Source: an optimization exercise on an open RTL-to-GDS flow (aim: small area). Production flows keep margins and buffers that such runs may drop.
At most, simulation tests tie the RTL to the original design; equivalence was not proved.
Some runs may be left out. An edit can pass the tests and still lose a function that they never use.
Only the layout flow was run in runs 6 and 7; the RTL was not checked for function there.
No activity file was given, so power comes from the tool's default toggle rates.

## flow/design.v

```verilog
module reset_synch(rst_n, RST_n, clk);
   input RST_n, clk;  
   output reg rst_n; 
   reg q;
   always @(negedge clk, negedge RST_n)begin
          if(!RST_n)begin
            q<=0;
            rst_n<=0;
          end  
          else begin
            q<=1;
            rst_n<=q;
          end  
   end        
endmodule              
module pwm(PWM_sig, duty, rst_n, clk);
    output reg PWM_sig;
    input clk, rst_n;
    input [9:0] duty;
    reg [9:0] cntr;  
    wire set_PWM, clr_PWM; 
   always @(posedge clk, negedge rst_n)begin
         if (!rst_n) cntr <= 10'h3ff;
         else cntr <= cntr+1;
   end
   always @(posedge clk, negedge rst_n)begin
         if(!rst_n) PWM_sig <= 1'b0;
	 else if(clr_PWM) PWM_sig <=1'b0;
	 else if(set_PWM) PWM_sig <=1'b1;  
   end   
   assign set_PWM = &cntr;
   assign clr_PWM = (cntr == duty) ? 1'b1 : 1'b0;
 endmodule
module pwm1(PWM_sig, rst_n, clk);
    output reg PWM_sig;
    input clk, rst_n;
    localparam DUTY = 8'h8c;
    reg [7:0] cntr;  
    wire set_PWM, clr_PWM; 
   always @(posedge clk, negedge rst_n)begin
         if (!rst_n) cntr<=8'hff;
         else cntr<=cntr+1;
   end
   always @(posedge clk, negedge rst_n)begin
         if(!rst_n) PWM_sig <= 1'b0;
	 else if(clr_PWM) PWM_sig <=1'b0;
	 else if(set_PWM) PWM_sig <=1'b1;  
   end   
   assign set_PWM = &cntr;
   assign clr_PWM = (cntr == DUTY) ? 1'b1 : 1'b0;
 endmodule
module motor_cntrl(clk, rst_n, rht, lft, fwd_rht, fwd_lft, rev_rht, rev_lft);
input clk, rst_n;
input [10:0] rht, lft;
output logic fwd_rht, fwd_lft, rev_rht, rev_lft;
logic [9:0] in_right, in_left; 
logic out_right, out_left;
pwm left_pwm(.PWM_sig(out_right), .duty(in_right), .rst_n(rst_n), .clk(clk));
pwm right_pwm(.PWM_sig(out_left), .duty(in_left), .rst_n(rst_n), .clk(clk));
assign in_right = (rht[10]) ?  ((~rht[9:0])+1) : rht[9:0];  
assign in_left = (lft[10]) ?  ((~lft[9:0])+1) : lft[9:0];  
assign fwd_lft = (lft == 11'h000) ? 1'b1 : 
		 (lft[10] == 1'b0) ? out_left: 1'b0;  
assign rev_lft = (lft == 11'h000) ? 1'b1 : 
		 (lft[10]) ?  out_left : 1'b0;   
assign fwd_rht = (rht == 11'h000) ? 1'b1 : 
		 (rht[10] == 1'b0) ?  out_right : 1'b0;  
assign rev_rht = (rht == 11'h000) ? 1'b1 : 
		(rht[10]) ?  out_right : 1'b0;  
endmodule
module barcode(ID_vld, ID, BC, clr_ID_vld, clk, rst_n);
input logic BC, clr_ID_vld, clk, rst_n;
output logic[7:0] ID;
output logic ID_vld;
typedef enum reg[2:0] {idle, get_time_info, wait_start, smpl, wait_high} state_t;
	state_t state, next_state;
logic BC_filtered, BC_FF0, BC_FF1, BC_FF2, BC_FF3, set, clr, start_timing_cnt, start_smpl_cnt, hold_cnt, shift, vld_en, start_bit;
logic[21:0] timing_cnt, smpl_cnt;
logic [3:0] bit_cnt;
always @(posedge clk, negedge rst_n)begin
	if(!rst_n)begin
		BC_FF0<=1;
		BC_FF1<=1;
		BC_FF2<=1;
		BC_FF3<=1;
	end
	else begin
		BC_FF0<=BC;
		BC_FF1<=BC_FF0;
		BC_FF2<=BC_FF1;
		BC_FF3<=BC_FF2;
	end
end
assign set = BC_FF1&BC_FF2&BC_FF3;
assign clr = ~(BC_FF1|BC_FF2|BC_FF3);
always @(posedge clk, negedge rst_n)begin
	if(!rst_n)
		BC_filtered<=1'b1;
	else if(set)
		BC_filtered<=1'b1;
	else if(clr)
		BC_filtered<=1'b0;
end 
always @(posedge clk, negedge rst_n)
		if(!rst_n)
			timing_cnt<=21'h000000;
		else if(start_timing_cnt)
			timing_cnt<=21'h000000;
		else if(!hold_cnt)
			timing_cnt<=timing_cnt+1;
always @(posedge clk, negedge rst_n)
		if(!rst_n)
			smpl_cnt<=21'h000000;
		else if(start_smpl_cnt)
			smpl_cnt<=21'h000000;
		else
			smpl_cnt<=smpl_cnt+1;
always @(posedge clk, negedge rst_n)
		if(!rst_n)
			bit_cnt<=3'h0;
		else if(start_bit)
			bit_cnt<=3'h0;
		else if(shift)
			bit_cnt<=bit_cnt+1;
always @(posedge clk, negedge rst_n)
	if(!rst_n)
		state<=idle;
	else
		state<=next_state;
always_comb begin
	next_state=idle;
	start_timing_cnt=0;
	hold_cnt=1;
	start_smpl_cnt=0;
	shift=0;
	vld_en=1'b1;
        start_bit =0;
	case(state)
		idle:
			if(~BC_filtered) begin
				next_state=get_time_info;
				start_timing_cnt=1;
				hold_cnt=0;
			end
		get_time_info:
			if(BC_filtered)begin
				next_state=wait_start;
				start_smpl_cnt=1;
				start_bit=1;
			end
			else begin
				next_state=get_time_info;
				hold_cnt=0;
			end
		wait_start:
			if(bit_cnt==8)begin
				next_state=idle;
				vld_en=1'b1;
			end
			else if(&smpl_cnt)  
				next_state=idle;
			else if(BC_filtered)
				next_state=wait_start;
			else begin
				next_state=smpl;
				start_smpl_cnt=1;
			end
		smpl:
			if(smpl_cnt==timing_cnt)begin
				next_state=wait_high;
				shift=1;
			end
			else
				next_state=smpl;
		default:
			if(BC_filtered)
				next_state=wait_start;
			else  
				next_state=wait_high;
	endcase
end
always @(posedge clk, negedge rst_n)
	if(!rst_n)
		ID<= 8'hFF;
	else if(clr_ID_vld)
		ID<= 8'hFF;
	else if(shift)
		ID<= {ID[6:0],BC_filtered};
always @(posedge clk, negedge rst_n)
	if(!rst_n)
		ID_vld<=0;
	else if(clr_ID_vld)
		ID_vld<=0;
	else if((~|ID[7:6]) & vld_en)
		ID_vld<=1;
endmodule
module uart_rcv(rx_rdy, rx_data, clk, rst_n, RX, clr_rx_rdy);
	output [7:0] rx_data;
	output reg rx_rdy;
	input clk, rst_n, RX, clr_rx_rdy;
	logic load, shift, transmitting, set_ready, rx_nr, rx_rd;
	reg [11:0] baud_cnt;
	reg [3:0] bit_cnt;
	reg [9:0] rx_shft;
	typedef enum reg[1:0] {idle, first, rest} state_t;
	state_t state, next_state;
	always @(posedge clk, negedge rst_n)
		if(!rst_n)begin
			rx_nr<=1;
			rx_rd<=1;
		end
		else begin
			rx_nr<=RX;
			rx_rd<=rx_nr;
		end
	always @(posedge clk)
		if(load)
			bit_cnt<=1'h0;
		else if(shift)
			bit_cnt<=bit_cnt+1;
   	 always @(posedge clk)
		if(load)
			baud_cnt<=3'h0;
		else if(shift)
			baud_cnt<=3'h0;
		else if(transmitting)
			baud_cnt<=baud_cnt+1;
	always @(posedge clk, negedge rst_n)
		if(!rst_n)
			rx_shft<=10'h000;
		else if(shift)
			rx_shft<= {rx_rd,rx_shft[9:1]};  
		else if(load)
			rx_shft<=10'h000;
	assign rx_data = rx_shft[8:1];
	always_ff @(posedge clk, negedge rst_n)
		if(!rst_n)
			state<=idle;
		else
			state<=next_state;  	
	always_comb begin
		load=0;
		shift=0;
		transmitting=0;
		set_ready=0;
		next_state=idle;
		case(state)
			idle: if(!rx_rd)begin  
				next_state=first;
				load=1;
			end
			first: if(baud_cnt==1302)begin  
					next_state=rest;
					shift=1;
				end
				else begin
					transmitting=1;  
					next_state=first;  
				end
			default: if(bit_cnt==10)  
					set_ready=1;
				 else if(baud_cnt==2604) begin   
					shift=1;
					next_state=rest;
				 end
				 else begin
					transmitting=1;  
					next_state=rest;
				 end
		endcase
	end
	always @(posedge clk, negedge rst_n)
		if(!rst_n)
			rx_rdy<=0;
		else if(set_ready)
			rx_rdy<=1;
		else if(clr_rx_rdy)
			rx_rdy<=0;
endmodule
module A2D_intf(cnv_cmplt, res, a2d_SS_n, SCLK, MOSI, clk, rst_n, strt_cnv, chnnl, MISO);
output logic cnv_cmplt, a2d_SS_n, SCLK, MOSI;
output logic [11:0] res;
input logic clk,rst_n, strt_cnv, MISO;
input logic [2:0] chnnl;
logic [4:0] SCLK_cnt;
logic [5:0] trans_cnt;
logic shift, clr_cnt, load, set_cnv_cmplt, ready_shift;
logic[15:0] shft_reg, shft_reg_inpt, cmd;
typedef enum reg[1:0] {idle, send, last} state_t;
state_t state, next_state;
always @(posedge clk, negedge rst_n)
	if(!rst_n)
		SCLK_cnt<=5'b11111;
	else if(a2d_SS_n)
		SCLK_cnt<=5'b11111;
	else if(!a2d_SS_n)	
		SCLK_cnt<=SCLK_cnt+1;
assign cmd = {2'b00, chnnl, 11'h000};
assign SCLK = SCLK_cnt[4];
assign shift = &SCLK_cnt[4:1] & !SCLK_cnt[0];
assign shft_reg_inpt = (load)	? cmd[15:0] :
		       (shift)	? {shft_reg[14:0],MISO} :
				shft_reg;
assign res = ~shft_reg[11:0];
always @(posedge clk, negedge rst_n)
	if(!rst_n)
		trans_cnt<=0;
	else if(clr_cnt)
		trans_cnt<=0;
	else if(shift)	
		trans_cnt<=trans_cnt+1;
always@(posedge clk, negedge rst_n)
	if(!rst_n)
		shft_reg<=16'h0000;
	else
		shft_reg<= shft_reg_inpt;
assign MOSI = shft_reg[15];
always @(posedge clk, negedge rst_n)
	if(!rst_n)
		state<=idle;
	else
		state<=next_state;
always@(posedge clk, negedge rst_n)
	if(!rst_n)
		cnv_cmplt<=0;
	else if(strt_cnv)
		cnv_cmplt<=0;
	else if(set_cnv_cmplt)
		cnv_cmplt<=1;
always_comb begin
	next_state=idle;
	clr_cnt=0;
	a2d_SS_n=1;
	load=0;
	set_cnv_cmplt=0;
	ready_shift=0;
	case(state)
		idle: if(strt_cnv)begin
				next_state= send;
				clr_cnt=1;  
				a2d_SS_n=0;
				load=1;
			end
		send: if(trans_cnt[5])begin   
				next_state = last;
				a2d_SS_n=0;   
    			end
     		        else begin
				next_state=send; 
				a2d_SS_n=0;
      		      	end
		default: 
			if(SCLK_cnt==3)
				set_cnv_cmplt=1;
			else begin   
				a2d_SS_n=0;
				next_state=last;
			end	
	endcase
end
endmodule
module alu(dst,src1sel, accum, iterm, error, fwd,
               src0sel, a2d_res, intgrl, icomp, pcomp, pterm,
               mult2, mult4, sub, saturate, multiply);
		output [15:0]dst;
    input [2:0]src1sel;
    input [15:0] accum;
    input [11:0] iterm, error, fwd; 
    input [2:0] src0sel;
    input [11:0] a2d_res, intgrl, icomp;
    input [15:0] pcomp;
    input [13:0] pterm;
    input mult2, mult4, sub, saturate, multiply;
    localparam ACCUM = 3'b000;
    localparam ITERM = 3'b001;
    localparam ERROR0 = 3'b010;
    localparam ERROR1 = 3'b011;
    localparam FWD = 3'b100;    
    localparam ADRES = 3'b000;
    localparam INTG = 3'b001;
    localparam ICOM = 3'b010;
    localparam PCOM = 3'b011;
    localparam PTER = 3'b100;
	wire [15:0] src1, pre_src0, scaled_src0, src0;
	wire [15:0] add_o, add_o_s;
    	wire signed  [14:0] op1, op0;
    	wire signed  [29:0] mult_o;
    	wire [15:0] mult_o_s; 
    	assign {src1} = (src1sel==ACCUM)  ? accum:
                    (src1sel==ITERM)  ? {4'b0000,iterm}:
                    (src1sel==ERROR0) ? {{4{error[11]}}, error}:
                    (src1sel==ERROR1) ? {{8{error[11]}}, error[11:4]}:
                    (src1sel==FWD)    ? {4'b0000, fwd}:
                                        16'h0000;    
    	assign {pre_src0} = (src0sel==ADRES)  ? {4'b0000,a2d_res}:
                        (src0sel==INTG)   ? {{4{intgrl[11]}}, intgrl}:
                        (src0sel==ICOM)   ? {{4{icomp[11]}}, icomp}:
                        (src0sel==PCOM)   ? pcomp:
                        (src0sel==PTER)   ? {2'b00, pterm}:
                                          16'h0000;                                        
    	assign {scaled_src0} = (mult4) ? pre_src0<<2:
                           (mult2) ? pre_src0<<1: pre_src0;
  	assign {src0} = (sub) ?  ~scaled_src0 : scaled_src0;                   
  	assign{add_o} = src1+src0+sub;  
  	assign op1 = src1[14:0];
  	assign op0 = src0[14:0];
  	assign mult_o = op1*op0;
    	assign{add_o_s} = (saturate) ?
		      ((add_o[15])     ? 
                      ((&add_o[14:11]) ? add_o : 16'hf800) :
                      ((|add_o[14:11]) ? 16'h07ff : add_o)): add_o;
     	assign{mult_o_s} = (mult_o[29])    ? 
                        ((&mult_o[27:26]) ? mult_o[27:12] : 16'h c000) :
                        ((|mult_o[27:26]) ? 16'h 3fff : mult_o[27:12]);   
	assign{dst}  = (multiply) ? mult_o_s : add_o_s;                              
endmodule                                        
module motion(addr, strt_cnv, lft, rht, IR_out_en, IR_mid_en, IR_in_en, res, cnv_cmplt, go, clk, rst_n);
output reg[10:0] lft, rht;
output reg[2:0] addr;
output reg strt_cnv, IR_out_en, IR_mid_en, IR_in_en;
input[11:0] res;
input cnv_cmplt, go, clk, rst_n;
logic[12:0] tmr;
logic[2:0] chnnl;
logic[1:0] itg_cnt;
logic rst_chnnl, inc_chnnl, clr_tmr, inc_itg_cnt, wrt_en_Intgrl, wrt_en_Icomp, wrt_en_Pcomp,
			wrt_en_Accum, wrt_en_rht, wrt_en_lft, wrt_en_Error, clr_accum, intg_en;
localparam Pterm = 14'h37e0;
localparam Iterm = 12'h380;
logic[15:0] dst;
logic[15:0] Accum, Pcomp;
logic[11:0] Fwd, Error, Intgrl, Icomp;
logic multiply, sub, mult2, mult4, saturate, PWM_sig, IR_en;
typedef enum reg[3:0] {IDLE, RDY, STRT_CNV_1, RHT_ACCUM, STRT_CNV_2, CALC_INTGRL, 
				CALC_ICOMP, CALC_PCOMP, CALC_ACCUM_1, CALC_RHT, CALC_ACCUM_2, CALC_LFT} state_t;
state_t state, nxt_state;
typedef enum reg[2:0] {ACCUM, ITERM, ERROR0, ERROR1, FWD} src1_sel_sig;
src1_sel_sig src1_sel;
typedef enum reg[2:0] {A2D_RES, INTGRL, ICOMP, PCOMP, PTERM} src0_sel_sig;
src0_sel_sig src0_sel;
pwm1 ir_pwm(.PWM_sig(PWM_sig), .rst_n(rst_n), .clk(clk));
alu my_ALU(.dst(dst), .src1sel(src1_sel), .src0sel(src0_sel), .accum(Accum), .pcomp(Pcomp), .pterm(Pterm), 
		   .fwd(Fwd), .a2d_res(res), .error(Error), .intgrl(Intgrl), .icomp(Icomp), .iterm(Iterm), .multiply(multiply),
		   .sub(sub), .mult2(mult2), .mult4(mult4), .saturate(saturate));
always @(posedge clk, negedge rst_n)
	if(!rst_n)
		tmr<=0;
	else if(clr_tmr)
		tmr<=0;
	else
		tmr<=tmr+1;
always @(posedge clk, negedge rst_n)
	if(!rst_n)
		chnnl<=3'h0;
	else if(rst_chnnl)
		chnnl<=3'h0;
	else if(inc_chnnl)
		chnnl<=chnnl+1;
always @(posedge clk, negedge rst_n)
	if(!rst_n)
		 itg_cnt <= 2'b00;
	else if(inc_itg_cnt)
		 itg_cnt <= itg_cnt + 1'b1;
assign wrt_en_Intgrl = (&itg_cnt) & intg_en ;
always_ff @(posedge clk, negedge rst_n)
	if (!rst_n)
		Fwd <= 12'h000;
	else if (~go)  
		Fwd <= 12'b000;  
	else if (wrt_en_Intgrl & ~&Fwd[10:8])  
		Fwd <= Fwd + 1'b1;  
always @(posedge clk, negedge rst_n)
	if(!rst_n)
		Accum <= 16'h0000;
	else if(clr_accum)
		Accum <= 16'h0000;
	else if(wrt_en_Accum)
		Accum <= dst;
always @(posedge clk, negedge rst_n)
	if(!rst_n)
		Error <= 12'h000;
	else if(wrt_en_Error)
		Error <= dst[11:0];
always @(posedge clk, negedge rst_n)
	if(!rst_n)
		Intgrl <= 12'h000;
	else if(wrt_en_Intgrl)  
		Intgrl <= dst[11:0];
always @(posedge clk, negedge rst_n)
	if(!rst_n)
		Icomp <= 12'h000;
	else if(wrt_en_Icomp)
		Icomp <= dst[11:0];
always @(posedge clk, negedge rst_n)
	if(!rst_n)
		Pcomp <= 16'h0000;
	else if(wrt_en_Pcomp)
		Pcomp <= dst;
always_ff @(posedge clk, negedge rst_n)
	if (!rst_n)
		lft <= 12'h000;
	else if (!go)
		lft <= 12'h000;
	else if (wrt_en_lft)
		lft <= dst[11:1];
always_ff @(posedge clk, negedge rst_n)
	if (!rst_n)
		rht <= 12'h000;
	else if (!go)
		rht <= 12'h000;
	else if (wrt_en_rht)
		rht <= dst[11:1];
assign addr = 	(chnnl == 3'b000) ? 3'b001:
		(chnnl == 3'b001) ? 3'b000:
		(chnnl == 3'b010) ? 3'b100:
		(chnnl == 3'b011) ? 3'b010:
		(chnnl == 3'b100) ? 3'b011:
		3'b111;
always @(posedge clk, negedge rst_n)
	if(!rst_n)
		state <= IDLE;
	else
		state <= nxt_state;
always_comb begin
	nxt_state = IDLE;
	strt_cnv = 1'b0;
	clr_tmr = 1'b0;
	rst_chnnl =1'b0;
	inc_chnnl = 1'b0;
	mult2 = 1'b0;
	mult4 = 1'b0;
	multiply = 1'b0;
	sub = 1'b0;
	inc_itg_cnt = 1'b0;
	wrt_en_Accum = 1'b0;
	wrt_en_Error = 1'b0;
	wrt_en_Icomp = 1'b0;
	wrt_en_Pcomp = 1'b0;
	wrt_en_rht = 1'b0;
	wrt_en_lft = 1'b0;
	IR_en = 1'b0;
	src0_sel =A2D_RES;
	src1_sel = ACCUM;
	clr_accum = 1'b0;
	saturate = 1'b0;	
	intg_en =1'b0;
	case(state)
		IDLE:		if(go) begin
					nxt_state = RDY;
					rst_chnnl = 1'b1;
					clr_tmr = 1'b1;
					clr_accum=1'b1;
				        IR_en = 1'b1;
				end
		RDY:	begin
				IR_en = 1'b1;
				if(tmr == 4096) begin
					nxt_state = STRT_CNV_1;
					strt_cnv = 1'b1;
				end
				else begin
					nxt_state = RDY;			
				end
			end
		STRT_CNV_1:	begin
				IR_en = 1'b1;
				if(cnv_cmplt)begin
					wrt_en_Accum = 1'b1;
					inc_chnnl = 1'b1;
					nxt_state = RHT_ACCUM;
					clr_tmr = 1'b1;
					if(chnnl == 2)
						mult2 = 1'b1;
					else if(chnnl == 4)
						mult4 = 1'b1;
				end				
				else
					nxt_state = STRT_CNV_1;
			end
		RHT_ACCUM:	begin
				IR_en = 1'b1;
				if(tmr == 32)begin	
					nxt_state = STRT_CNV_2;
					strt_cnv = 1'b1;		
				end
				else
					nxt_state = RHT_ACCUM;
			end
		STRT_CNV_2:	if(cnv_cmplt)begin
					if(chnnl == 1) begin
						inc_chnnl=1'b1;
						wrt_en_Accum = 1'b1;
						sub = 1'b1;
						nxt_state=RDY;
					end
					else if(chnnl == 3) begin
						inc_chnnl=1'b1;
						wrt_en_Accum = 1'b1;
						mult2 = 1'b1;
						sub = 1'b1;
						nxt_state=RDY;
					end
					else if(chnnl == 5) begin
						wrt_en_Error = 1'b1;
						mult4 = 1'b1;
						sub = 1'b1;
						saturate = 1'b1;
						nxt_state=CALC_INTGRL;
					end
				end
				else begin
					nxt_state = STRT_CNV_2;
					IR_en = 1'b1;
				end	
		CALC_INTGRL:	begin
					nxt_state = CALC_ICOMP;
					saturate = 1'b1;
					src0_sel = INTGRL;
					src1_sel = ERROR1;
					intg_en =1'b1;
					clr_tmr = 1'b1;
				end
		CALC_ICOMP:	begin
					multiply = 1'b1;
					src0_sel = INTGRL;
					src1_sel = ITERM;
					if(tmr[0]) begin
						nxt_state = CALC_PCOMP;
						wrt_en_Icomp = 1'b1;
					end
					else
					nxt_state= CALC_ICOMP;
				end
		CALC_PCOMP:	begin
					multiply = 1'b1;
					src0_sel = PTERM;
					src1_sel = ERROR0;
					if(tmr[0]) begin
						nxt_state = CALC_ACCUM_1;
						wrt_en_Pcomp = 1'b1;
					end
					else
					nxt_state=CALC_PCOMP;
				end
		CALC_ACCUM_1:	begin
					nxt_state = CALC_RHT;
					wrt_en_Accum = 1'b1;
					sub = 1'b1;
					src0_sel = PCOMP;
					src1_sel = FWD;
				end
		CALC_RHT:	begin
					nxt_state = CALC_ACCUM_2;
					wrt_en_rht = 1'b1;
					saturate = 1'b1;
					sub = 1'b1;
					src0_sel = ICOMP;
					src1_sel = ACCUM;
				end
		CALC_ACCUM_2:	begin
					nxt_state = CALC_LFT;
					wrt_en_Accum = 1'b1;
					src0_sel = PCOMP;
					src1_sel = FWD;
				end
		default:	begin
					wrt_en_lft = 1'b1;
					saturate = 1;
					src0_sel = ICOMP;
					src1_sel = ACCUM;
					inc_itg_cnt = 1'b1;
				end
	endcase
end
  assign IR_in_en = (IR_en && ~|chnnl[2:1]) ? PWM_sig : 1'b0; 
  assign IR_mid_en = (IR_en && ~chnnl[2] && chnnl[1]) ? PWM_sig : 1'b0; 
  assign IR_out_en = (IR_en && chnnl[2]) ? PWM_sig : 1'b0; 
endmodule	
module cmd_intf(buzz, buzz_n, clr_cmd_rdy, go, in_transit, clr_ID_vld, ID, ID_vld, cmd_rdy, OK2Move, cmd, clk, rst_n);
output logic clr_cmd_rdy, go, in_transit, clr_ID_vld, buzz, buzz_n;
input[7:0] cmd, ID;
input ID_vld, cmd_rdy, OK2Move, clk, rst_n;
typedef enum reg {IDLE, CMD_CNTRL} state_t;
state_t state, nxt_state;
logic[12:0]count;
logic[5:0] dest_ID, dest_ID_inp;
logic buzz_en, inv_buzz, capture_ID, clr_in_transit, set_in_transit;
always @(posedge clk, negedge rst_n)
	if(!rst_n) 
		count <= 13'h0000;
	else if(buzz_en && count < 6250) 
		count <= count + 1;
	else if(buzz_en &&  count == 6250)
		count <= 13'h0000;
assign inv_buzz = (count == 6249) ? 1'b1: 1'b0;   
always @(posedge clk, negedge rst_n)
	if(!rst_n) begin
		buzz <= 1'b0;
		buzz_n <= 1'b1;
	end
	else if(!buzz_en)begin
		buzz <=1'b0;
		buzz_n <=1'b1;
	end
	else if(inv_buzz) begin
		buzz <= ~buzz;
		buzz_n <= ~buzz_n;
	end
	else begin
		buzz <= buzz;
		buzz_n <= buzz_n;
	end
always @(posedge clk, negedge rst_n)
	if(!rst_n)
		in_transit <= 1'b0;
	else if(clr_in_transit)
		in_transit <= 1'b0;
	else if(set_in_transit)
		in_transit <= 1'b1;
	else
		in_transit <= in_transit;
assign buzz_en = in_transit & ~OK2Move;
assign dest_ID_inp = (capture_ID) ? cmd[5:0] : dest_ID;
always @(posedge clk, negedge rst_n)
	if(!rst_n)
		dest_ID <= 6'h00;
	else if(capture_ID)
		dest_ID <= dest_ID_inp;
assign go = in_transit & OK2Move;
always @(posedge clk, negedge rst_n)
	if(!rst_n)
		state <= IDLE;
	else
		state <= nxt_state;
always_comb begin
	nxt_state = IDLE;
	set_in_transit = 1'b0;
	clr_in_transit = 1'b0;
	capture_ID = 1'b0;
	clr_cmd_rdy = 1'b0;
	clr_ID_vld = 1'b0;
	case(state)
		IDLE: 		if(cmd_rdy && cmd[7:6] == 2'b01) begin  
					nxt_state = CMD_CNTRL;  
					set_in_transit = 1'b1;
					capture_ID = 1'b1;
					clr_cmd_rdy = 1'b1;	
				end
		  		else if(cmd_rdy)
						clr_cmd_rdy = 1'b1;  
		default:	if(cmd_rdy && cmd[7:6] == 2'b01) begin  
					nxt_state = CMD_CNTRL;
					set_in_transit = 1'b1;
					capture_ID = 1'b1;
					clr_cmd_rdy = 1'b1;
				end
				else if((!cmd_rdy && !ID_vld) || (cmd_rdy && cmd[7:6] != 2'b01 && 
						cmd[7:6] != 2'b00 && !ID_vld)) begin
					nxt_state = CMD_CNTRL;
					if(cmd_rdy)
						clr_cmd_rdy = 1'b1;  
				end
				else if((!cmd_rdy && ID_vld && ID[5:0] != dest_ID) || (cmd_rdy && cmd[7:6] != 2'b01 &&
						cmd[7:6] != 2'b00 && ID_vld && ID[5:0] != dest_ID)) begin
					nxt_state = CMD_CNTRL;
					clr_ID_vld = 1'b1;
					if(cmd_rdy)
						clr_cmd_rdy = 1'b1;  
				end
				else if(cmd_rdy && cmd[7:6] == 2'b00) begin
					clr_in_transit = 1'b1;
					clr_cmd_rdy = 1'b1;
				end
				else begin
					clr_ID_vld = 1'b1;
					clr_in_transit = 1'b1;
					if(cmd_rdy)
						clr_cmd_rdy = 1'b1;  
				end
	endcase
end
endmodule
module dig_core(clk,rst_n,cmd_rdy,cmd,clr_cmd_rdy,lft,rht,buzz,buzz_n,
                in_transit,OK2Move,ID,clr_ID_vld,ID_vld,cnv_cmplt,strt_cnv,
				chnnl,A2D_res,IR_in_en, IR_mid_en, go,IR_out_en,led);
  input clk,rst_n;			 
  input cmd_rdy;			 
  input [7:0] cmd;			 
  input OK2Move;			 
  input [7:0] ID;			 
  input ID_vld;				 
  input cnv_cmplt;			 
  input [11:0] A2D_res;		 
  output clr_cmd_rdy;					 
  output [10:0] lft,rht;				 
  output buzz,buzz_n;					 
  output in_transit;					 
  output clr_ID_vld;					 
  output strt_cnv;						 
  output [2:0] chnnl;					 
  output IR_in_en,IR_mid_en,IR_out_en;	 
  output [7:0] led;						 
  output go;							 
  assign led = 8'h00;
  cmd_intf cmd_cntrl(.buzz(buzz), .buzz_n(buzz_n), .clr_cmd_rdy(clr_cmd_rdy), .go(go), .in_transit(in_transit), .clr_ID_vld(clr_ID_vld), 
		.ID(ID), .ID_vld(ID_vld), .cmd_rdy(cmd_rdy), .OK2Move(OK2Move), .cmd(cmd), .clk(clk), .rst_n(rst_n));
  motion motion_cntrl(.addr(chnnl), .strt_cnv(strt_cnv), .lft(lft), .rht(rht), .IR_out_en(IR_out_en), 
		.IR_mid_en(IR_mid_en), .IR_in_en(IR_in_en), .res(A2D_res), .cnv_cmplt(cnv_cmplt), .go(go), .clk(clk), .rst_n(rst_n));			
endmodule
module Follower(clk,RST_n,led,a2d_SS_n,SCLK,MISO,MOSI,rev_rht,
                rev_lft,fwd_rht,fwd_lft,IR_in_en,IR_mid_en,IR_out_en,
				in_transit,OK2Move,buzz,buzz_n,BC,RX);
  input clk,RST_n;			 
  input MISO;				 
  input BC;					 
  input OK2Move;			 
  input RX;					 
  output [7:0] led;				 
  output a2d_SS_n,SCLK,MOSI;	 
  output rev_rht,fwd_rht;		 
  output rev_lft,fwd_lft;		 
  output IR_in_en,IR_mid_en,IR_out_en;	 
  output buzz,buzz_n;			 
  output in_transit;			 
  wire [10:0] lft, rht;			 
  wire [7:0] cmd;				 
  wire [7:0] ID;				 
  wire [11:0] A2D_res;			 
  wire [2:0] chnnl;				 
  wire cmd_rdy, clr_cmd_rdy, clr_ID_vld, ID_vld;
  wire cnv_cmplt, strt_cnv; 
  wire rst_n;
  reset_synch iRST(.clk(clk), .RST_n(RST_n), .rst_n(rst_n));
  dig_core iCORE(.clk(clk),.rst_n(rst_n),.cmd_rdy(cmd_rdy),.cmd(cmd),.led(led),
			     .clr_cmd_rdy(clr_cmd_rdy),.lft(lft),.rht(rht),.buzz(buzz),
				 .buzz_n(buzz_n),.in_transit(in_transit),.OK2Move(OK2Move),.ID(ID),
				 .clr_ID_vld(clr_ID_vld),.ID_vld(ID_vld),.strt_cnv(strt_cnv),
				 .cnv_cmplt(cnv_cmplt),.chnnl(chnnl),.A2D_res(A2D_res),.go(go),
				 .IR_in_en(IR_in_en),.IR_mid_en(IR_mid_en),.IR_out_en(IR_out_en));
  uart_rcv iCMD(.clk(clk),.rst_n(rst_n),.RX(RX),.rx_rdy(cmd_rdy),.rx_data(cmd),
             .clr_rx_rdy(clr_cmd_rdy));
  motor_cntrl iMTR(.clk(clk), .rst_n(rst_n), .lft(lft), .rht(rht), .fwd_lft(fwd_lft),
                   .rev_lft(rev_lft), .fwd_rht(fwd_rht), .rev_rht(rev_rht));
  barcode iBC(.clk(clk),.rst_n(rst_n),.BC(BC),.ID_vld(ID_vld),.clr_ID_vld(clr_ID_vld),
              .ID(ID));
  A2D_intf iA2D(.clk(clk),.rst_n(rst_n),.strt_cnv(strt_cnv),.cnv_cmplt(cnv_cmplt),.chnnl(chnnl),
                .res(A2D_res),.a2d_SS_n(a2d_SS_n),.SCLK(SCLK),.MOSI(MOSI),.MISO(MISO));
endmodule
```

## flow/run.sh

```bash
#!/bin/bash
# synth_recipe.tcl (not shown) runs the flow's synth.tcl, then flattens the netlist and writes it again
# the make line also repeats each setting of config.mk as NAME=value (left out here)
make -C /OpenROAD-flow-scripts/flow DESIGN_CONFIG=/design/flow/config.mk WORK_HOME=/design/flow/orfs CLKGATE_MAP_FILE= SYNTH_SCRIPT=/design/flow/synth_recipe.tcl finish
```

## flow/config.mk

```make
export PLATFORM = sky130hd
export DESIGN_NAME = Follower
export DESIGN_NICKNAME = Follower
export VERILOG_FILES = /design/flow/design.v
export SDC_FILE = /design/flow/constraint.sdc
export NUM_CORES = 4
export LEC_CHECK = 0
export CAP_MARGIN = 20
export CORE_MARGIN = 2
export CORE_UTILIZATION = 40
export SLEW_MARGIN = 20
```

## flow/constraint.sdc

```tcl
create_clock -name core_clock -period 20.0 [get_ports {clk}]
set_input_delay 4.0000 -clock core_clock [delete_from_list [all_inputs] [get_ports {clk}]]
set_output_delay 4.0000 -clock core_clock [all_outputs]
set_load 0.01 [all_outputs]
```

==> out/qor.log, run 1 <==
INFO  synthesis      synth_cell_type_count=94
INFO  power          power.density_cell_area=52.9mW/mm^2
INFO  layout         layout.cells.non_filler=3,736
INFO  synthesis      synth_mux_area_frac=0.0158
INFO  placed_design  post-place-ws=5.78ns
INFO  layout         num-nets-final=3,212
INFO  power          power.sequential.fraction=0.454
INFO  synthesis      synth-seq-area-share=0.300
INFO  worst_setup_path path_max_fanout=2
INFO  synthesis      synth_cells=2,866
INFO  placed_design  post-place-cells=3,668
INFO  global_routing gr-total-overflow=0
INFO  power          p_leak=13.2nW
INFO  clocking       cts_repair_resize_count=0
INFO  synthesis      ys_async_sr_fraction=0.948
INFO  clocking       clk_pin_slew_worst_paths=0.04ns
INFO  power          pwr.group.sequential=0.669mW
INFO  run_status     status=finished clean
INFO  routing        drt-vias-per-instance=5.28
INFO  min_path       worstHoldPathType=reg2reg
INFO  routing        routedWlPerCell=17.1um
INFO  routing        first_iter_violations=1,450
INFO  synthesis      synth.cell_area=0.0253mm^2
INFO  synthesis      synth_top_family_by_area=adder cells
INFO  sta            worstMarginPinSlew=1.04ns
INFO  routing        detailedRoute.firstPassIterationCount=5
INFO  placed_design  place_area=0.0265mm^2
INFO  routing        detail-route-antenna-nets=0
INFO  synthesis      ys_warn_count=13
INFO  clocking       cts-hold-fix-buffers=0
INFO  floorplanning  dieHeight=256um
INFO  placed_design  gp_congestion=0.923
INFO  floorplanning  standard_cell_rows=92
INFO  synthesis      netlist_top_cells_area=dfrtp_1 24%, fa_1 18%, ha_1 6.0%
INFO  clocking       cts.path.max_buffers=3
INFO  worst_setup_path end_kind=async pin
INFO  clocking       tritoncts=yes
INFO  floorplanning  die_w=256um
INFO  power          power.largest_group=the clock network
INFO  power          ir_worst_vdd=48.9uV
INFO  worst_setup_path crit_path_max_incr_delay=0.50ns
INFO  global_routing maximum_number_of_pins_on_one_net_before_global_route_repair=84
run 1: layout make-up:
cell class,instances,share of cell area
clock buffers,50,0.0383
flip-flops and latches,305,0.273
well taps,846,0.0380
repair buffers,58,0.0184
inverters,363,0.0489
clock inverters,16,0.00782
multi-input cells,2098,0.575
run 1: worst paths after layout:
check	from	end	slack [ns]	cells past startpoint
min in group asynchronous	iRST.rst_n$_DFF_NN0_	iBC.state[1]$_DFF_PN0_	10.44	1
max in group core_clock	iCORE.motion_cntrl.state[2]$_DFF_PN0_	iCORE.motion_cntrl.Pcomp[3]$_DFFE_PN0P_	9.08	27
hold reg to reg	iRST.q$_DFF_NN0_	iRST.rst_n$_DFF_NN0_	0.29	0
setup reg to reg	iRST.rst_n$_DFF_NN0_	iCORE.motion_cntrl.Fwd[5]$_DFFE_PN0P_	7.45	3
setup / recovery	RST_n	iRST.q$_DFF_NN0_	6.32	1
hold / removal	iRST.q$_DFF_NN0_	iRST.rst_n$_DFF_NN0_	0.29	0
run 1: per-layer routing:
layer,routed length [um],vias to the layer above,track usage
li1,-,9325,-
met2,30600,494,0.331
met1,27600,9807,0.263
met5,0,-,0
met4,1720,0,0.0582
met3,3820,105,0.0358
### Floorplan with the power grid, run 1

Pins as bars on the die edge.
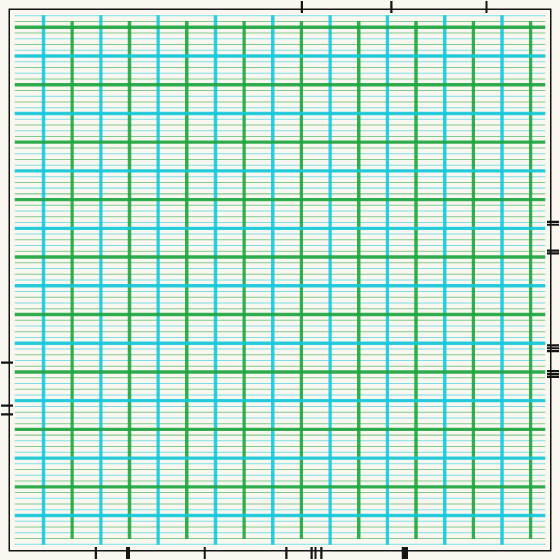
net	color
VDD	green
VSS	cyan
met4 straps	18
signal pins	27

### Placement by cell class, run 1

The bar under the picture is 100 um long.
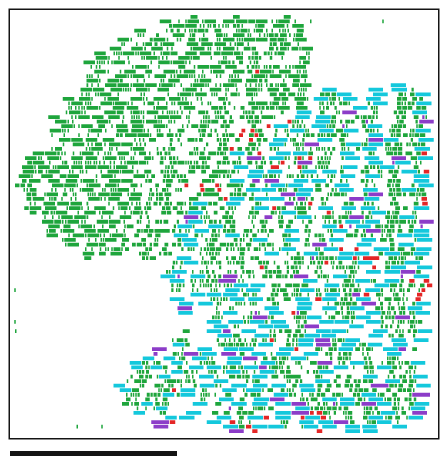
class	color	cells	share of their area
flops	cyan	305	28%
all other logic	green	2,461	65%
other buffers and delay cells	red	58	1.9%
clock drivers and dummy loads	purple	66	4.8%

### Clock network drawn from the DEF, run 1

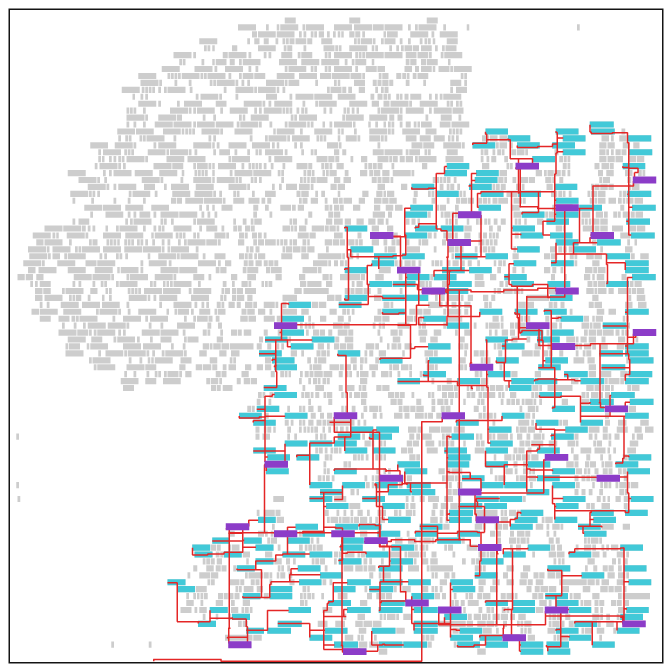
[flip-flops] cyan | count: 305
[clock wires] red | length: 4,310 um
[cells driving clock nets] purple | count: 36
routed clock nets	37

### Wiring by layer, run 1

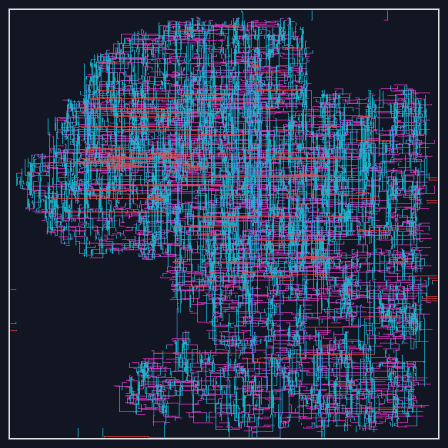
layer	color	wire length
met1	magenta	27.6 mm
met4	blue	1,720 um
met2	cyan	30.6 mm
met3	red	3,820 um

### Routing congestion, run 1

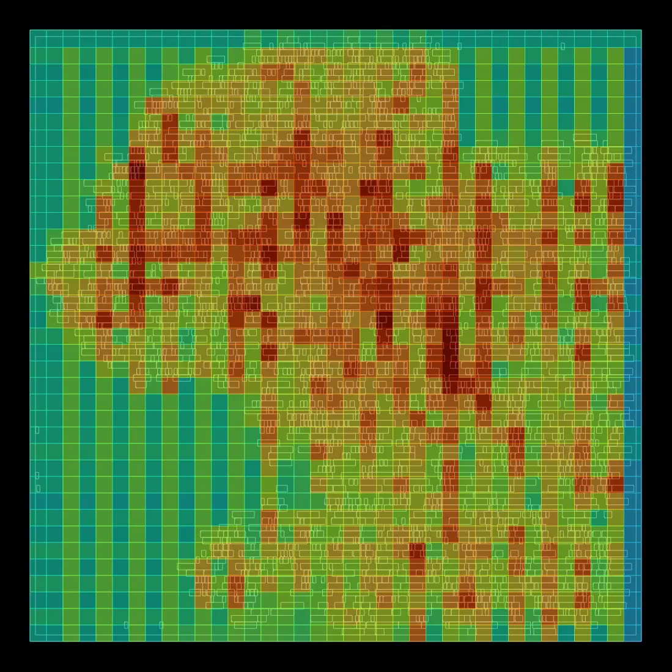

--- run 2 (changed files replaced; the others as in run 1) ---
==> flow/design.v <==
module reset_synch(rst_n, RST_n, clk);
   input RST_n, clk;  
   output reg rst_n; 
   reg q;
   always @(negedge clk, negedge RST_n)begin
          if(!RST_n)begin
            q<=0;
            rst_n<=0;
          end  
          else begin
            q<=1;
            rst_n<=q;
          end  
   end        
endmodule              
module pwm(PWM_sig, duty, cntr, rst_n, clk);
  output reg PWM_sig;
  input clk, rst_n;
  input [9:0] duty;
  input [9:0] cntr;
  always @(posedge clk, negedge rst_n)
    if (!rst_n) PWM_sig <= 1'b0;
    else if (cntr == duty) PWM_sig <= 1'b0;
    else if (&cntr) PWM_sig <= 1'b1;
endmodule
module pwm_cntr(cntr, rst_n, clk);
  output reg [9:0] cntr;
  input clk, rst_n;
  always @(posedge clk, negedge rst_n)
    if (!rst_n) cntr <= 10'h3ff;
    else cntr <= cntr + 1'b1;
endmodule
module motor_cntrl(clk, rst_n, rht, lft, pwm_cnt, fwd_rht, fwd_lft, rev_rht, rev_lft);
input clk, rst_n;
input [10:0] rht, lft;
output [9:0] pwm_cnt;
output logic fwd_rht, fwd_lft, rev_rht, rev_lft;
logic [9:0] in_right, in_left;
logic out_right, out_left;
pwm_cntr iCNT(.cntr(pwm_cnt), .rst_n(rst_n), .clk(clk));
pwm left_pwm(.PWM_sig(out_right), .duty(in_right), .cntr(pwm_cnt), .rst_n(rst_n), .clk(clk));
pwm right_pwm(.PWM_sig(out_left), .duty(in_left), .cntr(pwm_cnt), .rst_n(rst_n), .clk(clk));
assign in_right = (rht[10]) ? ((~rht[9:0])+1'b1) : rht[9:0];
assign in_left  = (lft[10]) ? ((~lft[9:0])+1'b1) : lft[9:0];
wire lz = ~|lft;
wire rz = ~|rht;
assign fwd_lft = lz | (~lft[10] & out_left);
assign rev_lft = lz | ( lft[10] & out_left);
assign fwd_rht = rz | (~rht[10] & out_right);
assign rev_rht = rz | ( rht[10] & out_right);
endmodule
module barcode(ID_vld, ID, BC, clr_ID_vld, clk, rst_n);
input logic BC, clr_ID_vld, clk, rst_n;
output logic [7:0] ID;
output logic ID_vld;
localparam IDLE = 3'd0, GTI = 3'd1, WS = 3'd2, SMPL = 3'd3, WH = 3'd4;
logic [2:0] state;
logic BC_filtered, BC_FF0, BC_FF1, BC_FF2, BC_FF3;
logic [21:0] timing_cnt, smpl_cnt;
logic [3:0] bit_cnt;
always @(posedge clk, negedge rst_n)
	if (!rst_n) {BC_FF0, BC_FF1, BC_FF2, BC_FF3} <= 4'hf;
	else {BC_FF0, BC_FF1, BC_FF2, BC_FF3} <= {BC, BC_FF0, BC_FF1, BC_FF2};
always @(posedge clk, negedge rst_n)
	if (!rst_n)
		BC_filtered <= 1'b1;
	else if (BC_FF1 & BC_FF2 & BC_FF3)
		BC_filtered <= 1'b1;
	else if (~(BC_FF1 | BC_FF2 | BC_FF3))
		BC_filtered <= 1'b0;
wire s_idle = (state == IDLE);
wire s_gti  = (state == GTI);
wire s_ws   = (state == WS);
wire s_smpl = (state == SMPL);
wire s_wh   = state[2];
wire match = (smpl_cnt == timing_cnt);
wire shift = s_smpl & match;
wire tmo   = &smpl_cnt;
always @(posedge clk)
	if (s_idle) timing_cnt <= 22'h0;
	else if (s_gti & ~BC_filtered) timing_cnt <= timing_cnt + 1'b1;
always @(posedge clk)
	if (s_idle | s_gti | (s_ws & ~BC_filtered)) smpl_cnt <= 22'h0;
	else smpl_cnt <= smpl_cnt + 1'b1;
always @(posedge clk)
	if (s_idle | s_gti) bit_cnt <= 4'h0;
	else if (shift) bit_cnt <= bit_cnt + 1'b1;
always @(posedge clk, negedge rst_n)
	if (!rst_n)
		state <= IDLE;
	else case (state)
		IDLE: if (~BC_filtered) state <= GTI;
		GTI:  if (BC_filtered) state <= WS;
		WS:   if (bit_cnt[3] | tmo) state <= IDLE;
		      else if (~BC_filtered) state <= SMPL;
		SMPL: if (match) state <= WH;
		default: if (BC_filtered) state <= WS;
	endcase
always @(posedge clk, negedge rst_n)
	if (!rst_n)
		ID <= 8'hFF;
	else if (clr_ID_vld)
		ID <= 8'hFF;
	else if (shift)
		ID <= {ID[6:0], BC_filtered};
always @(posedge clk, negedge rst_n)
	if (!rst_n)
		ID_vld <= 1'b0;
	else if (clr_ID_vld)
		ID_vld <= 1'b0;
	else if (~|ID[7:6])
		ID_vld <= 1'b1;
endmodule
module uart_rcv(rx_rdy, rx_data, clk, rst_n, RX);
	output reg [7:0] rx_data;
	output reg rx_rdy;
	input clk, rst_n, RX;
	reg rx_nr, rx_rd;
	reg [11:0] baud_cnt;
	reg [3:0] bit_cnt;
	reg [1:0] state;		 
	wire idle  = ~state[0] & ~state[1];
	wire first = state[0];
	wire rest  = state[1];
	wire half = &{baud_cnt[10], baud_cnt[8], baud_cnt[4], baud_cnt[2], baud_cnt[1]};	 
	wire full = &{baud_cnt[11], baud_cnt[9], baud_cnt[5], baud_cnt[3], baud_cnt[2]};	 
	wire done = bit_cnt[3] & bit_cnt[1];	 
	wire shift = (first & half) | (rest & ~done & full);
	always @(posedge clk, negedge rst_n)
		if (!rst_n) begin
			rx_nr <= 1'b1;
			rx_rd <= 1'b1;
		end else begin
			rx_nr <= RX;
			rx_rd <= rx_nr;
		end
	always @(posedge clk)
		if (idle) bit_cnt <= 4'h0;
		else if (shift) bit_cnt <= bit_cnt + 1'b1;
	always @(posedge clk)
		if (idle | shift) baud_cnt <= 12'h000;
		else baud_cnt <= baud_cnt + 1'b1;
	always @(posedge clk)
		if (shift & ~(bit_cnt[3] & bit_cnt[0]))
			rx_data <= {rx_rd, rx_data[7:1]};
	always @(posedge clk, negedge rst_n)
		if (!rst_n) state <= 2'b00;
		else if (idle) state <= {1'b0, ~rx_rd};
		else if (first) state <= {half, ~half};
		else state <= {~done, 1'b0};
	always @(posedge clk, negedge rst_n)
		if (!rst_n) rx_rdy <= 1'b0;
		else rx_rdy <= rest & done;
endmodule
module A2D_intf(cnv_cmplt, res, a2d_SS_n, SCLK, MOSI, clk, rst_n, strt_cnv, chnnl, MISO);
output logic cnv_cmplt, a2d_SS_n, SCLK, MOSI;
output logic [11:0] res;
input logic clk, rst_n, strt_cnv, MISO;
input logic [2:0] chnnl;
logic [10:0] cnt;
logic [15:0] shft_reg;
wire idle = cnt[10] & cnt[9];
wire last = cnt[10] & ~cnt[9];
wire fin  = last & cnt[1] & cnt[0];
wire start = idle & strt_cnv;
wire shift = (cnt[4:0] == 5'd30);
assign a2d_SS_n = idle ? ~strt_cnv : fin;
assign SCLK = cnt[4];
assign MOSI = shft_reg[15];
assign res = ~shft_reg[11:0];
always @(posedge clk, negedge rst_n)
	if (!rst_n)
		cnt <= 11'h7ff;
	else if (a2d_SS_n)
		cnt <= 11'h7ff;
	else
		cnt <= cnt + 1'b1;
always @(posedge clk, negedge rst_n)
	if (!rst_n)
		shft_reg <= 16'h0000;
	else if (start)
		shft_reg <= {2'b00, chnnl, 11'h000};
	else if (shift)
		shft_reg <= {shft_reg[14:0], MISO};
always @(posedge clk, negedge rst_n)
	if (!rst_n)
		cnv_cmplt <= 1'b0;
	else if (strt_cnv)
		cnv_cmplt <= 1'b0;
	else if (fin)
		cnv_cmplt <= 1'b1;
endmodule
module alu(sum, sat, pi, a, b, sub, error, intgrl);
  output [15:0] sum;		 
  output [11:0] sat;		 
  output [15:0] pi;		 
  input [15:0] a, b;
  input sub;
  input [11:0] error, intgrl;
  assign sum = a + (b ^ {16{sub}}) + sub;
  assign sat = (~sum[15] & |sum[14:11]) ? 12'h7ff :
               ( sum[15] & ~&sum[14:11]) ? 12'h800 : sum[11:0];
  wire [20:0] e = {{9{error[11]}}, error};
  wire [20:0] p447 = (e << 9) - (e << 6) - e;
  wire [14:0] i = {{3{intgrl[11]}}, intgrl};
  wire [14:0] i7 = (i << 3) - i;
  assign pi = {{2{p447[20]}}, p447[20:7]} + {{6{i7[14]}}, i7[14:5]};
endmodule
module motion(addr, strt_cnv, lft, rht, IR_out_en, IR_mid_en, IR_in_en, res, cnv_cmplt, go, pwm_cnt, clk, rst_n);
output reg [10:0] lft, rht;
output [2:0] addr;
output strt_cnv, IR_out_en, IR_mid_en, IR_in_en;
input [11:0] res;
input [9:0] pwm_cnt;
input cnv_cmplt, go, clk, rst_n;
localparam IDLE = 3'd0, TW = 3'd1, CW = 3'd2, CI = 3'd3, CALC = 3'd4;
reg [2:0] state;
reg [12:0] tmr;
reg [2:0] chnnl;
reg [1:0] itg_cnt;
reg [10:0] Fwd;
reg [15:0] Accum;
reg [11:0] Error, Intgrl;
wire s_idle = (state == IDLE);
wire s_tw   = (state == TW);
wire s_cw   = (state == CW);
wire s_ci   = (state == CI);
wire s_calc = state[2];
wire ch5 = chnnl[2] & chnnl[0];
wire cnv_done = s_cw & cnv_cmplt;
wire itg = s_ci & (&itg_cnt);
assign strt_cnv = s_tw & (chnnl[0] ? tmr[5] : tmr[12]);
wire [15:0] sum, pi;
wire [11:0] sat;
wire selA_acc = s_cw | (s_calc & tmr[0]);
wire selA_fwd = s_calc & ~tmr[0];
wire [15:0] opA = ({16{selA_acc}} & Accum) |
                  ({16{s_ci}} & {{4{Intgrl[11]}}, Intgrl}) |
                  ({16{selA_fwd}} & {5'b0, Fwd});
wire [13:0] res_sc = chnnl[2] ? {res, 2'b00} : chnnl[1] ? {1'b0, res, 1'b0} : {2'b00, res};
wire [15:0] opB = ({16{s_cw}} & {2'b00, res_sc}) |
                  ({16{s_ci}} & {{8{Error[11]}}, Error[11:4]}) |
                  ({16{selA_fwd}} & pi);
wire sub = (s_cw & chnnl[0]) | (s_calc & ~tmr[1] & ~tmr[0]);
alu iALU(.sum(sum), .sat(sat), .pi(pi), .a(opA), .b(opB), .sub(sub), .error(Error), .intgrl(Intgrl));
wire PWM_sig = ~pwm_cnt[7] | (~|pwm_cnt[6:4] & ~(pwm_cnt[3] & pwm_cnt[2] & (pwm_cnt[1] | pwm_cnt[0])));
always @(posedge clk, negedge rst_n)
	if (!rst_n)
		state <= IDLE;
	else case (state)
		IDLE: if (go) state <= TW;
		TW:   if (strt_cnv) state <= CW;
		CW:   if (cnv_cmplt) state <= ch5 ? CI : TW;
		CI:   state <= CALC;
		default: if (&tmr[2:0]) state <= IDLE;
	endcase
always @(posedge clk)
	if (s_idle | s_ci | (cnv_done & ~chnnl[0]))
		tmr <= 13'h0;
	else
		tmr <= tmr + 1'b1;
always @(posedge clk, negedge rst_n)
	if (!rst_n)
		chnnl <= 3'h0;
	else if (s_idle & go)
		chnnl <= 3'h0;
	else if (cnv_done & ~ch5)
		chnnl <= chnnl + 1'b1;
always @(posedge clk, negedge rst_n)
	if (!rst_n)
		itg_cnt <= 2'b00;
	else if (s_calc & (&tmr[2:0]))
		itg_cnt <= itg_cnt + 1'b1;
always @(posedge clk)
	if (~go)
		Fwd <= 11'h000;
	else if (itg & ~&Fwd[10:8])
		Fwd <= Fwd + 1'b1;
always @(posedge clk)
	if (s_idle | cnv_done | selA_fwd)
		Accum <= sum;
always @(posedge clk)
	if (cnv_done & ch5)
		Error <= sat;
always @(posedge clk, negedge rst_n)
	if (!rst_n)
		Intgrl <= 12'h000;
	else if (itg)
		Intgrl <= sat;
always @(posedge clk, negedge rst_n)
	if (!rst_n)
		rht <= 11'h000;
	else if (!go)
		rht <= 11'h000;
	else if (s_calc & tmr[2] & ~tmr[1] & tmr[0])
		rht <= sat[11:1];
always @(posedge clk, negedge rst_n)
	if (!rst_n)
		lft <= 11'h000;
	else if (!go)
		lft <= 11'h000;
	else if (s_calc & (&tmr[2:0]))
		lft <= sat[11:1];
assign addr = (chnnl == 3'b000) ? 3'b001:
              (chnnl == 3'b001) ? 3'b000:
              (chnnl == 3'b010) ? 3'b100:
              (chnnl == 3'b011) ? 3'b010:
              (chnnl == 3'b100) ? 3'b011:
              3'b111;
wire IR_en = (s_idle & go) | s_tw | (s_cw & ~(chnnl[0] & cnv_cmplt));
assign IR_in_en  = IR_en & ~chnnl[2] & ~chnnl[1] & PWM_sig;
assign IR_mid_en = IR_en & ~chnnl[2] &  chnnl[1] & PWM_sig;
assign IR_out_en = IR_en &  chnnl[2] & PWM_sig;
endmodule
module cmd_intf(buzz, buzz_n, go, in_transit, clr_ID_vld, ID, ID_vld, cmd_rdy, OK2Move, cmd, clk, rst_n);
output logic go, in_transit, clr_ID_vld, buzz, buzz_n;
input [7:0] cmd, ID;
input ID_vld, cmd_rdy, OK2Move, clk, rst_n;
logic [12:0] count;
logic [5:0] dest_ID;
wire buzz_en = in_transit & ~OK2Move;
wire c6250 = &{count[12], count[11], count[6], count[5], count[3], count[1]};
wire c6249 = &{count[12], count[11], count[6], count[5], count[3], count[0]};
always @(posedge clk, negedge rst_n)
	if (!rst_n)
		count <= 13'h0000;
	else if (buzz_en)
		count <= c6250 ? 13'h0000 : count + 1'b1;
always @(posedge clk, negedge rst_n)
	if (!rst_n)
		buzz <= 1'b0;
	else
		buzz <= buzz_en & (buzz ^ c6249);
assign buzz_n = ~buzz;
wire go_cmd   = cmd_rdy & ~cmd[7] &  cmd[6];
wire stop_cmd = cmd_rdy & ~cmd[7] & ~cmd[6];
wire at_dest  = ID_vld & (ID[5:0] == dest_ID);
always @(posedge clk, negedge rst_n)
	if (!rst_n)
		in_transit <= 1'b0;
	else
		in_transit <= go_cmd | (in_transit & ~stop_cmd & ~at_dest);
always @(posedge clk)
	if (go_cmd)
		dest_ID <= cmd[5:0];
assign clr_ID_vld = in_transit & ID_vld & (~cmd_rdy | cmd[7]);
assign go = in_transit & OK2Move;
endmodule
module dig_core(clk,rst_n,cmd_rdy,cmd,lft,rht,buzz,buzz_n,
                in_transit,OK2Move,ID,clr_ID_vld,ID_vld,cnv_cmplt,strt_cnv,
                chnnl,A2D_res,IR_in_en,IR_mid_en,go,IR_out_en,led,pwm_cnt);
  input clk,rst_n;
  input cmd_rdy;
  input [7:0] cmd;
  input OK2Move;
  input [7:0] ID;
  input ID_vld;
  input cnv_cmplt;
  input [11:0] A2D_res;
  input [9:0] pwm_cnt;
  output [10:0] lft,rht;
  output buzz,buzz_n;
  output in_transit;
  output clr_ID_vld;
  output strt_cnv;
  output [2:0] chnnl;
  output IR_in_en,IR_mid_en,IR_out_en;
  output [7:0] led;
  output go;
  assign led = 8'h00;
  cmd_intf cmd_cntrl(.buzz(buzz), .buzz_n(buzz_n), .go(go), .in_transit(in_transit),
                     .clr_ID_vld(clr_ID_vld), .ID(ID), .ID_vld(ID_vld), .cmd_rdy(cmd_rdy),
                     .OK2Move(OK2Move), .cmd(cmd), .clk(clk), .rst_n(rst_n));
  motion motion_cntrl(.addr(chnnl), .strt_cnv(strt_cnv), .lft(lft), .rht(rht),
                      .IR_out_en(IR_out_en), .IR_mid_en(IR_mid_en), .IR_in_en(IR_in_en),
                      .res(A2D_res), .cnv_cmplt(cnv_cmplt), .go(go), .pwm_cnt(pwm_cnt),
                      .clk(clk), .rst_n(rst_n));
endmodule
module Follower(clk,RST_n,led,a2d_SS_n,SCLK,MISO,MOSI,rev_rht,
                rev_lft,fwd_rht,fwd_lft,IR_in_en,IR_mid_en,IR_out_en,
				in_transit,OK2Move,buzz,buzz_n,BC,RX);
  input clk,RST_n;			 
  input MISO;				 
  input BC;					 
  input OK2Move;			 
  input RX;					 
  output [7:0] led;				 
  output a2d_SS_n,SCLK,MOSI;	 
  output rev_rht,fwd_rht;		 
  output rev_lft,fwd_lft;		 
  output IR_in_en,IR_mid_en,IR_out_en;	 
  output buzz,buzz_n;			 
  output in_transit;			 
  wire [10:0] lft, rht;
  wire [7:0] cmd;
  wire [7:0] ID;
  wire [11:0] A2D_res;
  wire [2:0] chnnl;
  wire [9:0] pwm_cnt;
  wire cmd_rdy, ID_vld, clr_ID_vld;
  wire cnv_cmplt, strt_cnv, go;
  wire rst_n;
  reset_synch iRST(.clk(clk), .RST_n(RST_n), .rst_n(rst_n));
  dig_core iCORE(.clk(clk),.rst_n(rst_n),.cmd_rdy(cmd_rdy),.cmd(cmd),.led(led),
                 .lft(lft),.rht(rht),.buzz(buzz),.buzz_n(buzz_n),.in_transit(in_transit),
                 .OK2Move(OK2Move),.ID(ID),.clr_ID_vld(clr_ID_vld),.ID_vld(ID_vld),
                 .strt_cnv(strt_cnv),.cnv_cmplt(cnv_cmplt),.chnnl(chnnl),.A2D_res(A2D_res),
                 .go(go),.pwm_cnt(pwm_cnt),
                 .IR_in_en(IR_in_en),.IR_mid_en(IR_mid_en),.IR_out_en(IR_out_en));
  uart_rcv iCMD(.clk(clk),.rst_n(rst_n),.RX(RX),.rx_rdy(cmd_rdy),.rx_data(cmd));
  motor_cntrl iMTR(.clk(clk), .rst_n(rst_n), .lft(lft), .rht(rht), .pwm_cnt(pwm_cnt),
                   .fwd_lft(fwd_lft), .rev_lft(rev_lft), .fwd_rht(fwd_rht), .rev_rht(rev_rht));
  barcode iBC(.clk(clk),.rst_n(rst_n),.BC(BC),.ID_vld(ID_vld),.clr_ID_vld(clr_ID_vld),
              .ID(ID));
  A2D_intf iA2D(.clk(clk),.rst_n(rst_n),.strt_cnv(strt_cnv),.cnv_cmplt(cnv_cmplt),.chnnl(chnnl),
                .res(A2D_res),.a2d_SS_n(a2d_SS_n),.SCLK(SCLK),.MOSI(MOSI),.MISO(MISO));
endmodule
==> flow/config.mk <==
export PLATFORM = sky130hd
export DESIGN_NAME = Follower
export DESIGN_NICKNAME = Follower
export VERILOG_FILES = /design/flow/design.v
export SDC_FILE = /design/flow/constraint.sdc
export NUM_CORES = 4
export LEC_CHECK = 0
export ABC_AREA = 1
export CAP_MARGIN = 20
export CORE_MARGIN = 2
export CORE_UTILIZATION = 40
export SLEW_MARGIN = 20
### Routing congestion, run 2

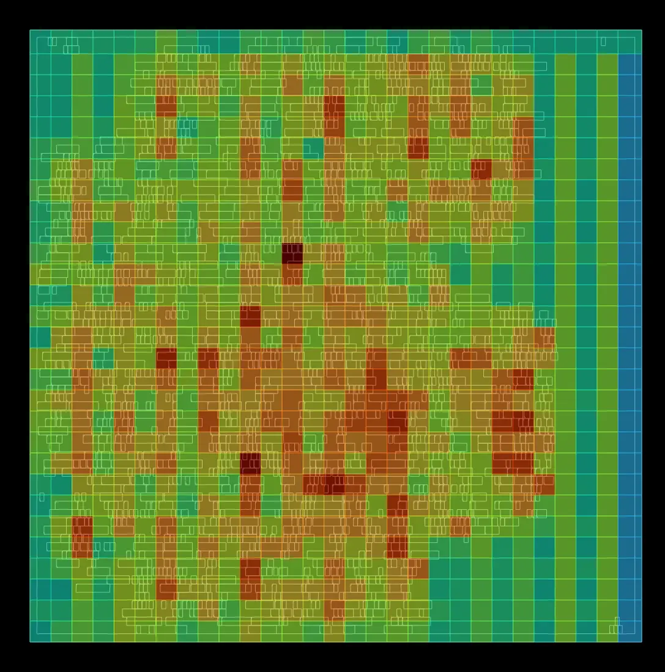
met1 Usage GRT: 0.250
fraction of the core area covered by cells at the end of the flow: 0.447
total global-route track usage: 0.179
GR met3 Demand/Resource: 0.0201
global-route layer with the greatest usage: met2

### Placement by cell class, run 2

The bar under the picture is 50 um long.
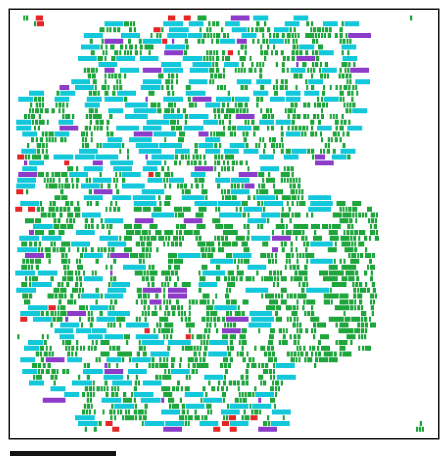
class	color	cells	share of their area
other buffers and delay cells	red	24	1.4%
flops	cyan	251	37%
clock drivers and dummy loads	purple	52	6.0%
all other logic	green	1,724	56%

### The routed nets, run 2

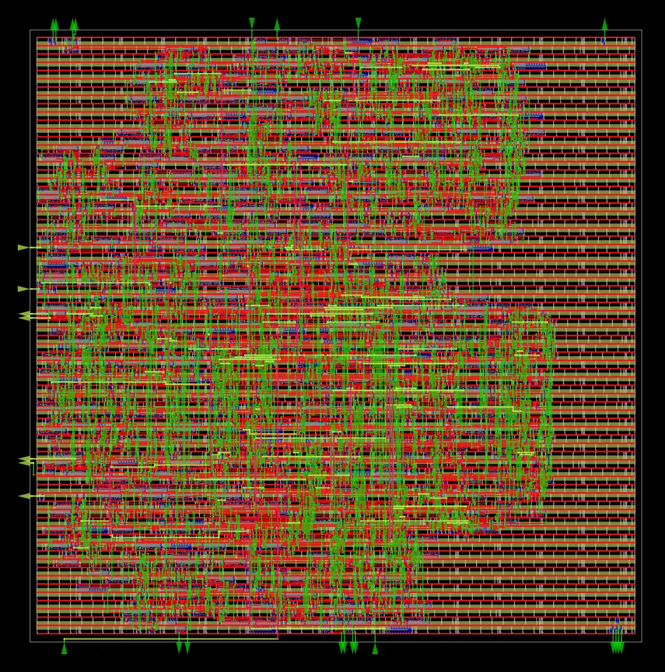
topmost layer with routed signal wires: met4
average wire per cell in the routed design: 14.0 um
overall routed net length: 36,100 um
WL met3: 1460 um
number of vias in the routed layout: 13,000

### Floorplan with the power grid, run 2

Pins as bars on the die edge.
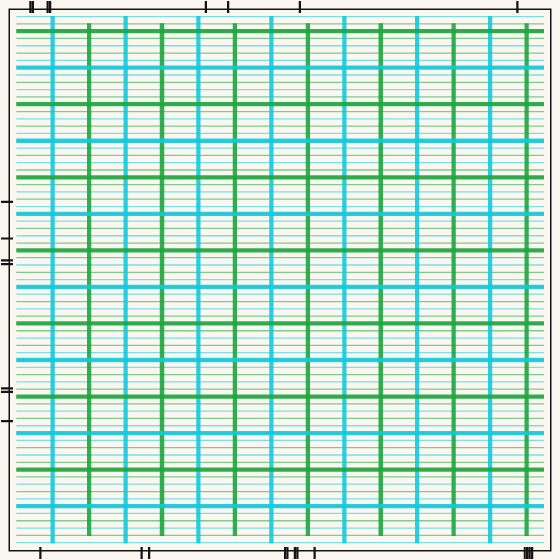
net	color
VSS	cyan
VDD	green
met1 rails	73
rows	72

==> run 2 against run 1 <==
Compared with the run above:
- still clean on timing, DRC and antenna
- via count down 34%
- clock skew up 0.0025 ns
- sequential cell count down 54
- largest power group is now sequential cells
- highest routed layer unchanged
==> out/qor.log, run 2 <==
INFO  power          share_of_power_burned_in_the_clock_network=0.445
INFO  synthesis      yosys.area.top_type=dfrtp_1
INFO  layout         multi_input_cells=1,418 [-32%]
INFO  routing        drt-vias-per-instance=5.05 [-4.4%]
INFO  clocking       cts.path.max_buffers=3 [unchanged]
INFO  sta            report.final.setup_viol=0
INFO  floorplanning  standard_cell_rows=72 [-22%]
INFO  worst_setup_path path_max_fanout=2 [unchanged]
INFO  routing        first_iter_violations=811 [-44%]
INFO  layout         n_all_buffers=24 [-59%]
INFO  synthesis      synth_top_area_frac=0.134
INFO  layout         clkCellAreaFrac=0.0575 [+0.0114]
INFO  global_routing maximum_number_of_pins_on_one_net_before_global_route_repair=69 [-18%]
INFO  layout         num-nets-final=2,128 [-34%]
INFO  global_routing gr-total-overflow=0 [unchanged]
INFO  power          combinational_gate_power=0.118mW
INFO  clocking       cts_htree_levels=1
INFO  worst_setup_path critical_path_class=in2async
INFO  routing        routed-wl-met2=16,400um [-46%]
INFO  layout         multi_input_area=0.00807mm^2
INFO  layout         layout.cells.non_filler=2,569 [-31%]
INFO  synthesis      synth_cells=2,012 [-30%]
INFO  layout         numSequentialCells=251 [-18%]
INFO  synthesis      synth_cell_type_count=60 [-36%]
INFO  layout         largestRegisters=iBC.smpl_cnt (22), iBC.timing_cnt (22)
INFO  layout         layout.buffer.nonclock.area_share=0.0131 [-0.00526]
INFO  synthesis      ys_async_sr_fraction=0.482 [-0.465]
INFO  routing        detailedRoute.firstPassIterationCount=5 [unchanged]
INFO  power          power_share_of_the_combinational_group=0.096
INFO  global_routing wire_length_of_the_first_global_routing_pass=60,500um
INFO  placed_design  dp_hpwl=26,900um
INFO  placed_design  post-place-cells=2,517 [-31%]
INFO  placed_design  post-place-ws=5.78ns [+0.00137 ns]
INFO  synthesis      netlist_top_cells_area=dfrtp_1 13%, dfxtp_1 11%, nand2_1 9.5%
INFO  floorplanning  dieHeight=201um [-21%]
INFO  placed_design  place_area=0.0162mm^2 [-39%]
INFO  power          power.sequential.fraction=0.459 [+0.005]
INFO  worst_setup_path worst-endpoint-arrival=4.49ns
INFO  synthesis      ys_warn_count=8 [-5]
INFO  synthesis      synth_top_family_by_area=simple AND/OR/NAND/NOR gates
INFO  worst_setup_path end_kind=async pin
INFO  synthesis      synth.avg_cell_area=7.71um^2
INFO  sta            worstMarginPinSlew=0.909ns [-0.131 ns]
INFO  clocking       cts_repair_resize_count=0 [unchanged]
INFO  worst_setup_path crit_path_max_incr_delay=0.49ns [about the same]
INFO  power          power.largest_group=sequential cells
INFO  routing        detail-route-antenna-nets=0 [unchanged]
INFO  layout         final.signal_inverter_count=306 [-16%]
INFO  clocking       cts-hold-fix-buffers=0 [unchanged]
INFO  layout         largest_cell_class=multi-input gates
INFO  synthesis      synth-edff-count=42
INFO  power          ir_worst_vdd=76.3uV [+56%]
INFO  sta            final_max_slew_viol_count=0
INFO  power          pwr.group.sequential=0.561mW [-16%]
INFO  clocking       clk_pin_slew_worst_paths=0.04ns [about the same]
INFO  floorplanning  die_w=201um [-21%]
INFO  power          sw_frac_of_total=0.254
INFO  sta            rsz_0062_raised_after_global_routing=false
INFO  layout         num_antenna_cells=0
INFO  synthesis      synth.cell_area=0.0155mm^2 [-39%]
INFO  sta            worst_hold_slack=0.301ns
INFO  job            maxCapViolCount=0
INFO  power          p_leak=7.80nW [-41%]
INFO  layout         multi_input_area_share=0.470 [-0.105]
INFO  synthesis      synth_mux_area_frac=0 [-0.0158]
INFO  worst_setup_path timing.critical_path.buf_inv=1
INFO  sta            worst_slack=6.35ns
INFO  layout         clkbuf_count=41 [-18%]
INFO  floorplanning  tap_cells=518 [-39%]
INFO  layout         sh_seq_area=0.355 [+0.0815]
INFO  sta            totalNegativeSetupSlack=0ns
INFO  run_status     status=finished clean
INFO  worst_setup_path crit_path_launch_type=input port
INFO  min_path       worstHoldPathType=reg2reg
INFO  floorplanning  design.die.area=0.0404mm^2
INFO  synthesis      synthAdderAreaFrac=0.0798
INFO  clocking       tritoncts=yes
INFO  power          power.clock.total=0.545mW
INFO  clocking       cts_buffers=28
INFO  layout         layout-area-overhead-vs-synth=10.7%
INFO  power          power.density_cell_area=71.2mW/mm^2 [+35%]
INFO  synthesis      synth_simple_gate_area_share=0.249
INFO  clocking       clk-insertion-delay-late=0.56ns
INFO  power          report.power.total=1.22mW
INFO  placed_design  gp_congestion=0.892 [-3.3%]
INFO  synthesis      synth-seq-area-share=0.393 [+0.0923]
INFO  routing        wl_met1=17,400um [-37%]
INFO  floorplanning  floorplan.initialDensity=0.404
INFO  global_routing grt_use_met2=0.296 [-0.0353]
[run 2: cell count changes after synthesis, sizes merged, moves of 32 or more]
| cell | delta |
|---|---|
| dfxtp | +72 |
| and3 | -34 |
| nand3 | +32 |
| xnor2 | -111 |
| nor3 | +41 |
| dfrtp | -155 |
| fa | -212 |
| inv | -51 |
| edfxtp | +42 |
| nor2 | -144 |
| ha | -39 |
| clkbuf | -56 |
[run 2: final timing paths]
kind,startpoint,to,slack (ns),depth (start not counted)
setup / recovery,RST_n,iRST.rst_n$_DFF_NN0_,6.35,1
min in group asynchronous,iRST.rst_n$_DFF_NN0_,iCORE.motion_cntrl.lft[9]$_DFFE_PN0P_,10.30,0
hold reg to reg,iRST.q$_DFF_NN0_,iRST.rst_n$_DFF_NN0_,0.30,0
setup reg to reg,iRST.rst_n$_DFF_NN0_,iCORE.motion_cntrl.Intgrl[11]$_DFFE_PN0P_,7.85,2
hold / removal,iRST.q$_DFF_NN0_,iRST.rst_n$_DFF_NN0_,0.30,0
max in group core_clock,OK2Move,IR_mid_en,10.17,8
### Clock network drawn from the DEF, run 2

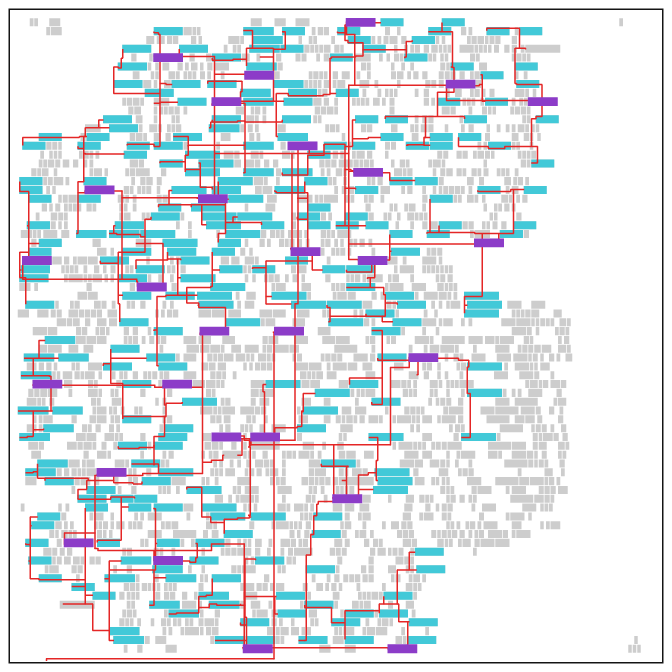

==> inputs of run 3 (changes only) <==
--- a/flow/config.mk
+++ b/flow/config.mk
@@ -5,7 +5,6 @@
 export SDC_FILE = /design/flow/constraint.sdc
 export NUM_CORES = 4
 export LEC_CHECK = 0
-export ABC_AREA = 1
 export CAP_MARGIN = 20
 export CORE_MARGIN = 2
 export CORE_UTILIZATION = 40
### Clock network drawn from the DEF, run 3

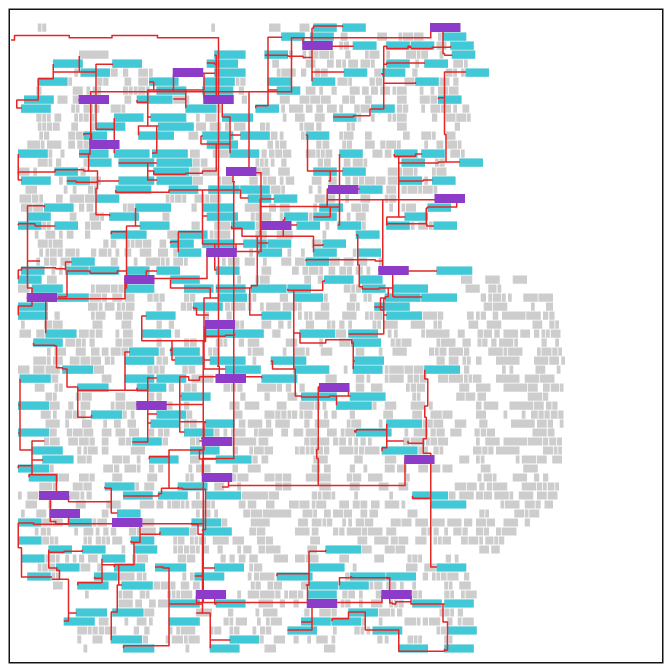
[flip-flops] cyan | count: 251
[clock wires] red | length: 3,340 um
[cells driving clock nets] purple | count: 27
routed clock nets	28

### Floorplan with the power grid, run 3

Pins as bars on the die edge.
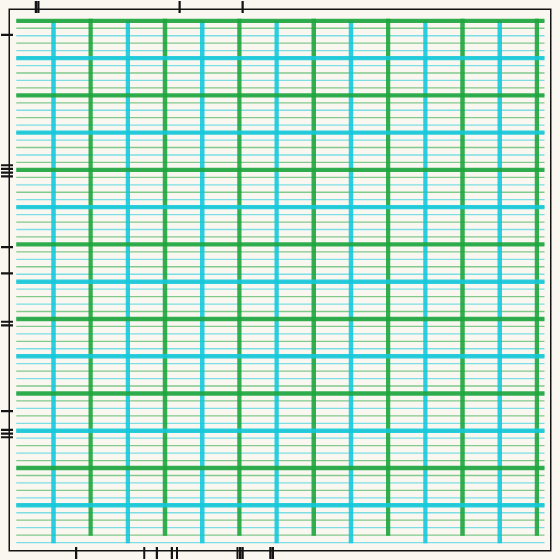
net	color
VSS	cyan
VDD	green
signal pins	27
met1 rails	71
rows	70

==> run 3 against run 2 <==
Compared with the run above:
- first-iteration DRC count fell by 17%
- via count down 13%
- sequential power is 1% higher
- utilization decreased by 0.11 points
- combinational power decreased by 14%
- global-route usage down 0.61 points
- final cell count shrank 18%
- still clean on timing, DRC and antenna
- clock skew decreased by 0.0026 ns
- largest power group unchanged
- largest cell class unchanged
- die area decreased by 3.9%
- critical path type unchanged
- clock power fell by 12%
- critical endpoint unchanged
==> out/qor.log, run 3 <==
INFO  clocking       tritoncts=yes
INFO  floorplanning  floorplan.initialDensity=0.406 [+0.00278]
INFO  routing        via_count=11,300 [-13%]
INFO  sta            report.final.setup_viol=0 [unchanged]
INFO  clocking       cts_htree_levels=1 [unchanged]
INFO  synthesis      synth.cell_area=0.0149mm^2 [-3.9%]
INFO  worst_setup_path cp-startpoint=RST_n
INFO  global_routing maximum_number_of_pins_on_one_net_before_global_route_repair=61 [-12%]
INFO  routing        route.final.wire_length=33,300um [-7.7%]
INFO  routing        drt-vias-per-instance=5.34 [+5.7%]
INFO  sta            rsz_0062_raised_after_global_routing=false
INFO  synthesis      ys_warn_count=8 [unchanged]
INFO  placed_design  post-place-ws=5.78ns [-0.000900 ns]
INFO  worst_setup_path r2r-start=iRST.rst_n$_DFF_NN0_
INFO  floorplanning  die_w=197um [-2.0%]
INFO  worst_setup_path critical_path.endpoint=iRST.rst_n$_DFF_NN0_
INFO  floorplanning  standard_cell_rows=70 [-2.8%]
INFO  synthesis      synth-edff-count=42 [unchanged]
INFO  floorplanning  dieHeight=197um [-2.0%]
INFO  global_routing globalRouteTotalUtil=0.173 [-0.00609]
INFO  routing        routed-wl-met2=15,300um [-7.1%]
INFO  sta            worst_hold_slack=0.309ns [+0.00827 ns]
INFO  placed_design  dp_hpwl=23,900um [-11%]
INFO  clocking       cts_buffers=27 [-3.6%]
INFO  synthesis      synth_top_area_frac=0.139 [+0.00549]
INFO  sta            worst_slack=6.35ns [-0.00493 ns]
INFO  clocking       cts_repair_resize_count=0 [unchanged]
INFO  synthesis      synth_cells=1,621 [-19%]
INFO  worst_setup_path critical_path_class=in2async
INFO  worst_setup_path end_kind=async pin
INFO  placed_design  gp_congestion=0.853 [-4.4%]
INFO  worst_setup_path worst-endpoint-arrival=4.49ns [about the same]
INFO  worst_setup_path critical_path_cell_count=1 [unchanged]
INFO  clocking       cts.path.max_buffers=3 [unchanged]
INFO  routing        detail-route-antenna-nets=0 [unchanged]
INFO  job            maxCapViolCount=0 [unchanged]
INFO  routing        wl_met1=16,000um [-8.4%]
INFO  power          p_leak=7.20nW [-7.7%]
INFO  global_routing grt_use_met2=0.285 [-0.0110]
INFO  min_path       worstHoldPathType=reg2reg
INFO  power          sw_frac_of_total=0.251 [-0.00255]
INFO  sta            worstMarginPinSlew=1.04ns [+0.126 ns]
INFO  run_status     status=finished clean
INFO  worst_setup_path crit_path_launch_type=input port
INFO  synthesis      ys_async_sr_fraction=0.482 [unchanged]
INFO  layout         num-nets-final=1,719 [-19%]
INFO  global_routing groute.layer.met3.usage=0.0208 [+0.000700]
INFO  min_path       min_delay_path_depth=0 [unchanged]
INFO  power          share_of_power_burned_in_the_clock_network=0.417 [-0.028]
### Routing congestion, run 3

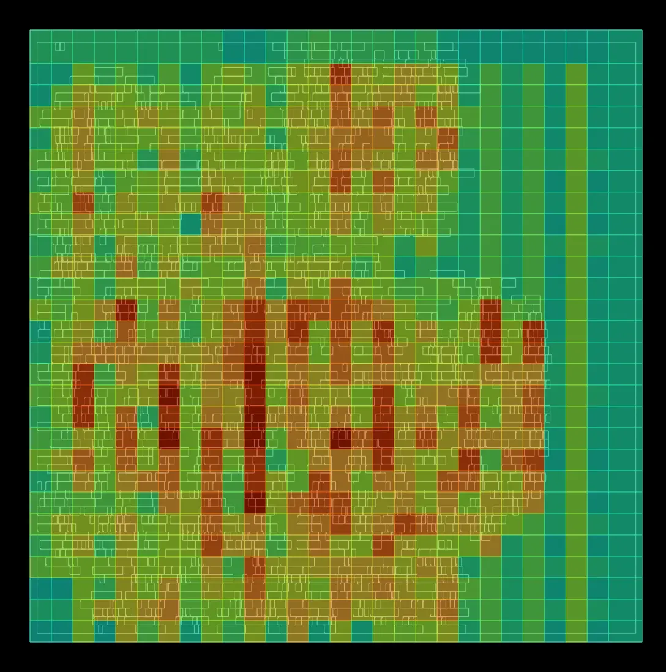
average wire per cell in the routed design: 15.8 um
met1 Usage GRT: 0.243
fraction of the core area covered by cells at the end of the flow: 0.446

### Wiring by layer, run 3

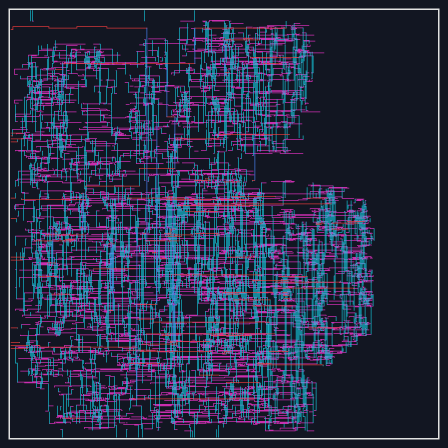
layer	color	wire length
met2	cyan	15,300 um
met3	red	1,490 um
met1	magenta	16,000 um
met4	blue	577 um

run 3: cell types whose count changed after synthesis, sizes merged, moves of 28 or more:
cell,before,now
nor3,73,27
a21oi,145,93
and3,0,28
xor2,69,120
nand3,117,59
o21ai,132,87
inv,303,77
nand2,423,171
mux2i,0,32
xnor2,27,91
run 3: stage by stage:
stage	cells	instance area [um^2]	power, mW
5_1_grt	2109	16400	1.20
4_1_cts	2109	16400	1.17
3_5_place_dp	2059	15500	0.681
3_3_place_gp	2059	15500	0.679
2_1_floorplan	1628	14900	0.655
6_report	2109	16400	1.15
run 3: logic make-up (layout without fill, tap and decap cells):
group           Yosys count  count (layout)  share of synthesized area
buf+inv                 144             157                     0.0403
other cells               2               9                   0.000504
compound gates          311             311                      0.135
fa+ha+maj                93              93                     0.0831
xor+xnor                212             212                      0.126
flops                   251             251                      0.409
simple gates            570             570                      0.180
mux                      38              38                     0.0269
run 3: area by class of cell:
class	instances	area, um^2	share of cell area
clock buffers	40	796	0.0487
clock inverters	10	56.3	0.00344
inverters	77	289	0.0177
multi-input cells	1233	8260	0.505
flip-flops and latches	251	6100	0.373
well taps	468	586	0.0358
repair buffers	30	270	0.0165
### Placement by cell class, run 3

The bar under the picture is 50 um long.
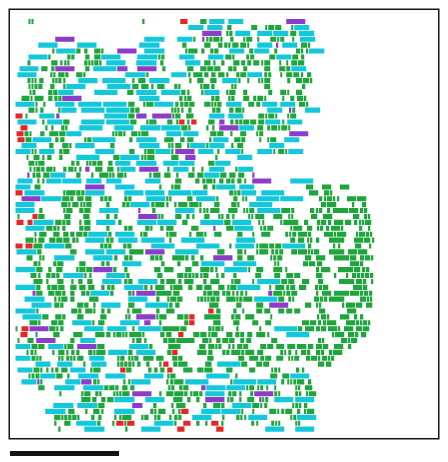

==> inputs of run 4 (changes only) <==
--- a/flow/design.v
+++ b/flow/design.v
@@ -73,15 +73,16 @@
 wire s_ws   = (state == WS);
 wire s_smpl = (state == SMPL);
 wire s_wh   = state[2];
+wire smpl_z = ~|smpl_cnt[20:0];
+wire [21:0] smpl_nxt = {smpl_cnt[20:0], smpl_cnt[21] ^ smpl_cnt[20] ^ smpl_z};
 wire match = (smpl_cnt == timing_cnt);
 wire shift = s_smpl & match;
-wire tmo   = &smpl_cnt;
+wire tmo   = smpl_cnt[21] & smpl_z;
 always @(posedge clk)
-	if (s_idle) timing_cnt <= 22'h0;
-	else if (s_gti & ~BC_filtered) timing_cnt <= timing_cnt + 1'b1;
+	if (s_gti & BC_filtered) timing_cnt <= smpl_cnt;
 always @(posedge clk)
-	if (s_idle | s_gti | (s_ws & ~BC_filtered)) smpl_cnt <= 22'h0;
-	else smpl_cnt <= smpl_cnt + 1'b1;
+	if (s_idle | (s_gti & BC_filtered) | (s_ws & ~BC_filtered)) smpl_cnt <= 22'h0;
+	else smpl_cnt <= smpl_nxt;
 always @(posedge clk)
 	if (s_idle | s_gti) bit_cnt <= 4'h0;
 	else if (shift) bit_cnt <= bit_cnt + 1'b1;
@@ -177,34 +178,35 @@
 		cnt <= cnt + 1'b1;
 always @(posedge clk, negedge rst_n)
 	if (!rst_n)
-		shft_reg <= 16'h0000;
+		shft_reg[15] <= 1'b0;
 	else if (start)
-		shft_reg <= {2'b00, chnnl, 11'h000};
+		shft_reg[15] <= 1'b0;
 	else if (shift)
-		shft_reg <= {shft_reg[14:0], MISO};
-always @(posedge clk, negedge rst_n)
-	if (!rst_n)
-		cnv_cmplt <= 1'b0;
-	else if (strt_cnv)
+		shft_reg[15] <= shft_reg[14];
+always @(posedge clk)
+	if (start)
+		shft_reg[14:0] <= {1'b0, chnnl, 11'h000};
+	else if (shift)
+		shft_reg[14:0] <= {shft_reg[13:0], MISO};
+always @(posedge clk)
+	if (strt_cnv)
 		cnv_cmplt <= 1'b0;
 	else if (fin)
 		cnv_cmplt <= 1'b1;
 endmodule
-module alu(sum, sat, pi, a, b, sub, error, intgrl);
+module alu(sum, sat, ic, a, b, inv, cin, intgrl);
   output [15:0] sum;		 
   output [11:0] sat;		 
-  output [15:0] pi;		 
+  output [9:0] ic;
   input [15:0] a, b;
-  input sub;
-  input [11:0] error, intgrl;
-  assign sum = a + (b ^ {16{sub}}) + sub;
+  input inv, cin;
+  input [11:0] intgrl;
+  assign sum = a + (b ^ {16{inv}}) + cin;
   assign sat = (~sum[15] & |sum[14:11]) ? 12'h7ff :
                ( sum[15] & ~&sum[14:11]) ? 12'h800 : sum[11:0];
-  wire [20:0] e = {{9{error[11]}}, error};
-  wire [20:0] p447 = (e << 9) - (e << 6) - e;
   wire [14:0] i = {{3{intgrl[11]}}, intgrl};
   wire [14:0] i7 = (i << 3) - i;
-  assign pi = {{2{p447[20]}}, p447[20:7]} + {{6{i7[14]}}, i7[14:5]};
+  assign ic = i7[14:5];
 endmodule
 module motion(addr, strt_cnv, lft, rht, IR_out_en, IR_mid_en, IR_in_en, res, cnv_cmplt, go, pwm_cnt, clk, rst_n);
 output reg [10:0] lft, rht;
@@ -220,7 +222,8 @@
 reg [1:0] itg_cnt;
 reg [10:0] Fwd;
 reg [15:0] Accum;
-reg [11:0] Error, Intgrl;
+reg [11:0] Intgrl;
+reg [13:0] Error;
 wire s_idle = (state == IDLE);
 wire s_tw   = (state == TW);
 wire s_cw   = (state == CW);
@@ -230,19 +233,28 @@
 wire cnv_done = s_cw & cnv_cmplt;
 wire itg = s_ci & (&itg_cnt);
 assign strt_cnv = s_tw & (chnnl[0] ? tmr[5] : tmr[12]);
-wire [15:0] sum, pi;
+wire [15:0] sum;
 wire [11:0] sat;
-wire selA_acc = s_cw | (s_calc & tmr[0]);
-wire selA_fwd = s_calc & ~tmr[0];
-wire [15:0] opA = ({16{selA_acc}} & Accum) |
+wire [9:0] ic;
+wire t0 = s_calc & (tmr[2:0] == 3'd0);
+wire t1 = s_calc & (tmr[2:0] == 3'd1);
+wire tF = s_calc & tmr[2] & ~tmr[0];	 
+wire tR = s_calc & tmr[2] &  tmr[0];	 
+wire [11:0] E = Error[11:0];
+wire [15:0] opA = ({16{s_cw | t1 | tR}} & Accum) |
                   ({16{s_ci}} & {{4{Intgrl[11]}}, Intgrl}) |
-                  ({16{selA_fwd}} & {5'b0, Fwd});
+                  ({16{tF}} & {5'b0, Fwd}) |
+                  ({16{t0}} & {{1{E[11]}}, E, 3'b000});
 wire [13:0] res_sc = chnnl[2] ? {res, 2'b00} : chnnl[1] ? {1'b0, res, 1'b0} : {2'b00, res};
 wire [15:0] opB = ({16{s_cw}} & {2'b00, res_sc}) |
-                  ({16{s_ci}} & {{8{Error[11]}}, Error[11:4]}) |
-                  ({16{selA_fwd}} & pi);
-wire sub = (s_cw & chnnl[0]) | (s_calc & ~tmr[1] & ~tmr[0]);
-alu iALU(.sum(sum), .sat(sat), .pi(pi), .a(opA), .b(opB), .sub(sub), .error(Error), .intgrl(Intgrl));
+                  ({16{s_ci}} & {{8{E[11]}}, E[11:4]}) |
+                  ({16{t0}} & {{4{E[11]}}, E}) |
+                  ({16{t1}} & {{10{E[11]}}, E[11:6]}) |
+                  ({16{tF}} & {{2{Error[13]}}, Error}) |
+                  ({16{tR}} & {{6{ic[9]}}, ic});
+wire inv = (s_cw & chnnl[0]) | t0 | t1 | (s_calc & tmr[2] & ~tmr[1]);
+wire cin = (s_cw & chnnl[0]) | t0 | (t1 & ~|E[5:0]) | (s_calc & tmr[2] & ~tmr[1]);
+alu iALU(.sum(sum), .sat(sat), .ic(ic), .a(opA), .b(opB), .inv(inv), .cin(cin), .intgrl(Intgrl));
 wire PWM_sig = ~pwm_cnt[7] | (~|pwm_cnt[6:4] & ~(pwm_cnt[3] & pwm_cnt[2] & (pwm_cnt[1] | pwm_cnt[0])));
 always @(posedge clk, negedge rst_n)
 	if (!rst_n)
@@ -277,11 +289,13 @@
 	else if (itg & ~&Fwd[10:8])
 		Fwd <= Fwd + 1'b1;
 always @(posedge clk)
-	if (s_idle | cnv_done | selA_fwd)
+	if (s_idle | cnv_done | t0 | tF)
 		Accum <= sum;
 always @(posedge clk)
 	if (cnv_done & ch5)
-		Error <= sat;
+		Error <= {{2{sat[11]}}, sat};
+	else if (t1)
+		Error <= sum[14:1];
 always @(posedge clk, negedge rst_n)
 	if (!rst_n)
 		Intgrl <= 12'h000;
@@ -292,14 +306,14 @@
 		rht <= 11'h000;
 	else if (!go)
 		rht <= 11'h000;
-	else if (s_calc & tmr[2] & ~tmr[1] & tmr[0])
+	else if (tR & ~tmr[1])
 		rht <= sat[11:1];
 always @(posedge clk, negedge rst_n)
 	if (!rst_n)
 		lft <= 11'h000;
 	else if (!go)
 		lft <= 11'h000;
-	else if (s_calc & (&tmr[2:0]))
+	else if (tR & tmr[1])
 		lft <= sat[11:1];
 assign addr = (chnnl == 3'b000) ? 3'b001:
               (chnnl == 3'b001) ? 3'b000:
--- a/flow/config.mk
+++ b/flow/config.mk
@@ -7,5 +7,5 @@
 export LEC_CHECK = 0
 export CAP_MARGIN = 20
 export CORE_MARGIN = 2
-export CORE_UTILIZATION = 40
+export CORE_UTILIZATION = 65
 export SLEW_MARGIN = 20
### Placement by cell class, run 4

The bar under the picture is 50 um long.
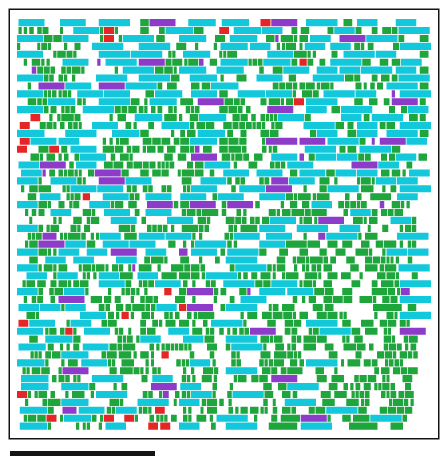
class	color	cells	share of their area
flops	cyan	253	44%
other buffers and delay cells	red	25	1.6%
clock drivers and dummy loads	purple	52	6.7%
all other logic	green	1,045	47%

### Routing congestion, run 4

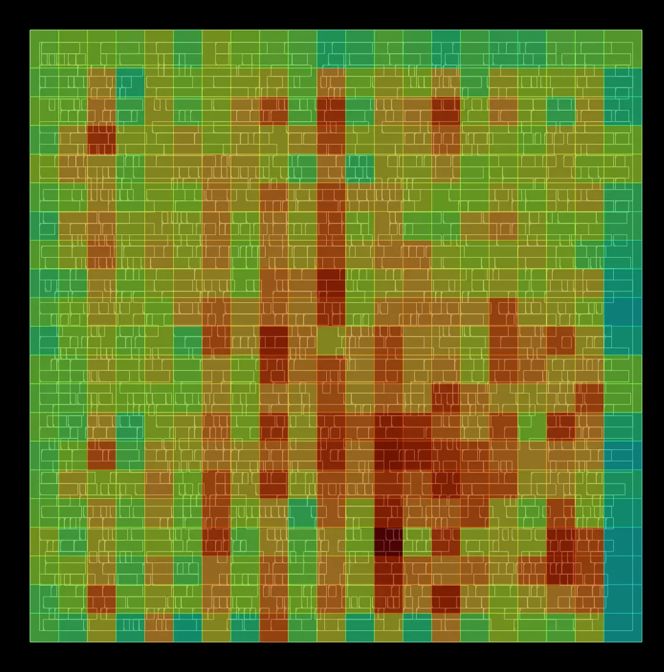
GR met3 Demand/Resource: 0.0509
average wire per cell in the routed design: 17.4 um
met1 Usage GRT: 0.388
total global-route track usage: 0.268
fraction of the core area covered by cells at the end of the flow: 0.722

### The routed nets, run 4

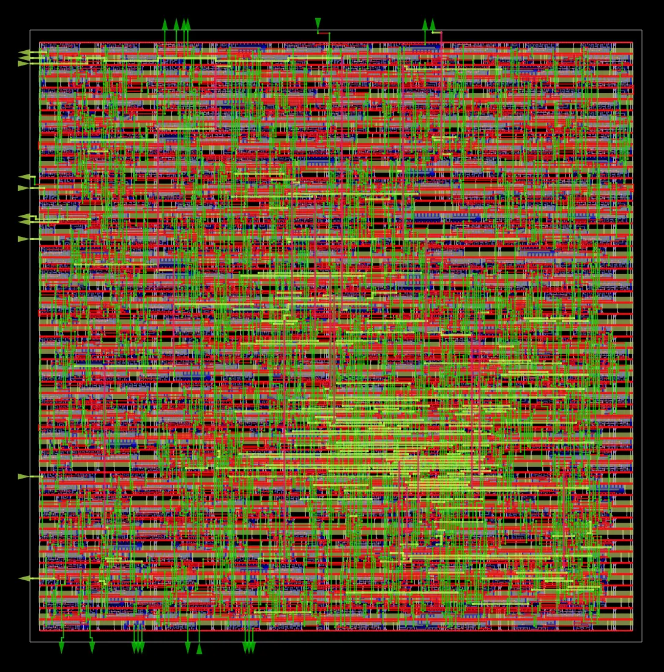
overall routed net length: 28,600 um
Routed met2 length: 12,800 um
wl on met1: 13,000 um
WL met3: 2200 um
number of vias in the routed layout: 9,822

### Clock network drawn from the DEF, run 4

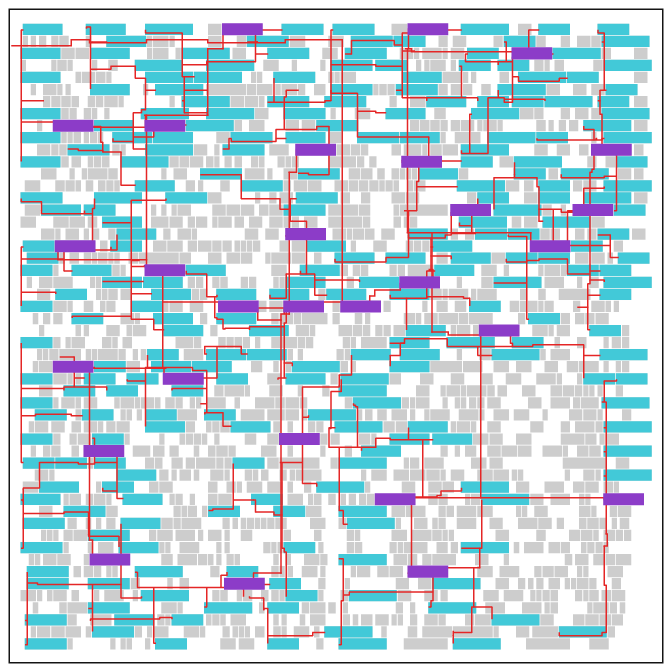
[flip-flops] cyan | count: 253
[clock wires] red | length: 3,060 um
[cells driving clock nets] purple | count: 28
routed clock nets	29

==> run 4 against run 3 <==
Compared with the run above:
- still clean on timing, DRC and antenna
- power is 0.13% lower
- sequential share of layout area up 6.1 points
- final cell count shrank 22%
- clock power is 9.0% higher
- register-to-register slack worse by 0.84 ns
- synthesized area down 11%
- die area shrank 44%
- count of clock-buffer cells in the layout shrank 1
- clock skew increased by 0.0015 ns
- critical path type unchanged
- critical endpoint is now iRST.q$_DFF_NN0_
- largest power group unchanged
==> out/qor.log, run 4 <==
INFO  run_status     status=finished clean
INFO  synthesis      synth_top_family_by_area=simple AND/OR/NAND/NOR gates
INFO  synthesis      synth_simple_gate_area_share=0.169 [-0.0108]
INFO  power          power.density_cell_area=78.8mW/mm^2
INFO  sta            rsz_0062_raised_after_global_routing=false
INFO  clocking       cts.path.max_buffers=3 [unchanged]
INFO  job            maxCapViolCount=0 [unchanged]
INFO  synthesis      synthAdderAreaFrac=0.0462 [-0.0369]
INFO  layout         finish.instance_area=0.0146mm^2 [-11%]
INFO  sta            worst_slack=6.34ns [-0.00222 ns]
INFO  sta            report.final.setup_viol=0 [unchanged]
INFO  layout         fillerInstances=1,509
INFO  worst_setup_path critical_path.endpoint=iRST.q$_DFF_NN0_
INFO  layout         final.signal_inverter_count=40 [-48%]
INFO  sta            worstMarginPinSlew=1.03ns [-0.00424 ns]
INFO  floorplanning  floorplan.initialDensity=0.660 [+0.254]
INFO  layout         n_all_buffers=25 [-17%]
INFO  floorplanning  dieHeight=147um [-25%]
INFO  synthesis      synth-edff-count=69 [+64%]
INFO  layout         clkCellAreaFrac=0.0657 [+0.0136]
INFO  synthesis      ys_async_sr_fraction=0.415 [-0.0671]
INFO  synthesis      synth_compound_gate_area_share=0.149 [+0.0139]
INFO  synthesis      synth_top_area_frac=0.156 [+0.0163]
INFO  floorplanning  die_w=147um [-25%]
INFO  layout         numSequentialCells=253 [+0.80%]
INFO  worst_setup_path r2r-start=iRST.rst_n$_DFF_NN0_
INFO  placed_design  post-place-ws=5.79ns [+0.00484 ns]
INFO  floorplanning  standard_cell_rows=52 [-26%]
INFO  routing        drt-vias-per-instance=5.97 [+12%]
INFO  worst_setup_path critical_path_class=in2async
INFO  layout         layout.cells.non_filler=1,645 [-22%]
INFO  clocking       tritoncts=yes
INFO  layout         sh_seq_area=0.434 [+0.0614]
INFO  layout         largest_cell_class=multi-input gates
INFO  clocking       cts_repair_resize_count=0 [unchanged]
INFO  floorplanning  tap_cells=270 [-42%]
INFO  global_routing maximum_number_of_pins_on_one_net_before_global_route_repair=54 [-11%]
INFO  layout         layout.buffer.nonclock.area_share=0.0160 [-0.000556]
INFO  worst_setup_path critical_path_cell_count=1 [unchanged]
INFO  layout         num-nets-final=1,407 [-18%]
INFO  min_path       worstHoldPathType=reg2reg
INFO  worst_setup_path cp-startpoint=RST_n
INFO  power          p_leak=6.23nW [-13%]
INFO  synthesis      synth_mux_area_frac=0.0271 [+0.000297]
INFO  synthesis      ys_warn_count=8 [unchanged]
INFO  synthesis      synth_cells=1,357 [-16%]
INFO  sta            worst_hold_slack=0.310ns [+0.000843 ns]
INFO  worst_setup_path worst-endpoint-arrival=4.49ns [about the same]
INFO  layout         multi_input_area=0.00657mm^2 [-20%]
INFO  layout         multi_input_area_share=0.451 [-0.0544]
INFO  layout         sequential_cell_area=0.00633mm^2 [+3.8%]
INFO  worst_setup_path end_kind=async pin
==> run 4: worst min path at each step <==
stage                                 from              endpoint  slack, ns  depth (start not counted)
after floorplan           iRST.q$_DFF_NN0_  iRST.rst_n$_DFF_NN0_       0.29                          0
after global placement    iRST.q$_DFF_NN0_  iRST.rst_n$_DFF_NN0_       0.30                          0
after detailed placement  iRST.q$_DFF_NN0_  iRST.rst_n$_DFF_NN0_       0.30                          0
after CTS                 iRST.q$_DFF_NN0_  iRST.rst_n$_DFF_NN0_       0.31                          0
after global routing      iRST.q$_DFF_NN0_  iRST.rst_n$_DFF_NN0_       0.32                          0
final                     iRST.q$_DFF_NN0_  iRST.rst_n$_DFF_NN0_       0.31                          0
==> run 4: layer usage <==
metal / track usage / routed length (um) / up-vias
met2: 0.420 / 12800 / 305
met5: 0 / 0 / -
met4: 0.0668 / 601 / 0
met3: 0.0509 / 2200 / 45
met1: 0.388 / 13000 / 4661
li1: - / - / 4811
==> run 4: power by group <==
part	internal, mW	leakage (nW)	switching, mW
logic	0.0226	3.18	0.0352
clock network	0.311	0.472	0.211
registers	0.552	2.58	0.0158
total	0.885	6.23	0.262
### Wiring by layer, run 4

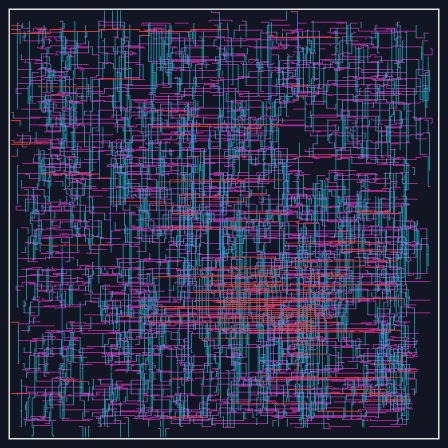

==> inputs of run 5 (changes only) <==
--- a/flow/config.mk
+++ b/flow/config.mk
@@ -7,5 +7,5 @@
 export LEC_CHECK = 0
 export CAP_MARGIN = 20
 export CORE_MARGIN = 2
-export CORE_UTILIZATION = 65
+export CORE_UTILIZATION = 40
 export SLEW_MARGIN = 20
### Wiring by layer, run 5

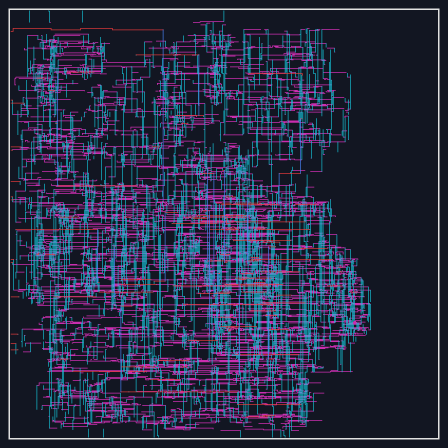
layer	color	wire length
met4	blue	625 um
met3	red	1,200 um
met2	cyan	13,000 um
met1	magenta	14,600 um

### Clock network drawn from the DEF, run 5

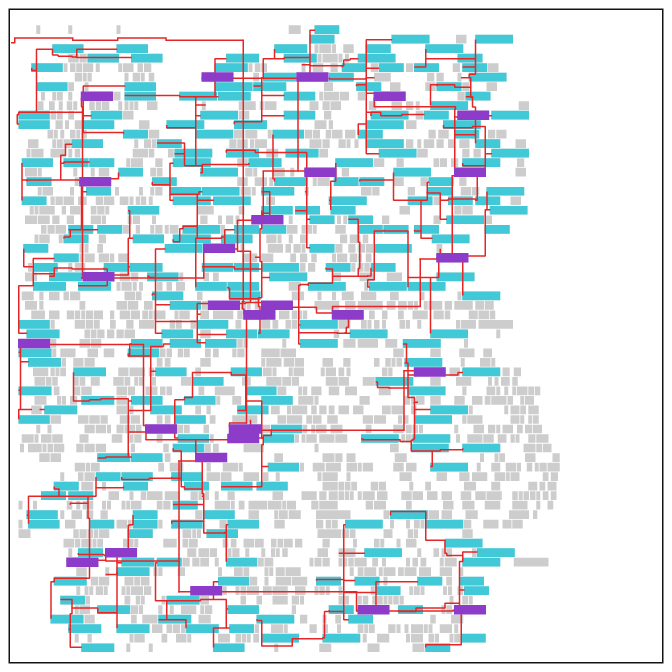
[cells driving clock nets] purple | count: 27
[clock wires] red | length: 3,230 um
[flip-flops] cyan | count: 253
routed clock nets	28

### The routed nets, run 5

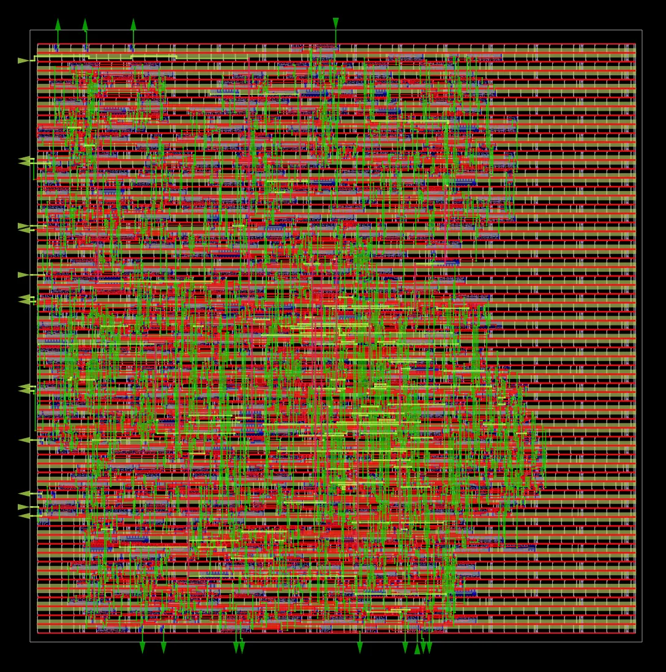
wl on met1: 14,600 um
WL met3: 1200 um
average wire per cell in the routed design: 16.2 um

### Routing congestion, run 5

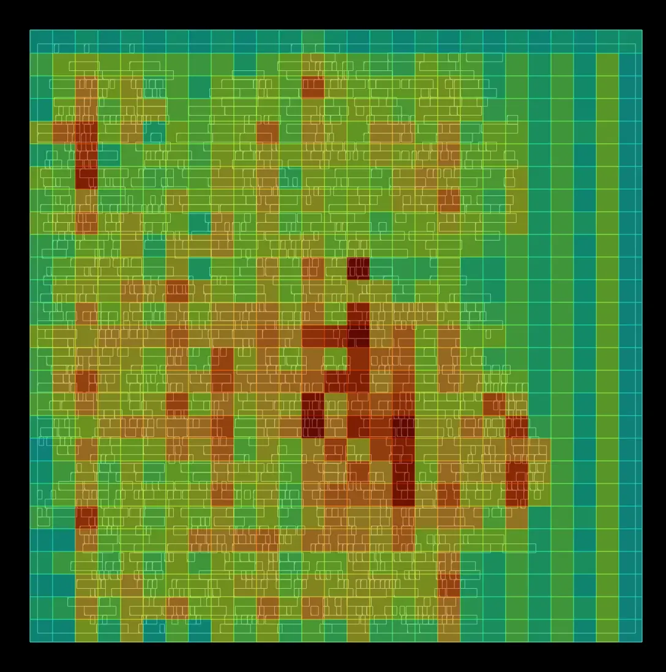
met2 routing resource usage after global routing: 0.257
GR met3 Demand/Resource: 0.0216
total global-route track usage: 0.168
fraction of the core area covered by cells at the end of the flow: 0.449

==> run 5 against run 4 <==
Compared with the run above:
- combinational power grew 2%
- sequential share of layout area shrank 0.35 points
- critical endpoint unchanged
- final cell count grew 11%
- final area grew 0.81%
- critical path depth is the same
- register-to-register slack lost 0.13 ns
- utilization shrank 27 points
==> out/qor.log, run 5 <==
INFO  layout         layout.cells.most_common_list=151 x nand2_1, 127 x nor2_1, 84 x a21oi_1, 79 x xor2_1, 79 x dfxtp_1
INFO  synthesis      synth_top_area_frac=0.156 [unchanged]
INFO  min_path       hp-start=iRST.q$_DFF_NN0_
INFO  run_status     status=finished clean
INFO  power          p_sw=0.259mW [-1.3%]
INFO  power          p_leak=6.18nW [-0.79%]
INFO  routing        route.final.wire_length=29,400um [+2.7%]
INFO  placed_design  numPortBuffers=18
INFO  placed_design  post-place-cells=1,768
INFO  min_path       worstHoldPathType=reg2reg
INFO  synthesis      synth_top_family_by_area=simple AND/OR/NAND/NOR gates
INFO  global_routing wire_length_of_the_first_global_routing_pass=49,200um
INFO  floorplanning  floorplan.initialDensity=0.407 [-0.253]
INFO  routing        detail-route-antenna-nets=0
INFO  clocking       cts.path.max_buffers=3 [unchanged]
INFO  layout         finish.instance_area=0.0147mm^2 [+0.81%]
INFO  routing        post-route-drc-count=0
INFO  synthesis      ys_warn_count=8 [unchanged]
INFO  synthesis      synth_cell_type_count=85
INFO  power          power.density_cell_area=74.6mW/mm^2 [-5.2%]
INFO  power          combinational_gate_power=0.0586mW [+2%]
INFO  clocking       cts_repair_resize_count=0 [unchanged]
INFO  worst_setup_path critical_path.endpoint=iRST.q$_DFF_NN0_
INFO  worst_setup_path cp-startpoint=RST_n
INFO  routing        drt-vias-per-instance=5.38 [-9.9%]
INFO  routing        via_count=9,776 [-0.47%]
INFO  floorplanning  standard_cell_rows=66 [+27%]
INFO  sta            report.final.setup_viol=0 [unchanged]
INFO  worst_setup_path end_kind=async pin
INFO  min_path       hold_path_end=iRST.rst_n$_DFF_NN0_
INFO  floorplanning  die_w=186um [+27%]
INFO  placed_design  place_area=0.0139mm^2
INFO  global_routing grt_pass1_vias=9,412
INFO  synthesis      ys_async_sr_fraction=0.415 [unchanged]
INFO  clocking       setup_buffers_after_cts=0
INFO  worst_setup_path crit_path_launch_type=input port
INFO  worst_setup_path r2r-start=iRST.rst_n$_DFF_NN0_
INFO  sta            final-hold-violation-count=0
INFO  power          pwr.group.sequential=0.568mW [about the same]
INFO  sta            worstMarginPinSlew=0.991ns [-0.0396 ns]
INFO  power          power.largest_group=sequential cells
INFO  sta            worst_slack=6.34ns [-0.00152 ns]
INFO  power          power_share_of_the_combinational_group=0.053 [+0.003]
INFO  floorplanning  io_pins=27
INFO  worst_setup_path worst-endpoint-arrival=4.49ns [about the same]
INFO  worst_setup_path required=10.83ns
INFO  synthesis      synth-edff-count=69 [unchanged]
INFO  layout         layout.cells.non_filler=1,818 [+11%]
INFO  floorplanning  dieHeight=186um [+27%]
INFO  sta            worst_hold_slack=0.305ns [-0.00559 ns]
INFO  synthesis      synth_simple_gate_area_share=0.169 [unchanged]
INFO  worst_setup_path rr_worst_depth=2
INFO  synthesis      synth_cells=1,357 [unchanged]
INFO  sta            rsz_0062_raised_after_global_routing=false
INFO  power          p_int=0.837mW [-5.4%]
INFO  synthesis      yosys.area.top_type=edfxtp_1
INFO  worst_setup_path critical_path_cell_count=1 [unchanged]
INFO  worst_setup_path critPathTopFamily=buffers and inverters
INFO  min_path       min_delay_path_depth=0 [unchanged]
INFO  worst_setup_path path_max_fanout=2
INFO  global_routing maximum_number_of_pins_on_one_net_before_global_route_repair=64 [+19%]
INFO  job            maxCapViolCount=0 [unchanged]
INFO  power          power.clock.total=0.469mW [-10%]
INFO  layout         num-nets-final=1,409 [+0.14%]
INFO  power          sw_frac_of_total=0.236 [+0.00768]
INFO  synthesis      synthTopCellsByCount=151 x nand2_1, 127 x nor2_1, 84 x a21oi_1
INFO  clocking       tritoncts=yes
INFO  sta            final_max_slew_viol_count=0
INFO  worst_setup_path setup.reg_to_reg.worst_slack=8.00ns
INFO  synthesis      yosys_most_used_dff=dfxtp_1
INFO  worst_setup_path timing.critical_path.cells=clkdlybuf4s50_1
INFO  worst_setup_path timing.critical_path.buf_inv=1
INFO  placed_design  post-place-ws=5.78ns [-0.00605 ns]
INFO  power          power.sequential.fraction=0.518 [+0.023]
INFO  synthesis      synth.avg_cell_area=9.82um^2
INFO  power          report.power.total=1.10mW
INFO  synthesis      synth_mux_area_frac=0.0271 [unchanged]
INFO  synthesis      synth-xor-area-share=0.0986
INFO  floorplanning  floorplan.core_area=0.0327mm^2
INFO  synthesis      synth_compound_gate_area_share=0.149 [unchanged]
INFO  synthesis      synthAdderAreaFrac=0.0462 [unchanged]
INFO  power          share_of_power_burned_in_the_clock_network=0.428 [-0.027]
INFO  worst_setup_path critical_path.slowest_cell=clkdlybuf4s50_1
INFO  worst_setup_path critical_path_class=in2async
INFO  placed_design  gp_congestion=0.904
==> run 5: cell types whose count changed in the layout (fill, tap and decap cells not counted), sizes merged <==
cell,delta
clkinvlp,+2
buf,+3
bufinv,-1
inv,-1
clkbuf,-4
clkinv,+2
==> run 5: area by class of cell <==
type / count / area [um^2]
Inverter: 40 / 150
Clock buffer: 35 / 739
Clock inverter: 15 / 96.3
Fill cell: 3164 / 18000
Multi-Input combinational cell: 1005 / 6570
Timing Repair Buffer: 28 / 255
Sequential cell: 253 / 6330
Tap cell: 442 / 553
==> run 5: per-layer routing <==
metal | part of all wire | vias up | routed length [um] | global-route usage
li1 | - | 4803 | - | -
met1 | 0.50 | 4736 | 14600 | 0.250
met2 | 0.44 | 198 | 13000 | 0.257
met3 | 0.041 | 39 | 1200 | 0.0216
met4 | 0.021 | 0 | 624 | 0.0491
met5 | 0 | - | 0 | 0
### Placement by cell class, run 5

The bar under the picture is 50 um long.
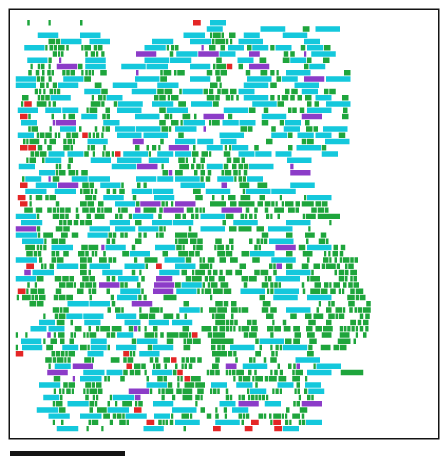

==> inputs of run 6 (changes only) <==
--- a/flow/design.v
+++ b/flow/design.v
@@ -40,8 +40,8 @@
 pwm_cntr iCNT(.cntr(pwm_cnt), .rst_n(rst_n), .clk(clk));
 pwm left_pwm(.PWM_sig(out_right), .duty(in_right), .cntr(pwm_cnt), .rst_n(rst_n), .clk(clk));
 pwm right_pwm(.PWM_sig(out_left), .duty(in_left), .cntr(pwm_cnt), .rst_n(rst_n), .clk(clk));
-assign in_right = (rht[10]) ? ((~rht[9:0])+1'b1) : rht[9:0];
-assign in_left  = (lft[10]) ? ((~lft[9:0])+1'b1) : lft[9:0];
+assign in_right = rht[9:0];
+assign in_left  = lft[9:0];
 wire lz = ~|lft;
 wire rz = ~|rht;
 assign fwd_lft = lz | (~lft[10] & out_left);
@@ -123,8 +123,9 @@
 	wire idle  = ~state[0] & ~state[1];
 	wire first = state[0];
 	wire rest  = state[1];
-	wire half = &{baud_cnt[10], baud_cnt[8], baud_cnt[4], baud_cnt[2], baud_cnt[1]};	 
-	wire full = &{baud_cnt[11], baud_cnt[9], baud_cnt[5], baud_cnt[3], baud_cnt[2]};	 
+	wire [11:0] baud_nxt = {baud_cnt[10:0], ~(baud_cnt[11] ^ baud_cnt[7] ^ baud_cnt[1] ^ baud_cnt[0])};
+	wire half = ((baud_cnt & 12'h7bf) == 12'h7ad);
+	wire full = ((baud_cnt & 12'hff7) == 12'h586);
 	wire done = bit_cnt[3] & bit_cnt[1];	 
 	wire shift = (first & half) | (rest & ~done & full);
 	always @(posedge clk, negedge rst_n)
@@ -140,7 +141,7 @@
 		else if (shift) bit_cnt <= bit_cnt + 1'b1;
 	always @(posedge clk)
 		if (idle | shift) baud_cnt <= 12'h000;
-		else baud_cnt <= baud_cnt + 1'b1;
+		else baud_cnt <= baud_nxt;
 	always @(posedge clk)
 		if (shift & ~(bit_cnt[3] & bit_cnt[0]))
 			rx_data <= {rx_rd, rx_data[7:1]};
@@ -232,14 +233,20 @@
 wire ch5 = chnnl[2] & chnnl[0];
 wire cnv_done = s_cw & cnv_cmplt;
 wire itg = s_ci & (&itg_cnt);
-assign strt_cnv = s_tw & (chnnl[0] ? tmr[5] : tmr[12]);
+wire [12:0] tmr_nxt = {tmr[11:0], ~(tmr[12] ^ tmr[10] ^ tmr[8] ^ tmr[7])};
+wire tmr32   = ((tmr & 13'h285) == 13'h081);
+wire tmr4096 = ((tmr & 13'hdff) == 13'h05a);
+wire [7:0] tk = {tmr[6] & ~tmr[7], tmr[5] & ~tmr[6], tmr[4] & ~tmr[5], tmr[3] & ~tmr[4],
+                 tmr[2] & ~tmr[3], tmr[1] & ~tmr[2], tmr[0] & ~tmr[1], ~tmr[0]};
+assign strt_cnv = s_tw & (chnnl[0] ? tmr32 : tmr4096);
 wire [15:0] sum;
 wire [11:0] sat;
 wire [9:0] ic;
-wire t0 = s_calc & (tmr[2:0] == 3'd0);
-wire t1 = s_calc & (tmr[2:0] == 3'd1);
-wire tF = s_calc & tmr[2] & ~tmr[0];	 
-wire tR = s_calc & tmr[2] &  tmr[0];	 
+wire t0 = s_calc & tk[0];
+wire t1 = s_calc & tk[1];
+wire tF = s_calc & (tk[4] | tk[6]);	 
+wire tR = s_calc & (tk[5] | tk[7]);	 
+wire t45 = s_calc & tmr[3] & ~tmr[5];	 
 wire [11:0] E = Error[11:0];
 wire [15:0] opA = ({16{s_cw | t1 | tR}} & Accum) |
                   ({16{s_ci}} & {{4{Intgrl[11]}}, Intgrl}) |
@@ -252,8 +259,8 @@
                   ({16{t1}} & {{10{E[11]}}, E[11:6]}) |
                   ({16{tF}} & {{2{Error[13]}}, Error}) |
                   ({16{tR}} & {{6{ic[9]}}, ic});
-wire inv = (s_cw & chnnl[0]) | t0 | t1 | (s_calc & tmr[2] & ~tmr[1]);
-wire cin = (s_cw & chnnl[0]) | t0 | (t1 & ~|E[5:0]) | (s_calc & tmr[2] & ~tmr[1]);
+wire inv = (s_cw & chnnl[0]) | t0 | t1 | t45;
+wire cin = (s_cw & chnnl[0]) | t0 | (t1 & ~|E[5:0]) | t45;
 alu iALU(.sum(sum), .sat(sat), .ic(ic), .a(opA), .b(opB), .inv(inv), .cin(cin), .intgrl(Intgrl));
 wire PWM_sig = ~pwm_cnt[7] | (~|pwm_cnt[6:4] & ~(pwm_cnt[3] & pwm_cnt[2] & (pwm_cnt[1] | pwm_cnt[0])));
 always @(posedge clk, negedge rst_n)
@@ -264,13 +271,13 @@
 		TW:   if (strt_cnv) state <= CW;
 		CW:   if (cnv_cmplt) state <= ch5 ? CI : TW;
 		CI:   state <= CALC;
-		default: if (&tmr[2:0]) state <= IDLE;
+		default: if (tk[7]) state <= IDLE;
 	endcase
 always @(posedge clk)
 	if (s_idle | s_ci | (cnv_done & ~chnnl[0]))
 		tmr <= 13'h0;
 	else
-		tmr <= tmr + 1'b1;
+		tmr <= tmr_nxt;
 always @(posedge clk, negedge rst_n)
 	if (!rst_n)
 		chnnl <= 3'h0;
@@ -281,7 +288,7 @@
 always @(posedge clk, negedge rst_n)
 	if (!rst_n)
 		itg_cnt <= 2'b00;
-	else if (s_calc & (&tmr[2:0]))
+	else if (s_calc & tk[7])
 		itg_cnt <= itg_cnt + 1'b1;
 always @(posedge clk)
 	if (~go)
@@ -301,20 +308,22 @@
 		Intgrl <= 12'h000;
 	else if (itg)
 		Intgrl <= sat;
+wire [10:0] drv = sat[11:1];
+wire [10:0] drv_sm = {drv[10], (drv[9:0] ^ {10{drv[10]}}) + drv[10]};
 always @(posedge clk, negedge rst_n)
 	if (!rst_n)
 		rht <= 11'h000;
 	else if (!go)
 		rht <= 11'h000;
-	else if (tR & ~tmr[1])
-		rht <= sat[11:1];
+	else if (s_calc & tk[5])
+		rht <= drv_sm;
 always @(posedge clk, negedge rst_n)
 	if (!rst_n)
 		lft <= 11'h000;
 	else if (!go)
 		lft <= 11'h000;
-	else if (tR & tmr[1])
-		lft <= sat[11:1];
+	else if (s_calc & tk[7])
+		lft <= drv_sm;
 assign addr = (chnnl == 3'b000) ? 3'b001:
               (chnnl == 3'b001) ? 3'b000:
               (chnnl == 3'b010) ? 3'b100:
--- a/flow/config.mk
+++ b/flow/config.mk
@@ -8,4 +8,5 @@
 export CAP_MARGIN = 20
 export CORE_MARGIN = 2
 export CORE_UTILIZATION = 40
+export CTS_BUF_LIST = sky130_fd_sc_hd__clkbuf_4
 export SLEW_MARGIN = 20
### Placement by cell class, run 6

The bar under the picture is 50 um long.
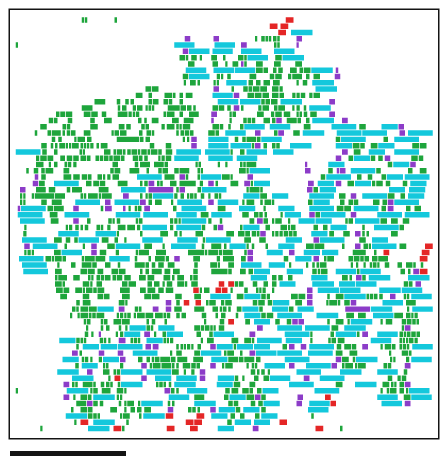
class	color	cells	share of their area
all other logic	green	1,043	46%
flops	cyan	253	45%
other buffers and delay cells	red	30	1.9%
clock drivers and dummy loads	purple	131	7.0%

### Wiring by layer, run 6

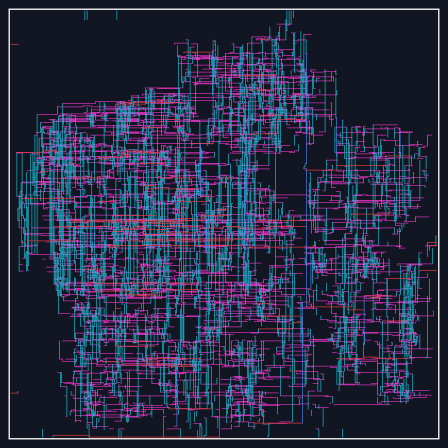
layer	color	wire length
met2	cyan	13,900 um
met1	magenta	13,700 um
met4	blue	810 um
met3	red	1,490 um

==> run 6 against run 5 <==
Compared with the run above:
- still clean
- die area decreased by 1.4%
- combinational power increased by 23%
- non-clock buffer count up 2
- first-iteration DRC count fell by 17%
- count of clock-buffer cells in the layout rose by 81
- synthesized area shrank 1.4%
- register-to-register slack better by 0.44 ns
- critical path type unchanged
- critical endpoint is now iRST.rst_n$_DFF_NN0_
- largest cell class unchanged
==> out/qor.log, run 6 <==
INFO  worst_setup_path required=10.93ns [+0.10 ns]
INFO  worst_setup_path crit_path_launch_type=input port
INFO  synthesis      yosys_most_used_dff=dfxtp_1
INFO  routing        post-route-drc-count=0 [unchanged]
INFO  synthesis      synth_cell_type_count=88 [+3.5%]
INFO  synthesis      yosys.area.top_type=edfxtp_1
INFO  global_routing global_route.usage.met1=0.241 [-0.00930]
INFO  power          p_leak=6.08nW [-1.6%]
INFO  sta            report.final.setup_viol=0 [unchanged]
INFO  routing        wl_met1=13,700um [-6.0%]
INFO  worst_setup_path critical_path_class=in2async
INFO  clocking       cts.path.max_buffers=3 [unchanged]
INFO  placed_design  gp_congestion=0.865 [-4.4%]
INFO  worst_setup_path rr_worst_depth=2 [unchanged]
INFO  global_routing groute.layer.met3.usage=0.0358 [+0.0142]
INFO  synthesis      synth_mux_area_frac=0.0245 [-0.00266]
INFO  routing        detail-route-antenna-nets=0 [unchanged]
INFO  min_path       hp-start=iRST.q$_DFF_NN0_
INFO  power          power_share_of_the_combinational_group=0.062 [+0.009]
INFO  clocking       cts_repair_resize_count=0 [unchanged]
INFO  sta            final_max_slew_viol_count=0 [unchanged]
INFO  run_status     status=finished clean
INFO  layout         layout.cells.most_common_list=178 x nand2_1, 116 x clkbuf_4, 104 x nor2_1, 82 x o21ai_0, 79 x dfxtp_1
INFO  worst_setup_path worst-endpoint-arrival=4.49ns [about the same]
INFO  placed_design  numPortBuffers=18 [unchanged]
INFO  floorplanning  io_pins=27 [unchanged]
INFO  worst_setup_path critical_path.slowest_cell=clkdlybuf4s50_1
INFO  synthesis      ys_async_sr_fraction=0.415 [unchanged]
INFO  synthesis      synth.avg_cell_area=9.67um^2 [-1.5%]
INFO  routing        drt-vias-per-instance=5.29 [-1.6%]
INFO  floorplanning  floorplan.initialDensity=0.405 [-0.00271]
INFO  worst_setup_path timing.critical_path.buf_inv=1 [unchanged]
INFO  synthesis      synth_top_area_frac=0.158 [+0.00224]
INFO  layout         sequential_cell_area=0.00633mm^2 [unchanged]
INFO  worst_setup_path r2r-start=iRST.rst_n$_DFF_NN0_
INFO  worst_setup_path end_kind=async pin
INFO  global_routing busiest_layer=met2
INFO  worst_setup_path path_max_fanout=2 [unchanged]
INFO  layout         num-nets-final=1,449 [+2.8%]
INFO  synthesis      synth_compound_gate_area_share=0.145 [-0.00396]
INFO  synthesis      synth_simple_gate_area_share=0.186 [+0.0163]
INFO  synthesis      synthTopCellsByCount=178 x nand2_1, 104 x nor2_1, 82 x o21ai_0
INFO  min_path       hold_path_end=iRST.rst_n$_DFF_NN0_
### The routed nets, run 6

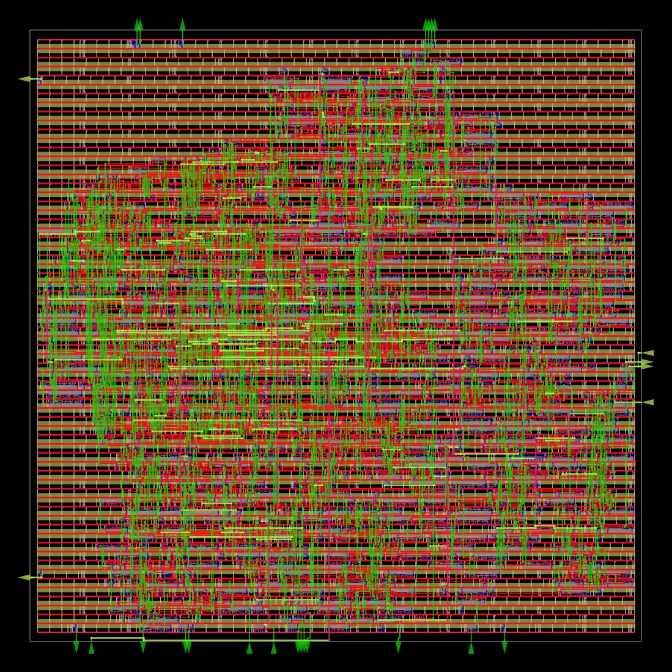
Routed met2 length: 13,900 um
average wire per cell in the routed design: 15.7 um
WL met3: 1490 um

### Floorplan with the power grid, run 6

Pins as bars on the die edge.
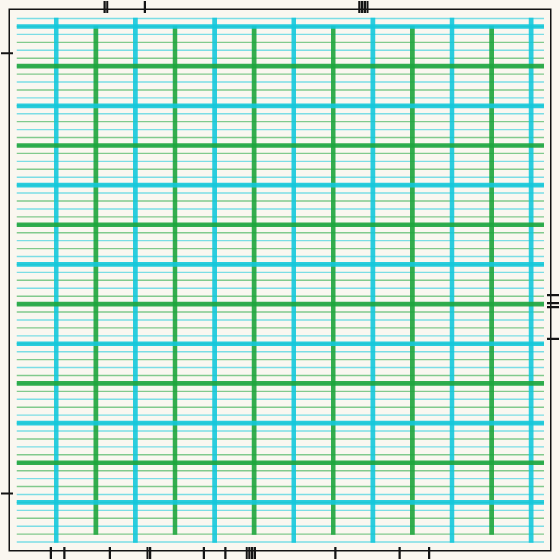
net	color
VDD	green
VSS	cyan
met1 rails	67
rows	66

-- run 6: cell type report --
class,count,share of cell area
diodes,2,0.000340
clock buffers,116,0.0592
clock inverters,15,0.00842
inverters,40,0.0103
multi-input cells,1003,0.436
flip-flops and latches,253,0.430
well taps,442,0.0376
repair buffers,30,0.0184
-- run 6: worst max-delay path by stage --
stage	from	cells after the start	to	slack, ns
after CTS	RST_n	1	iRST.rst_n$_DFF_NN0_	6.48
after global routing	RST_n	1	iRST.rst_n$_DFF_NN0_	6.48
after floorplan	RST_n	0	iRST.q$_DFF_NN0_	6.30
after global placement	RST_n	1	iRST.q$_DFF_NN0_	5.78
final	RST_n	1	iRST.rst_n$_DFF_NN0_	6.44
after detailed placement	RST_n	1	iRST.q$_DFF_NN0_	5.78
-- run 6: stage by stage --
stage	instances	setup slack [ns]	power (mW)	hold slack, ns	area, um^2
detailed placement	1768	5.78	0.666	0.307	13700
global placement	1768	5.78	0.664	0.306	13700
global route	1901	6.48	1.22	0.327	14700
floorplan	1365	6.30	0.646	0.292	13200
CTS	1899	6.48	1.18	0.307	14700
finish	1901	6.44	1.16	0.304	14700
### Clock network drawn from the DEF, run 6

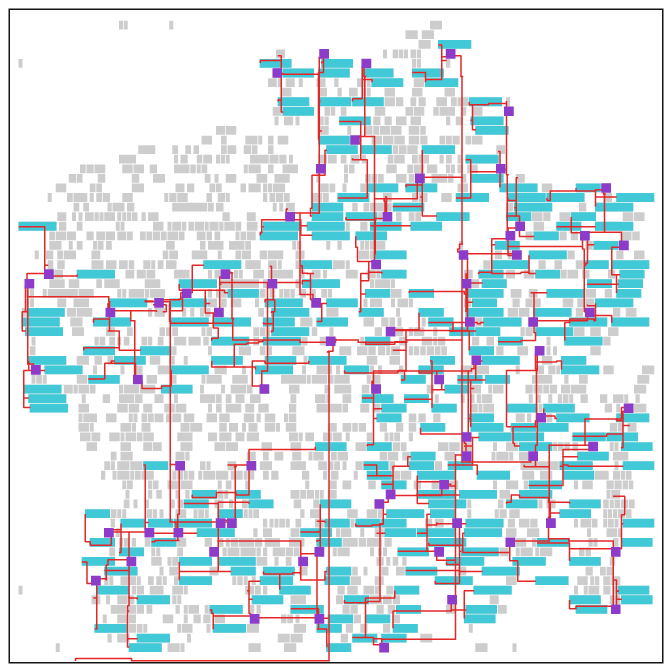

==> inputs of run 7 (changes only) <==
--- a/flow/config.mk
+++ b/flow/config.mk
@@ -8,5 +8,4 @@
 export CAP_MARGIN = 20
 export CORE_MARGIN = 2
 export CORE_UTILIZATION = 40
-export CTS_BUF_LIST = sky130_fd_sc_hd__clkbuf_4
 export SLEW_MARGIN = 20
### Clock network drawn from the DEF, run 7

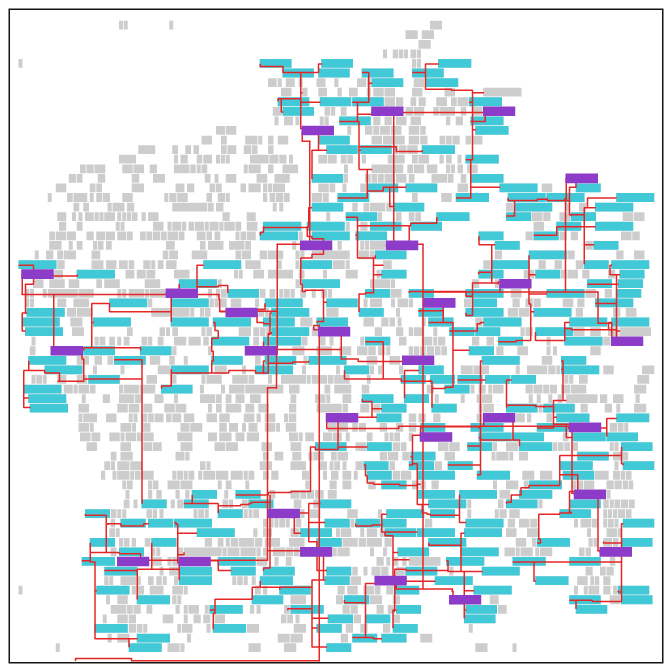
[flip-flops] cyan | count: 253
[clock wires] red | length: 3,200 um
[cells driving clock nets] purple | count: 28
flops lie	widely spread

### Placement by cell class, run 7

The bar under the picture is 50 um long.
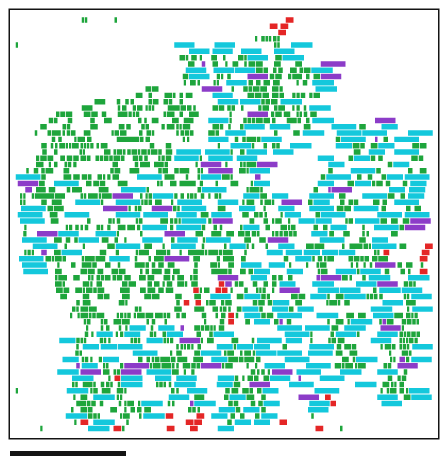
class	color	cells	share of their area
flops	cyan	253	45%
clock drivers and dummy loads	purple	52	7.3%
all other logic	green	1,043	46%
other buffers and delay cells	red	30	1.9%

### Wiring by layer, run 7

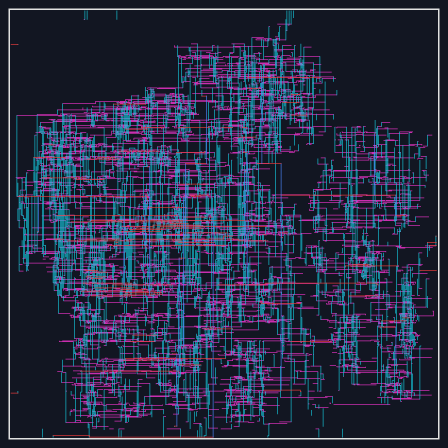
layer	color	wire length
met4	blue	721 um
met2	cyan	13,600 um
met3	red	1,540 um
met1	magenta	13,500 um

### Routing congestion, run 7

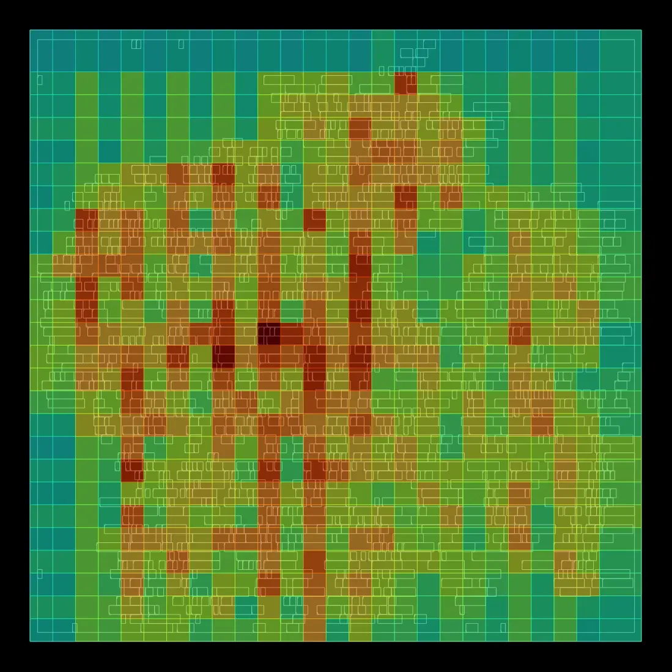
fraction of the core area covered by cells at the end of the flow: 0.454
average wire per cell in the routed design: 16.2 um
met1 Usage GRT: 0.243
total global-route track usage: 0.175

==> run 7 against run 6 <==
Compared with the run above:
- sequential cell count is the same
- register-to-register slack lost 0.09 ns
- count of clock-buffer cells in the layout shrank 81
==> out/qor.log, run 7 <==
INFO  routing        post-route-drc-count=0 [unchanged]
INFO  job            maxCapViolCount=0
INFO  layout         final.signal_inverter_count=40 [unchanged]
INFO  worst_setup_path critical_path.slowest_cell=clkdlybuf4s50_1
INFO  layout         sh_seq_area=0.429 [-0.00109]
INFO  sta            worst_hold_slack=0.304ns [-0.0000560 ns]
INFO  routing        detail-route-antenna-nets=0 [unchanged]
INFO  layout         multi_input_area_share=0.434 [-0.00111]
INFO  synthesis      synth.avg_cell_area=9.67um^2 [unchanged]
INFO  routing        drt-vias-per-instance=5.35 [+1.2%]
INFO  synthesis      synth_top_area_frac=0.158 [unchanged]
INFO  worst_setup_path worst-endpoint-arrival=4.49ns [about the same]
INFO  synthesis      synth_mux_area_frac=0.0245 [unchanged]
INFO  synthesis      synth_simple_gate_area_share=0.186 [unchanged]
INFO  layout         layout.buffer.nonclock.area_share=0.0183 [-0.0000468]
INFO  routing        wl_met3=1540um [+3.6%]
INFO  placed_design  numPortBuffers=18 [unchanged]
INFO  global_routing busiest_layer=met2
INFO  layout         multi_input_cells=1,003 [unchanged]
INFO  power          report.power.total=1.22mW [+4.5%]
INFO  worst_setup_path critical_path_class=in2async
INFO  synthesis      synth_compound_gate_area_share=0.145 [unchanged]
INFO  layout         layout-drive-gt1-share=0.0922
INFO  global_routing groute.layer.met3.usage=0.0260 [-0.00983]
INFO  clocking       clk-insertion-delay-late=0.56ns
INFO  sta            worst_slack=6.35ns [-0.0872 ns]
INFO  layout         layout.cells.non_filler=1,820 [-4.3%]
INFO  synthesis      yosys.area.top_type=edfxtp_1
INFO  worst_setup_path crit_path_launch_type=input port
INFO  placed_design  post-place-ws=5.78ns [unchanged]
INFO  power          p_leak=5.99nW [-1.5%]
INFO  layout         largest_cell_class=multi-input gates
INFO  worst_setup_path critPathTopFamily=buffers and inverters
INFO  placed_design  place_area=0.0137mm^2 [unchanged]
INFO  layout         clkbuf_count=35 [-70%]
INFO  synthesis      synthTopCellsByCount=178 x nand2_1, 104 x nor2_1, 82 x o21ai_0
INFO  worst_setup_path end_kind=async pin
INFO  clocking       clk_pin_slew_worst_paths=0.04ns
INFO  layout         sequential_cell_area=0.00633mm^2 [unchanged]
INFO  floorplanning  floorplan.initialDensity=0.405 [unchanged]
INFO  synthesis      ys_async_sr_fraction=0.415 [unchanged]
INFO  layout         n_all_buffers=30 [unchanged]
INFO  routing        routed-wl-met2=13,600um [-1.5%]
INFO  synthesis      synth_cell_type_count=88 [unchanged]
INFO  routing        wl_met1=13,500um [-1.6%]
INFO  worst_setup_path path_max_fanout=2 [unchanged]
INFO  layout         num_antenna_cells=0 [-2]
INFO  layout         mostFrequentLayoutCell=nand2_1
INFO  synthesis      netlist_top_cells_area=edfxtp_1 16%, dfrtp_1 13%, dfxtp_1 12%
INFO  layout         numSequentialCells=253 [unchanged]
INFO  synthesis      yosys_most_used_dff=dfxtp_1
INFO  global_routing maximum_number_of_pins_on_one_net_before_global_route_repair=72
INFO  floorplanning  io_pins=27 [unchanged]
INFO  sta            report.final.setup_viol=0 [unchanged]
INFO  clocking       cts.path.max_buffers=3 [unchanged]
INFO  layout         clkCellAreaFrac=0.0704 [+0.00271]
INFO  layout         layout.cells.most_common_list=178 x nand2_1, 104 x nor2_1, 82 x o21ai_0, 79 x dfxtp_1, 69 x edfxtp_1
INFO  run_status     status=finished clean
INFO  placed_design  gp_congestion=0.865 [unchanged]
INFO  floorplanning  floorplan.core_area=0.0325mm^2
INFO  sta            final_max_slew_viol_count=0 [unchanged]
INFO  clocking       cts_repair_resize_count=0 [unchanged]
INFO  layout         num-nets-final=1,405 [-3.0%]
INFO  worst_setup_path timing.critical_path.buf_inv=1 [unchanged]
INFO  floorplanning  tap_cells=442 [unchanged]
INFO  placed_design  post-place-cells=1,768 [unchanged]
INFO  layout         finish.instance_area=0.0147mm^2 [+0.26%]
INFO  routing        highest_layer=met4
INFO  worst_setup_path required=10.85ns [-0.08 ns]
[run 7: changes by cell type in the layout (fill, tap and decap cells not counted), sizes merged]
cell	change
clkinvlp	+2
bufinv	+2
inv	-1
diode	-2
clkbuf	-81
clkinv	-1
[run 7: power breakdown]
part / internal (mW) / switching, mW / leakage [nW]
registers: 0.563 / 0.0208 / 2.66
clock network: 0.343 / 0.217 / 0.503
logic: 0.0320 / 0.0399 / 2.82
total: 0.938 / 0.277 / 5.99
[run 7: worst paths after layout]
path | end | from | slack (ns) | cells after the start
worst max register to register | iCORE.motion_cntrl.lft[1]$_DFFE_PN0P_ | iRST.rst_n$_DFF_NN0_ | 8.35 | 2
worst min register to register | iRST.rst_n$_DFF_NN0_ | iRST.q$_DFF_NN0_ | 0.30 | 0
worst min-delay path | iRST.rst_n$_DFF_NN0_ | iRST.q$_DFF_NN0_ | 0.30 | 0
min in group asynchronous | iCORE.cmd_cntrl.count[8]$_DFFE_PN0P_ | iRST.rst_n$_DFF_NN0_ | 10.31 | 1
worst max-delay path | iRST.rst_n$_DFF_NN0_ | RST_n | 6.35 | 1
max in group core_clock | IR_mid_en | OK2Move | 9.84 | 7
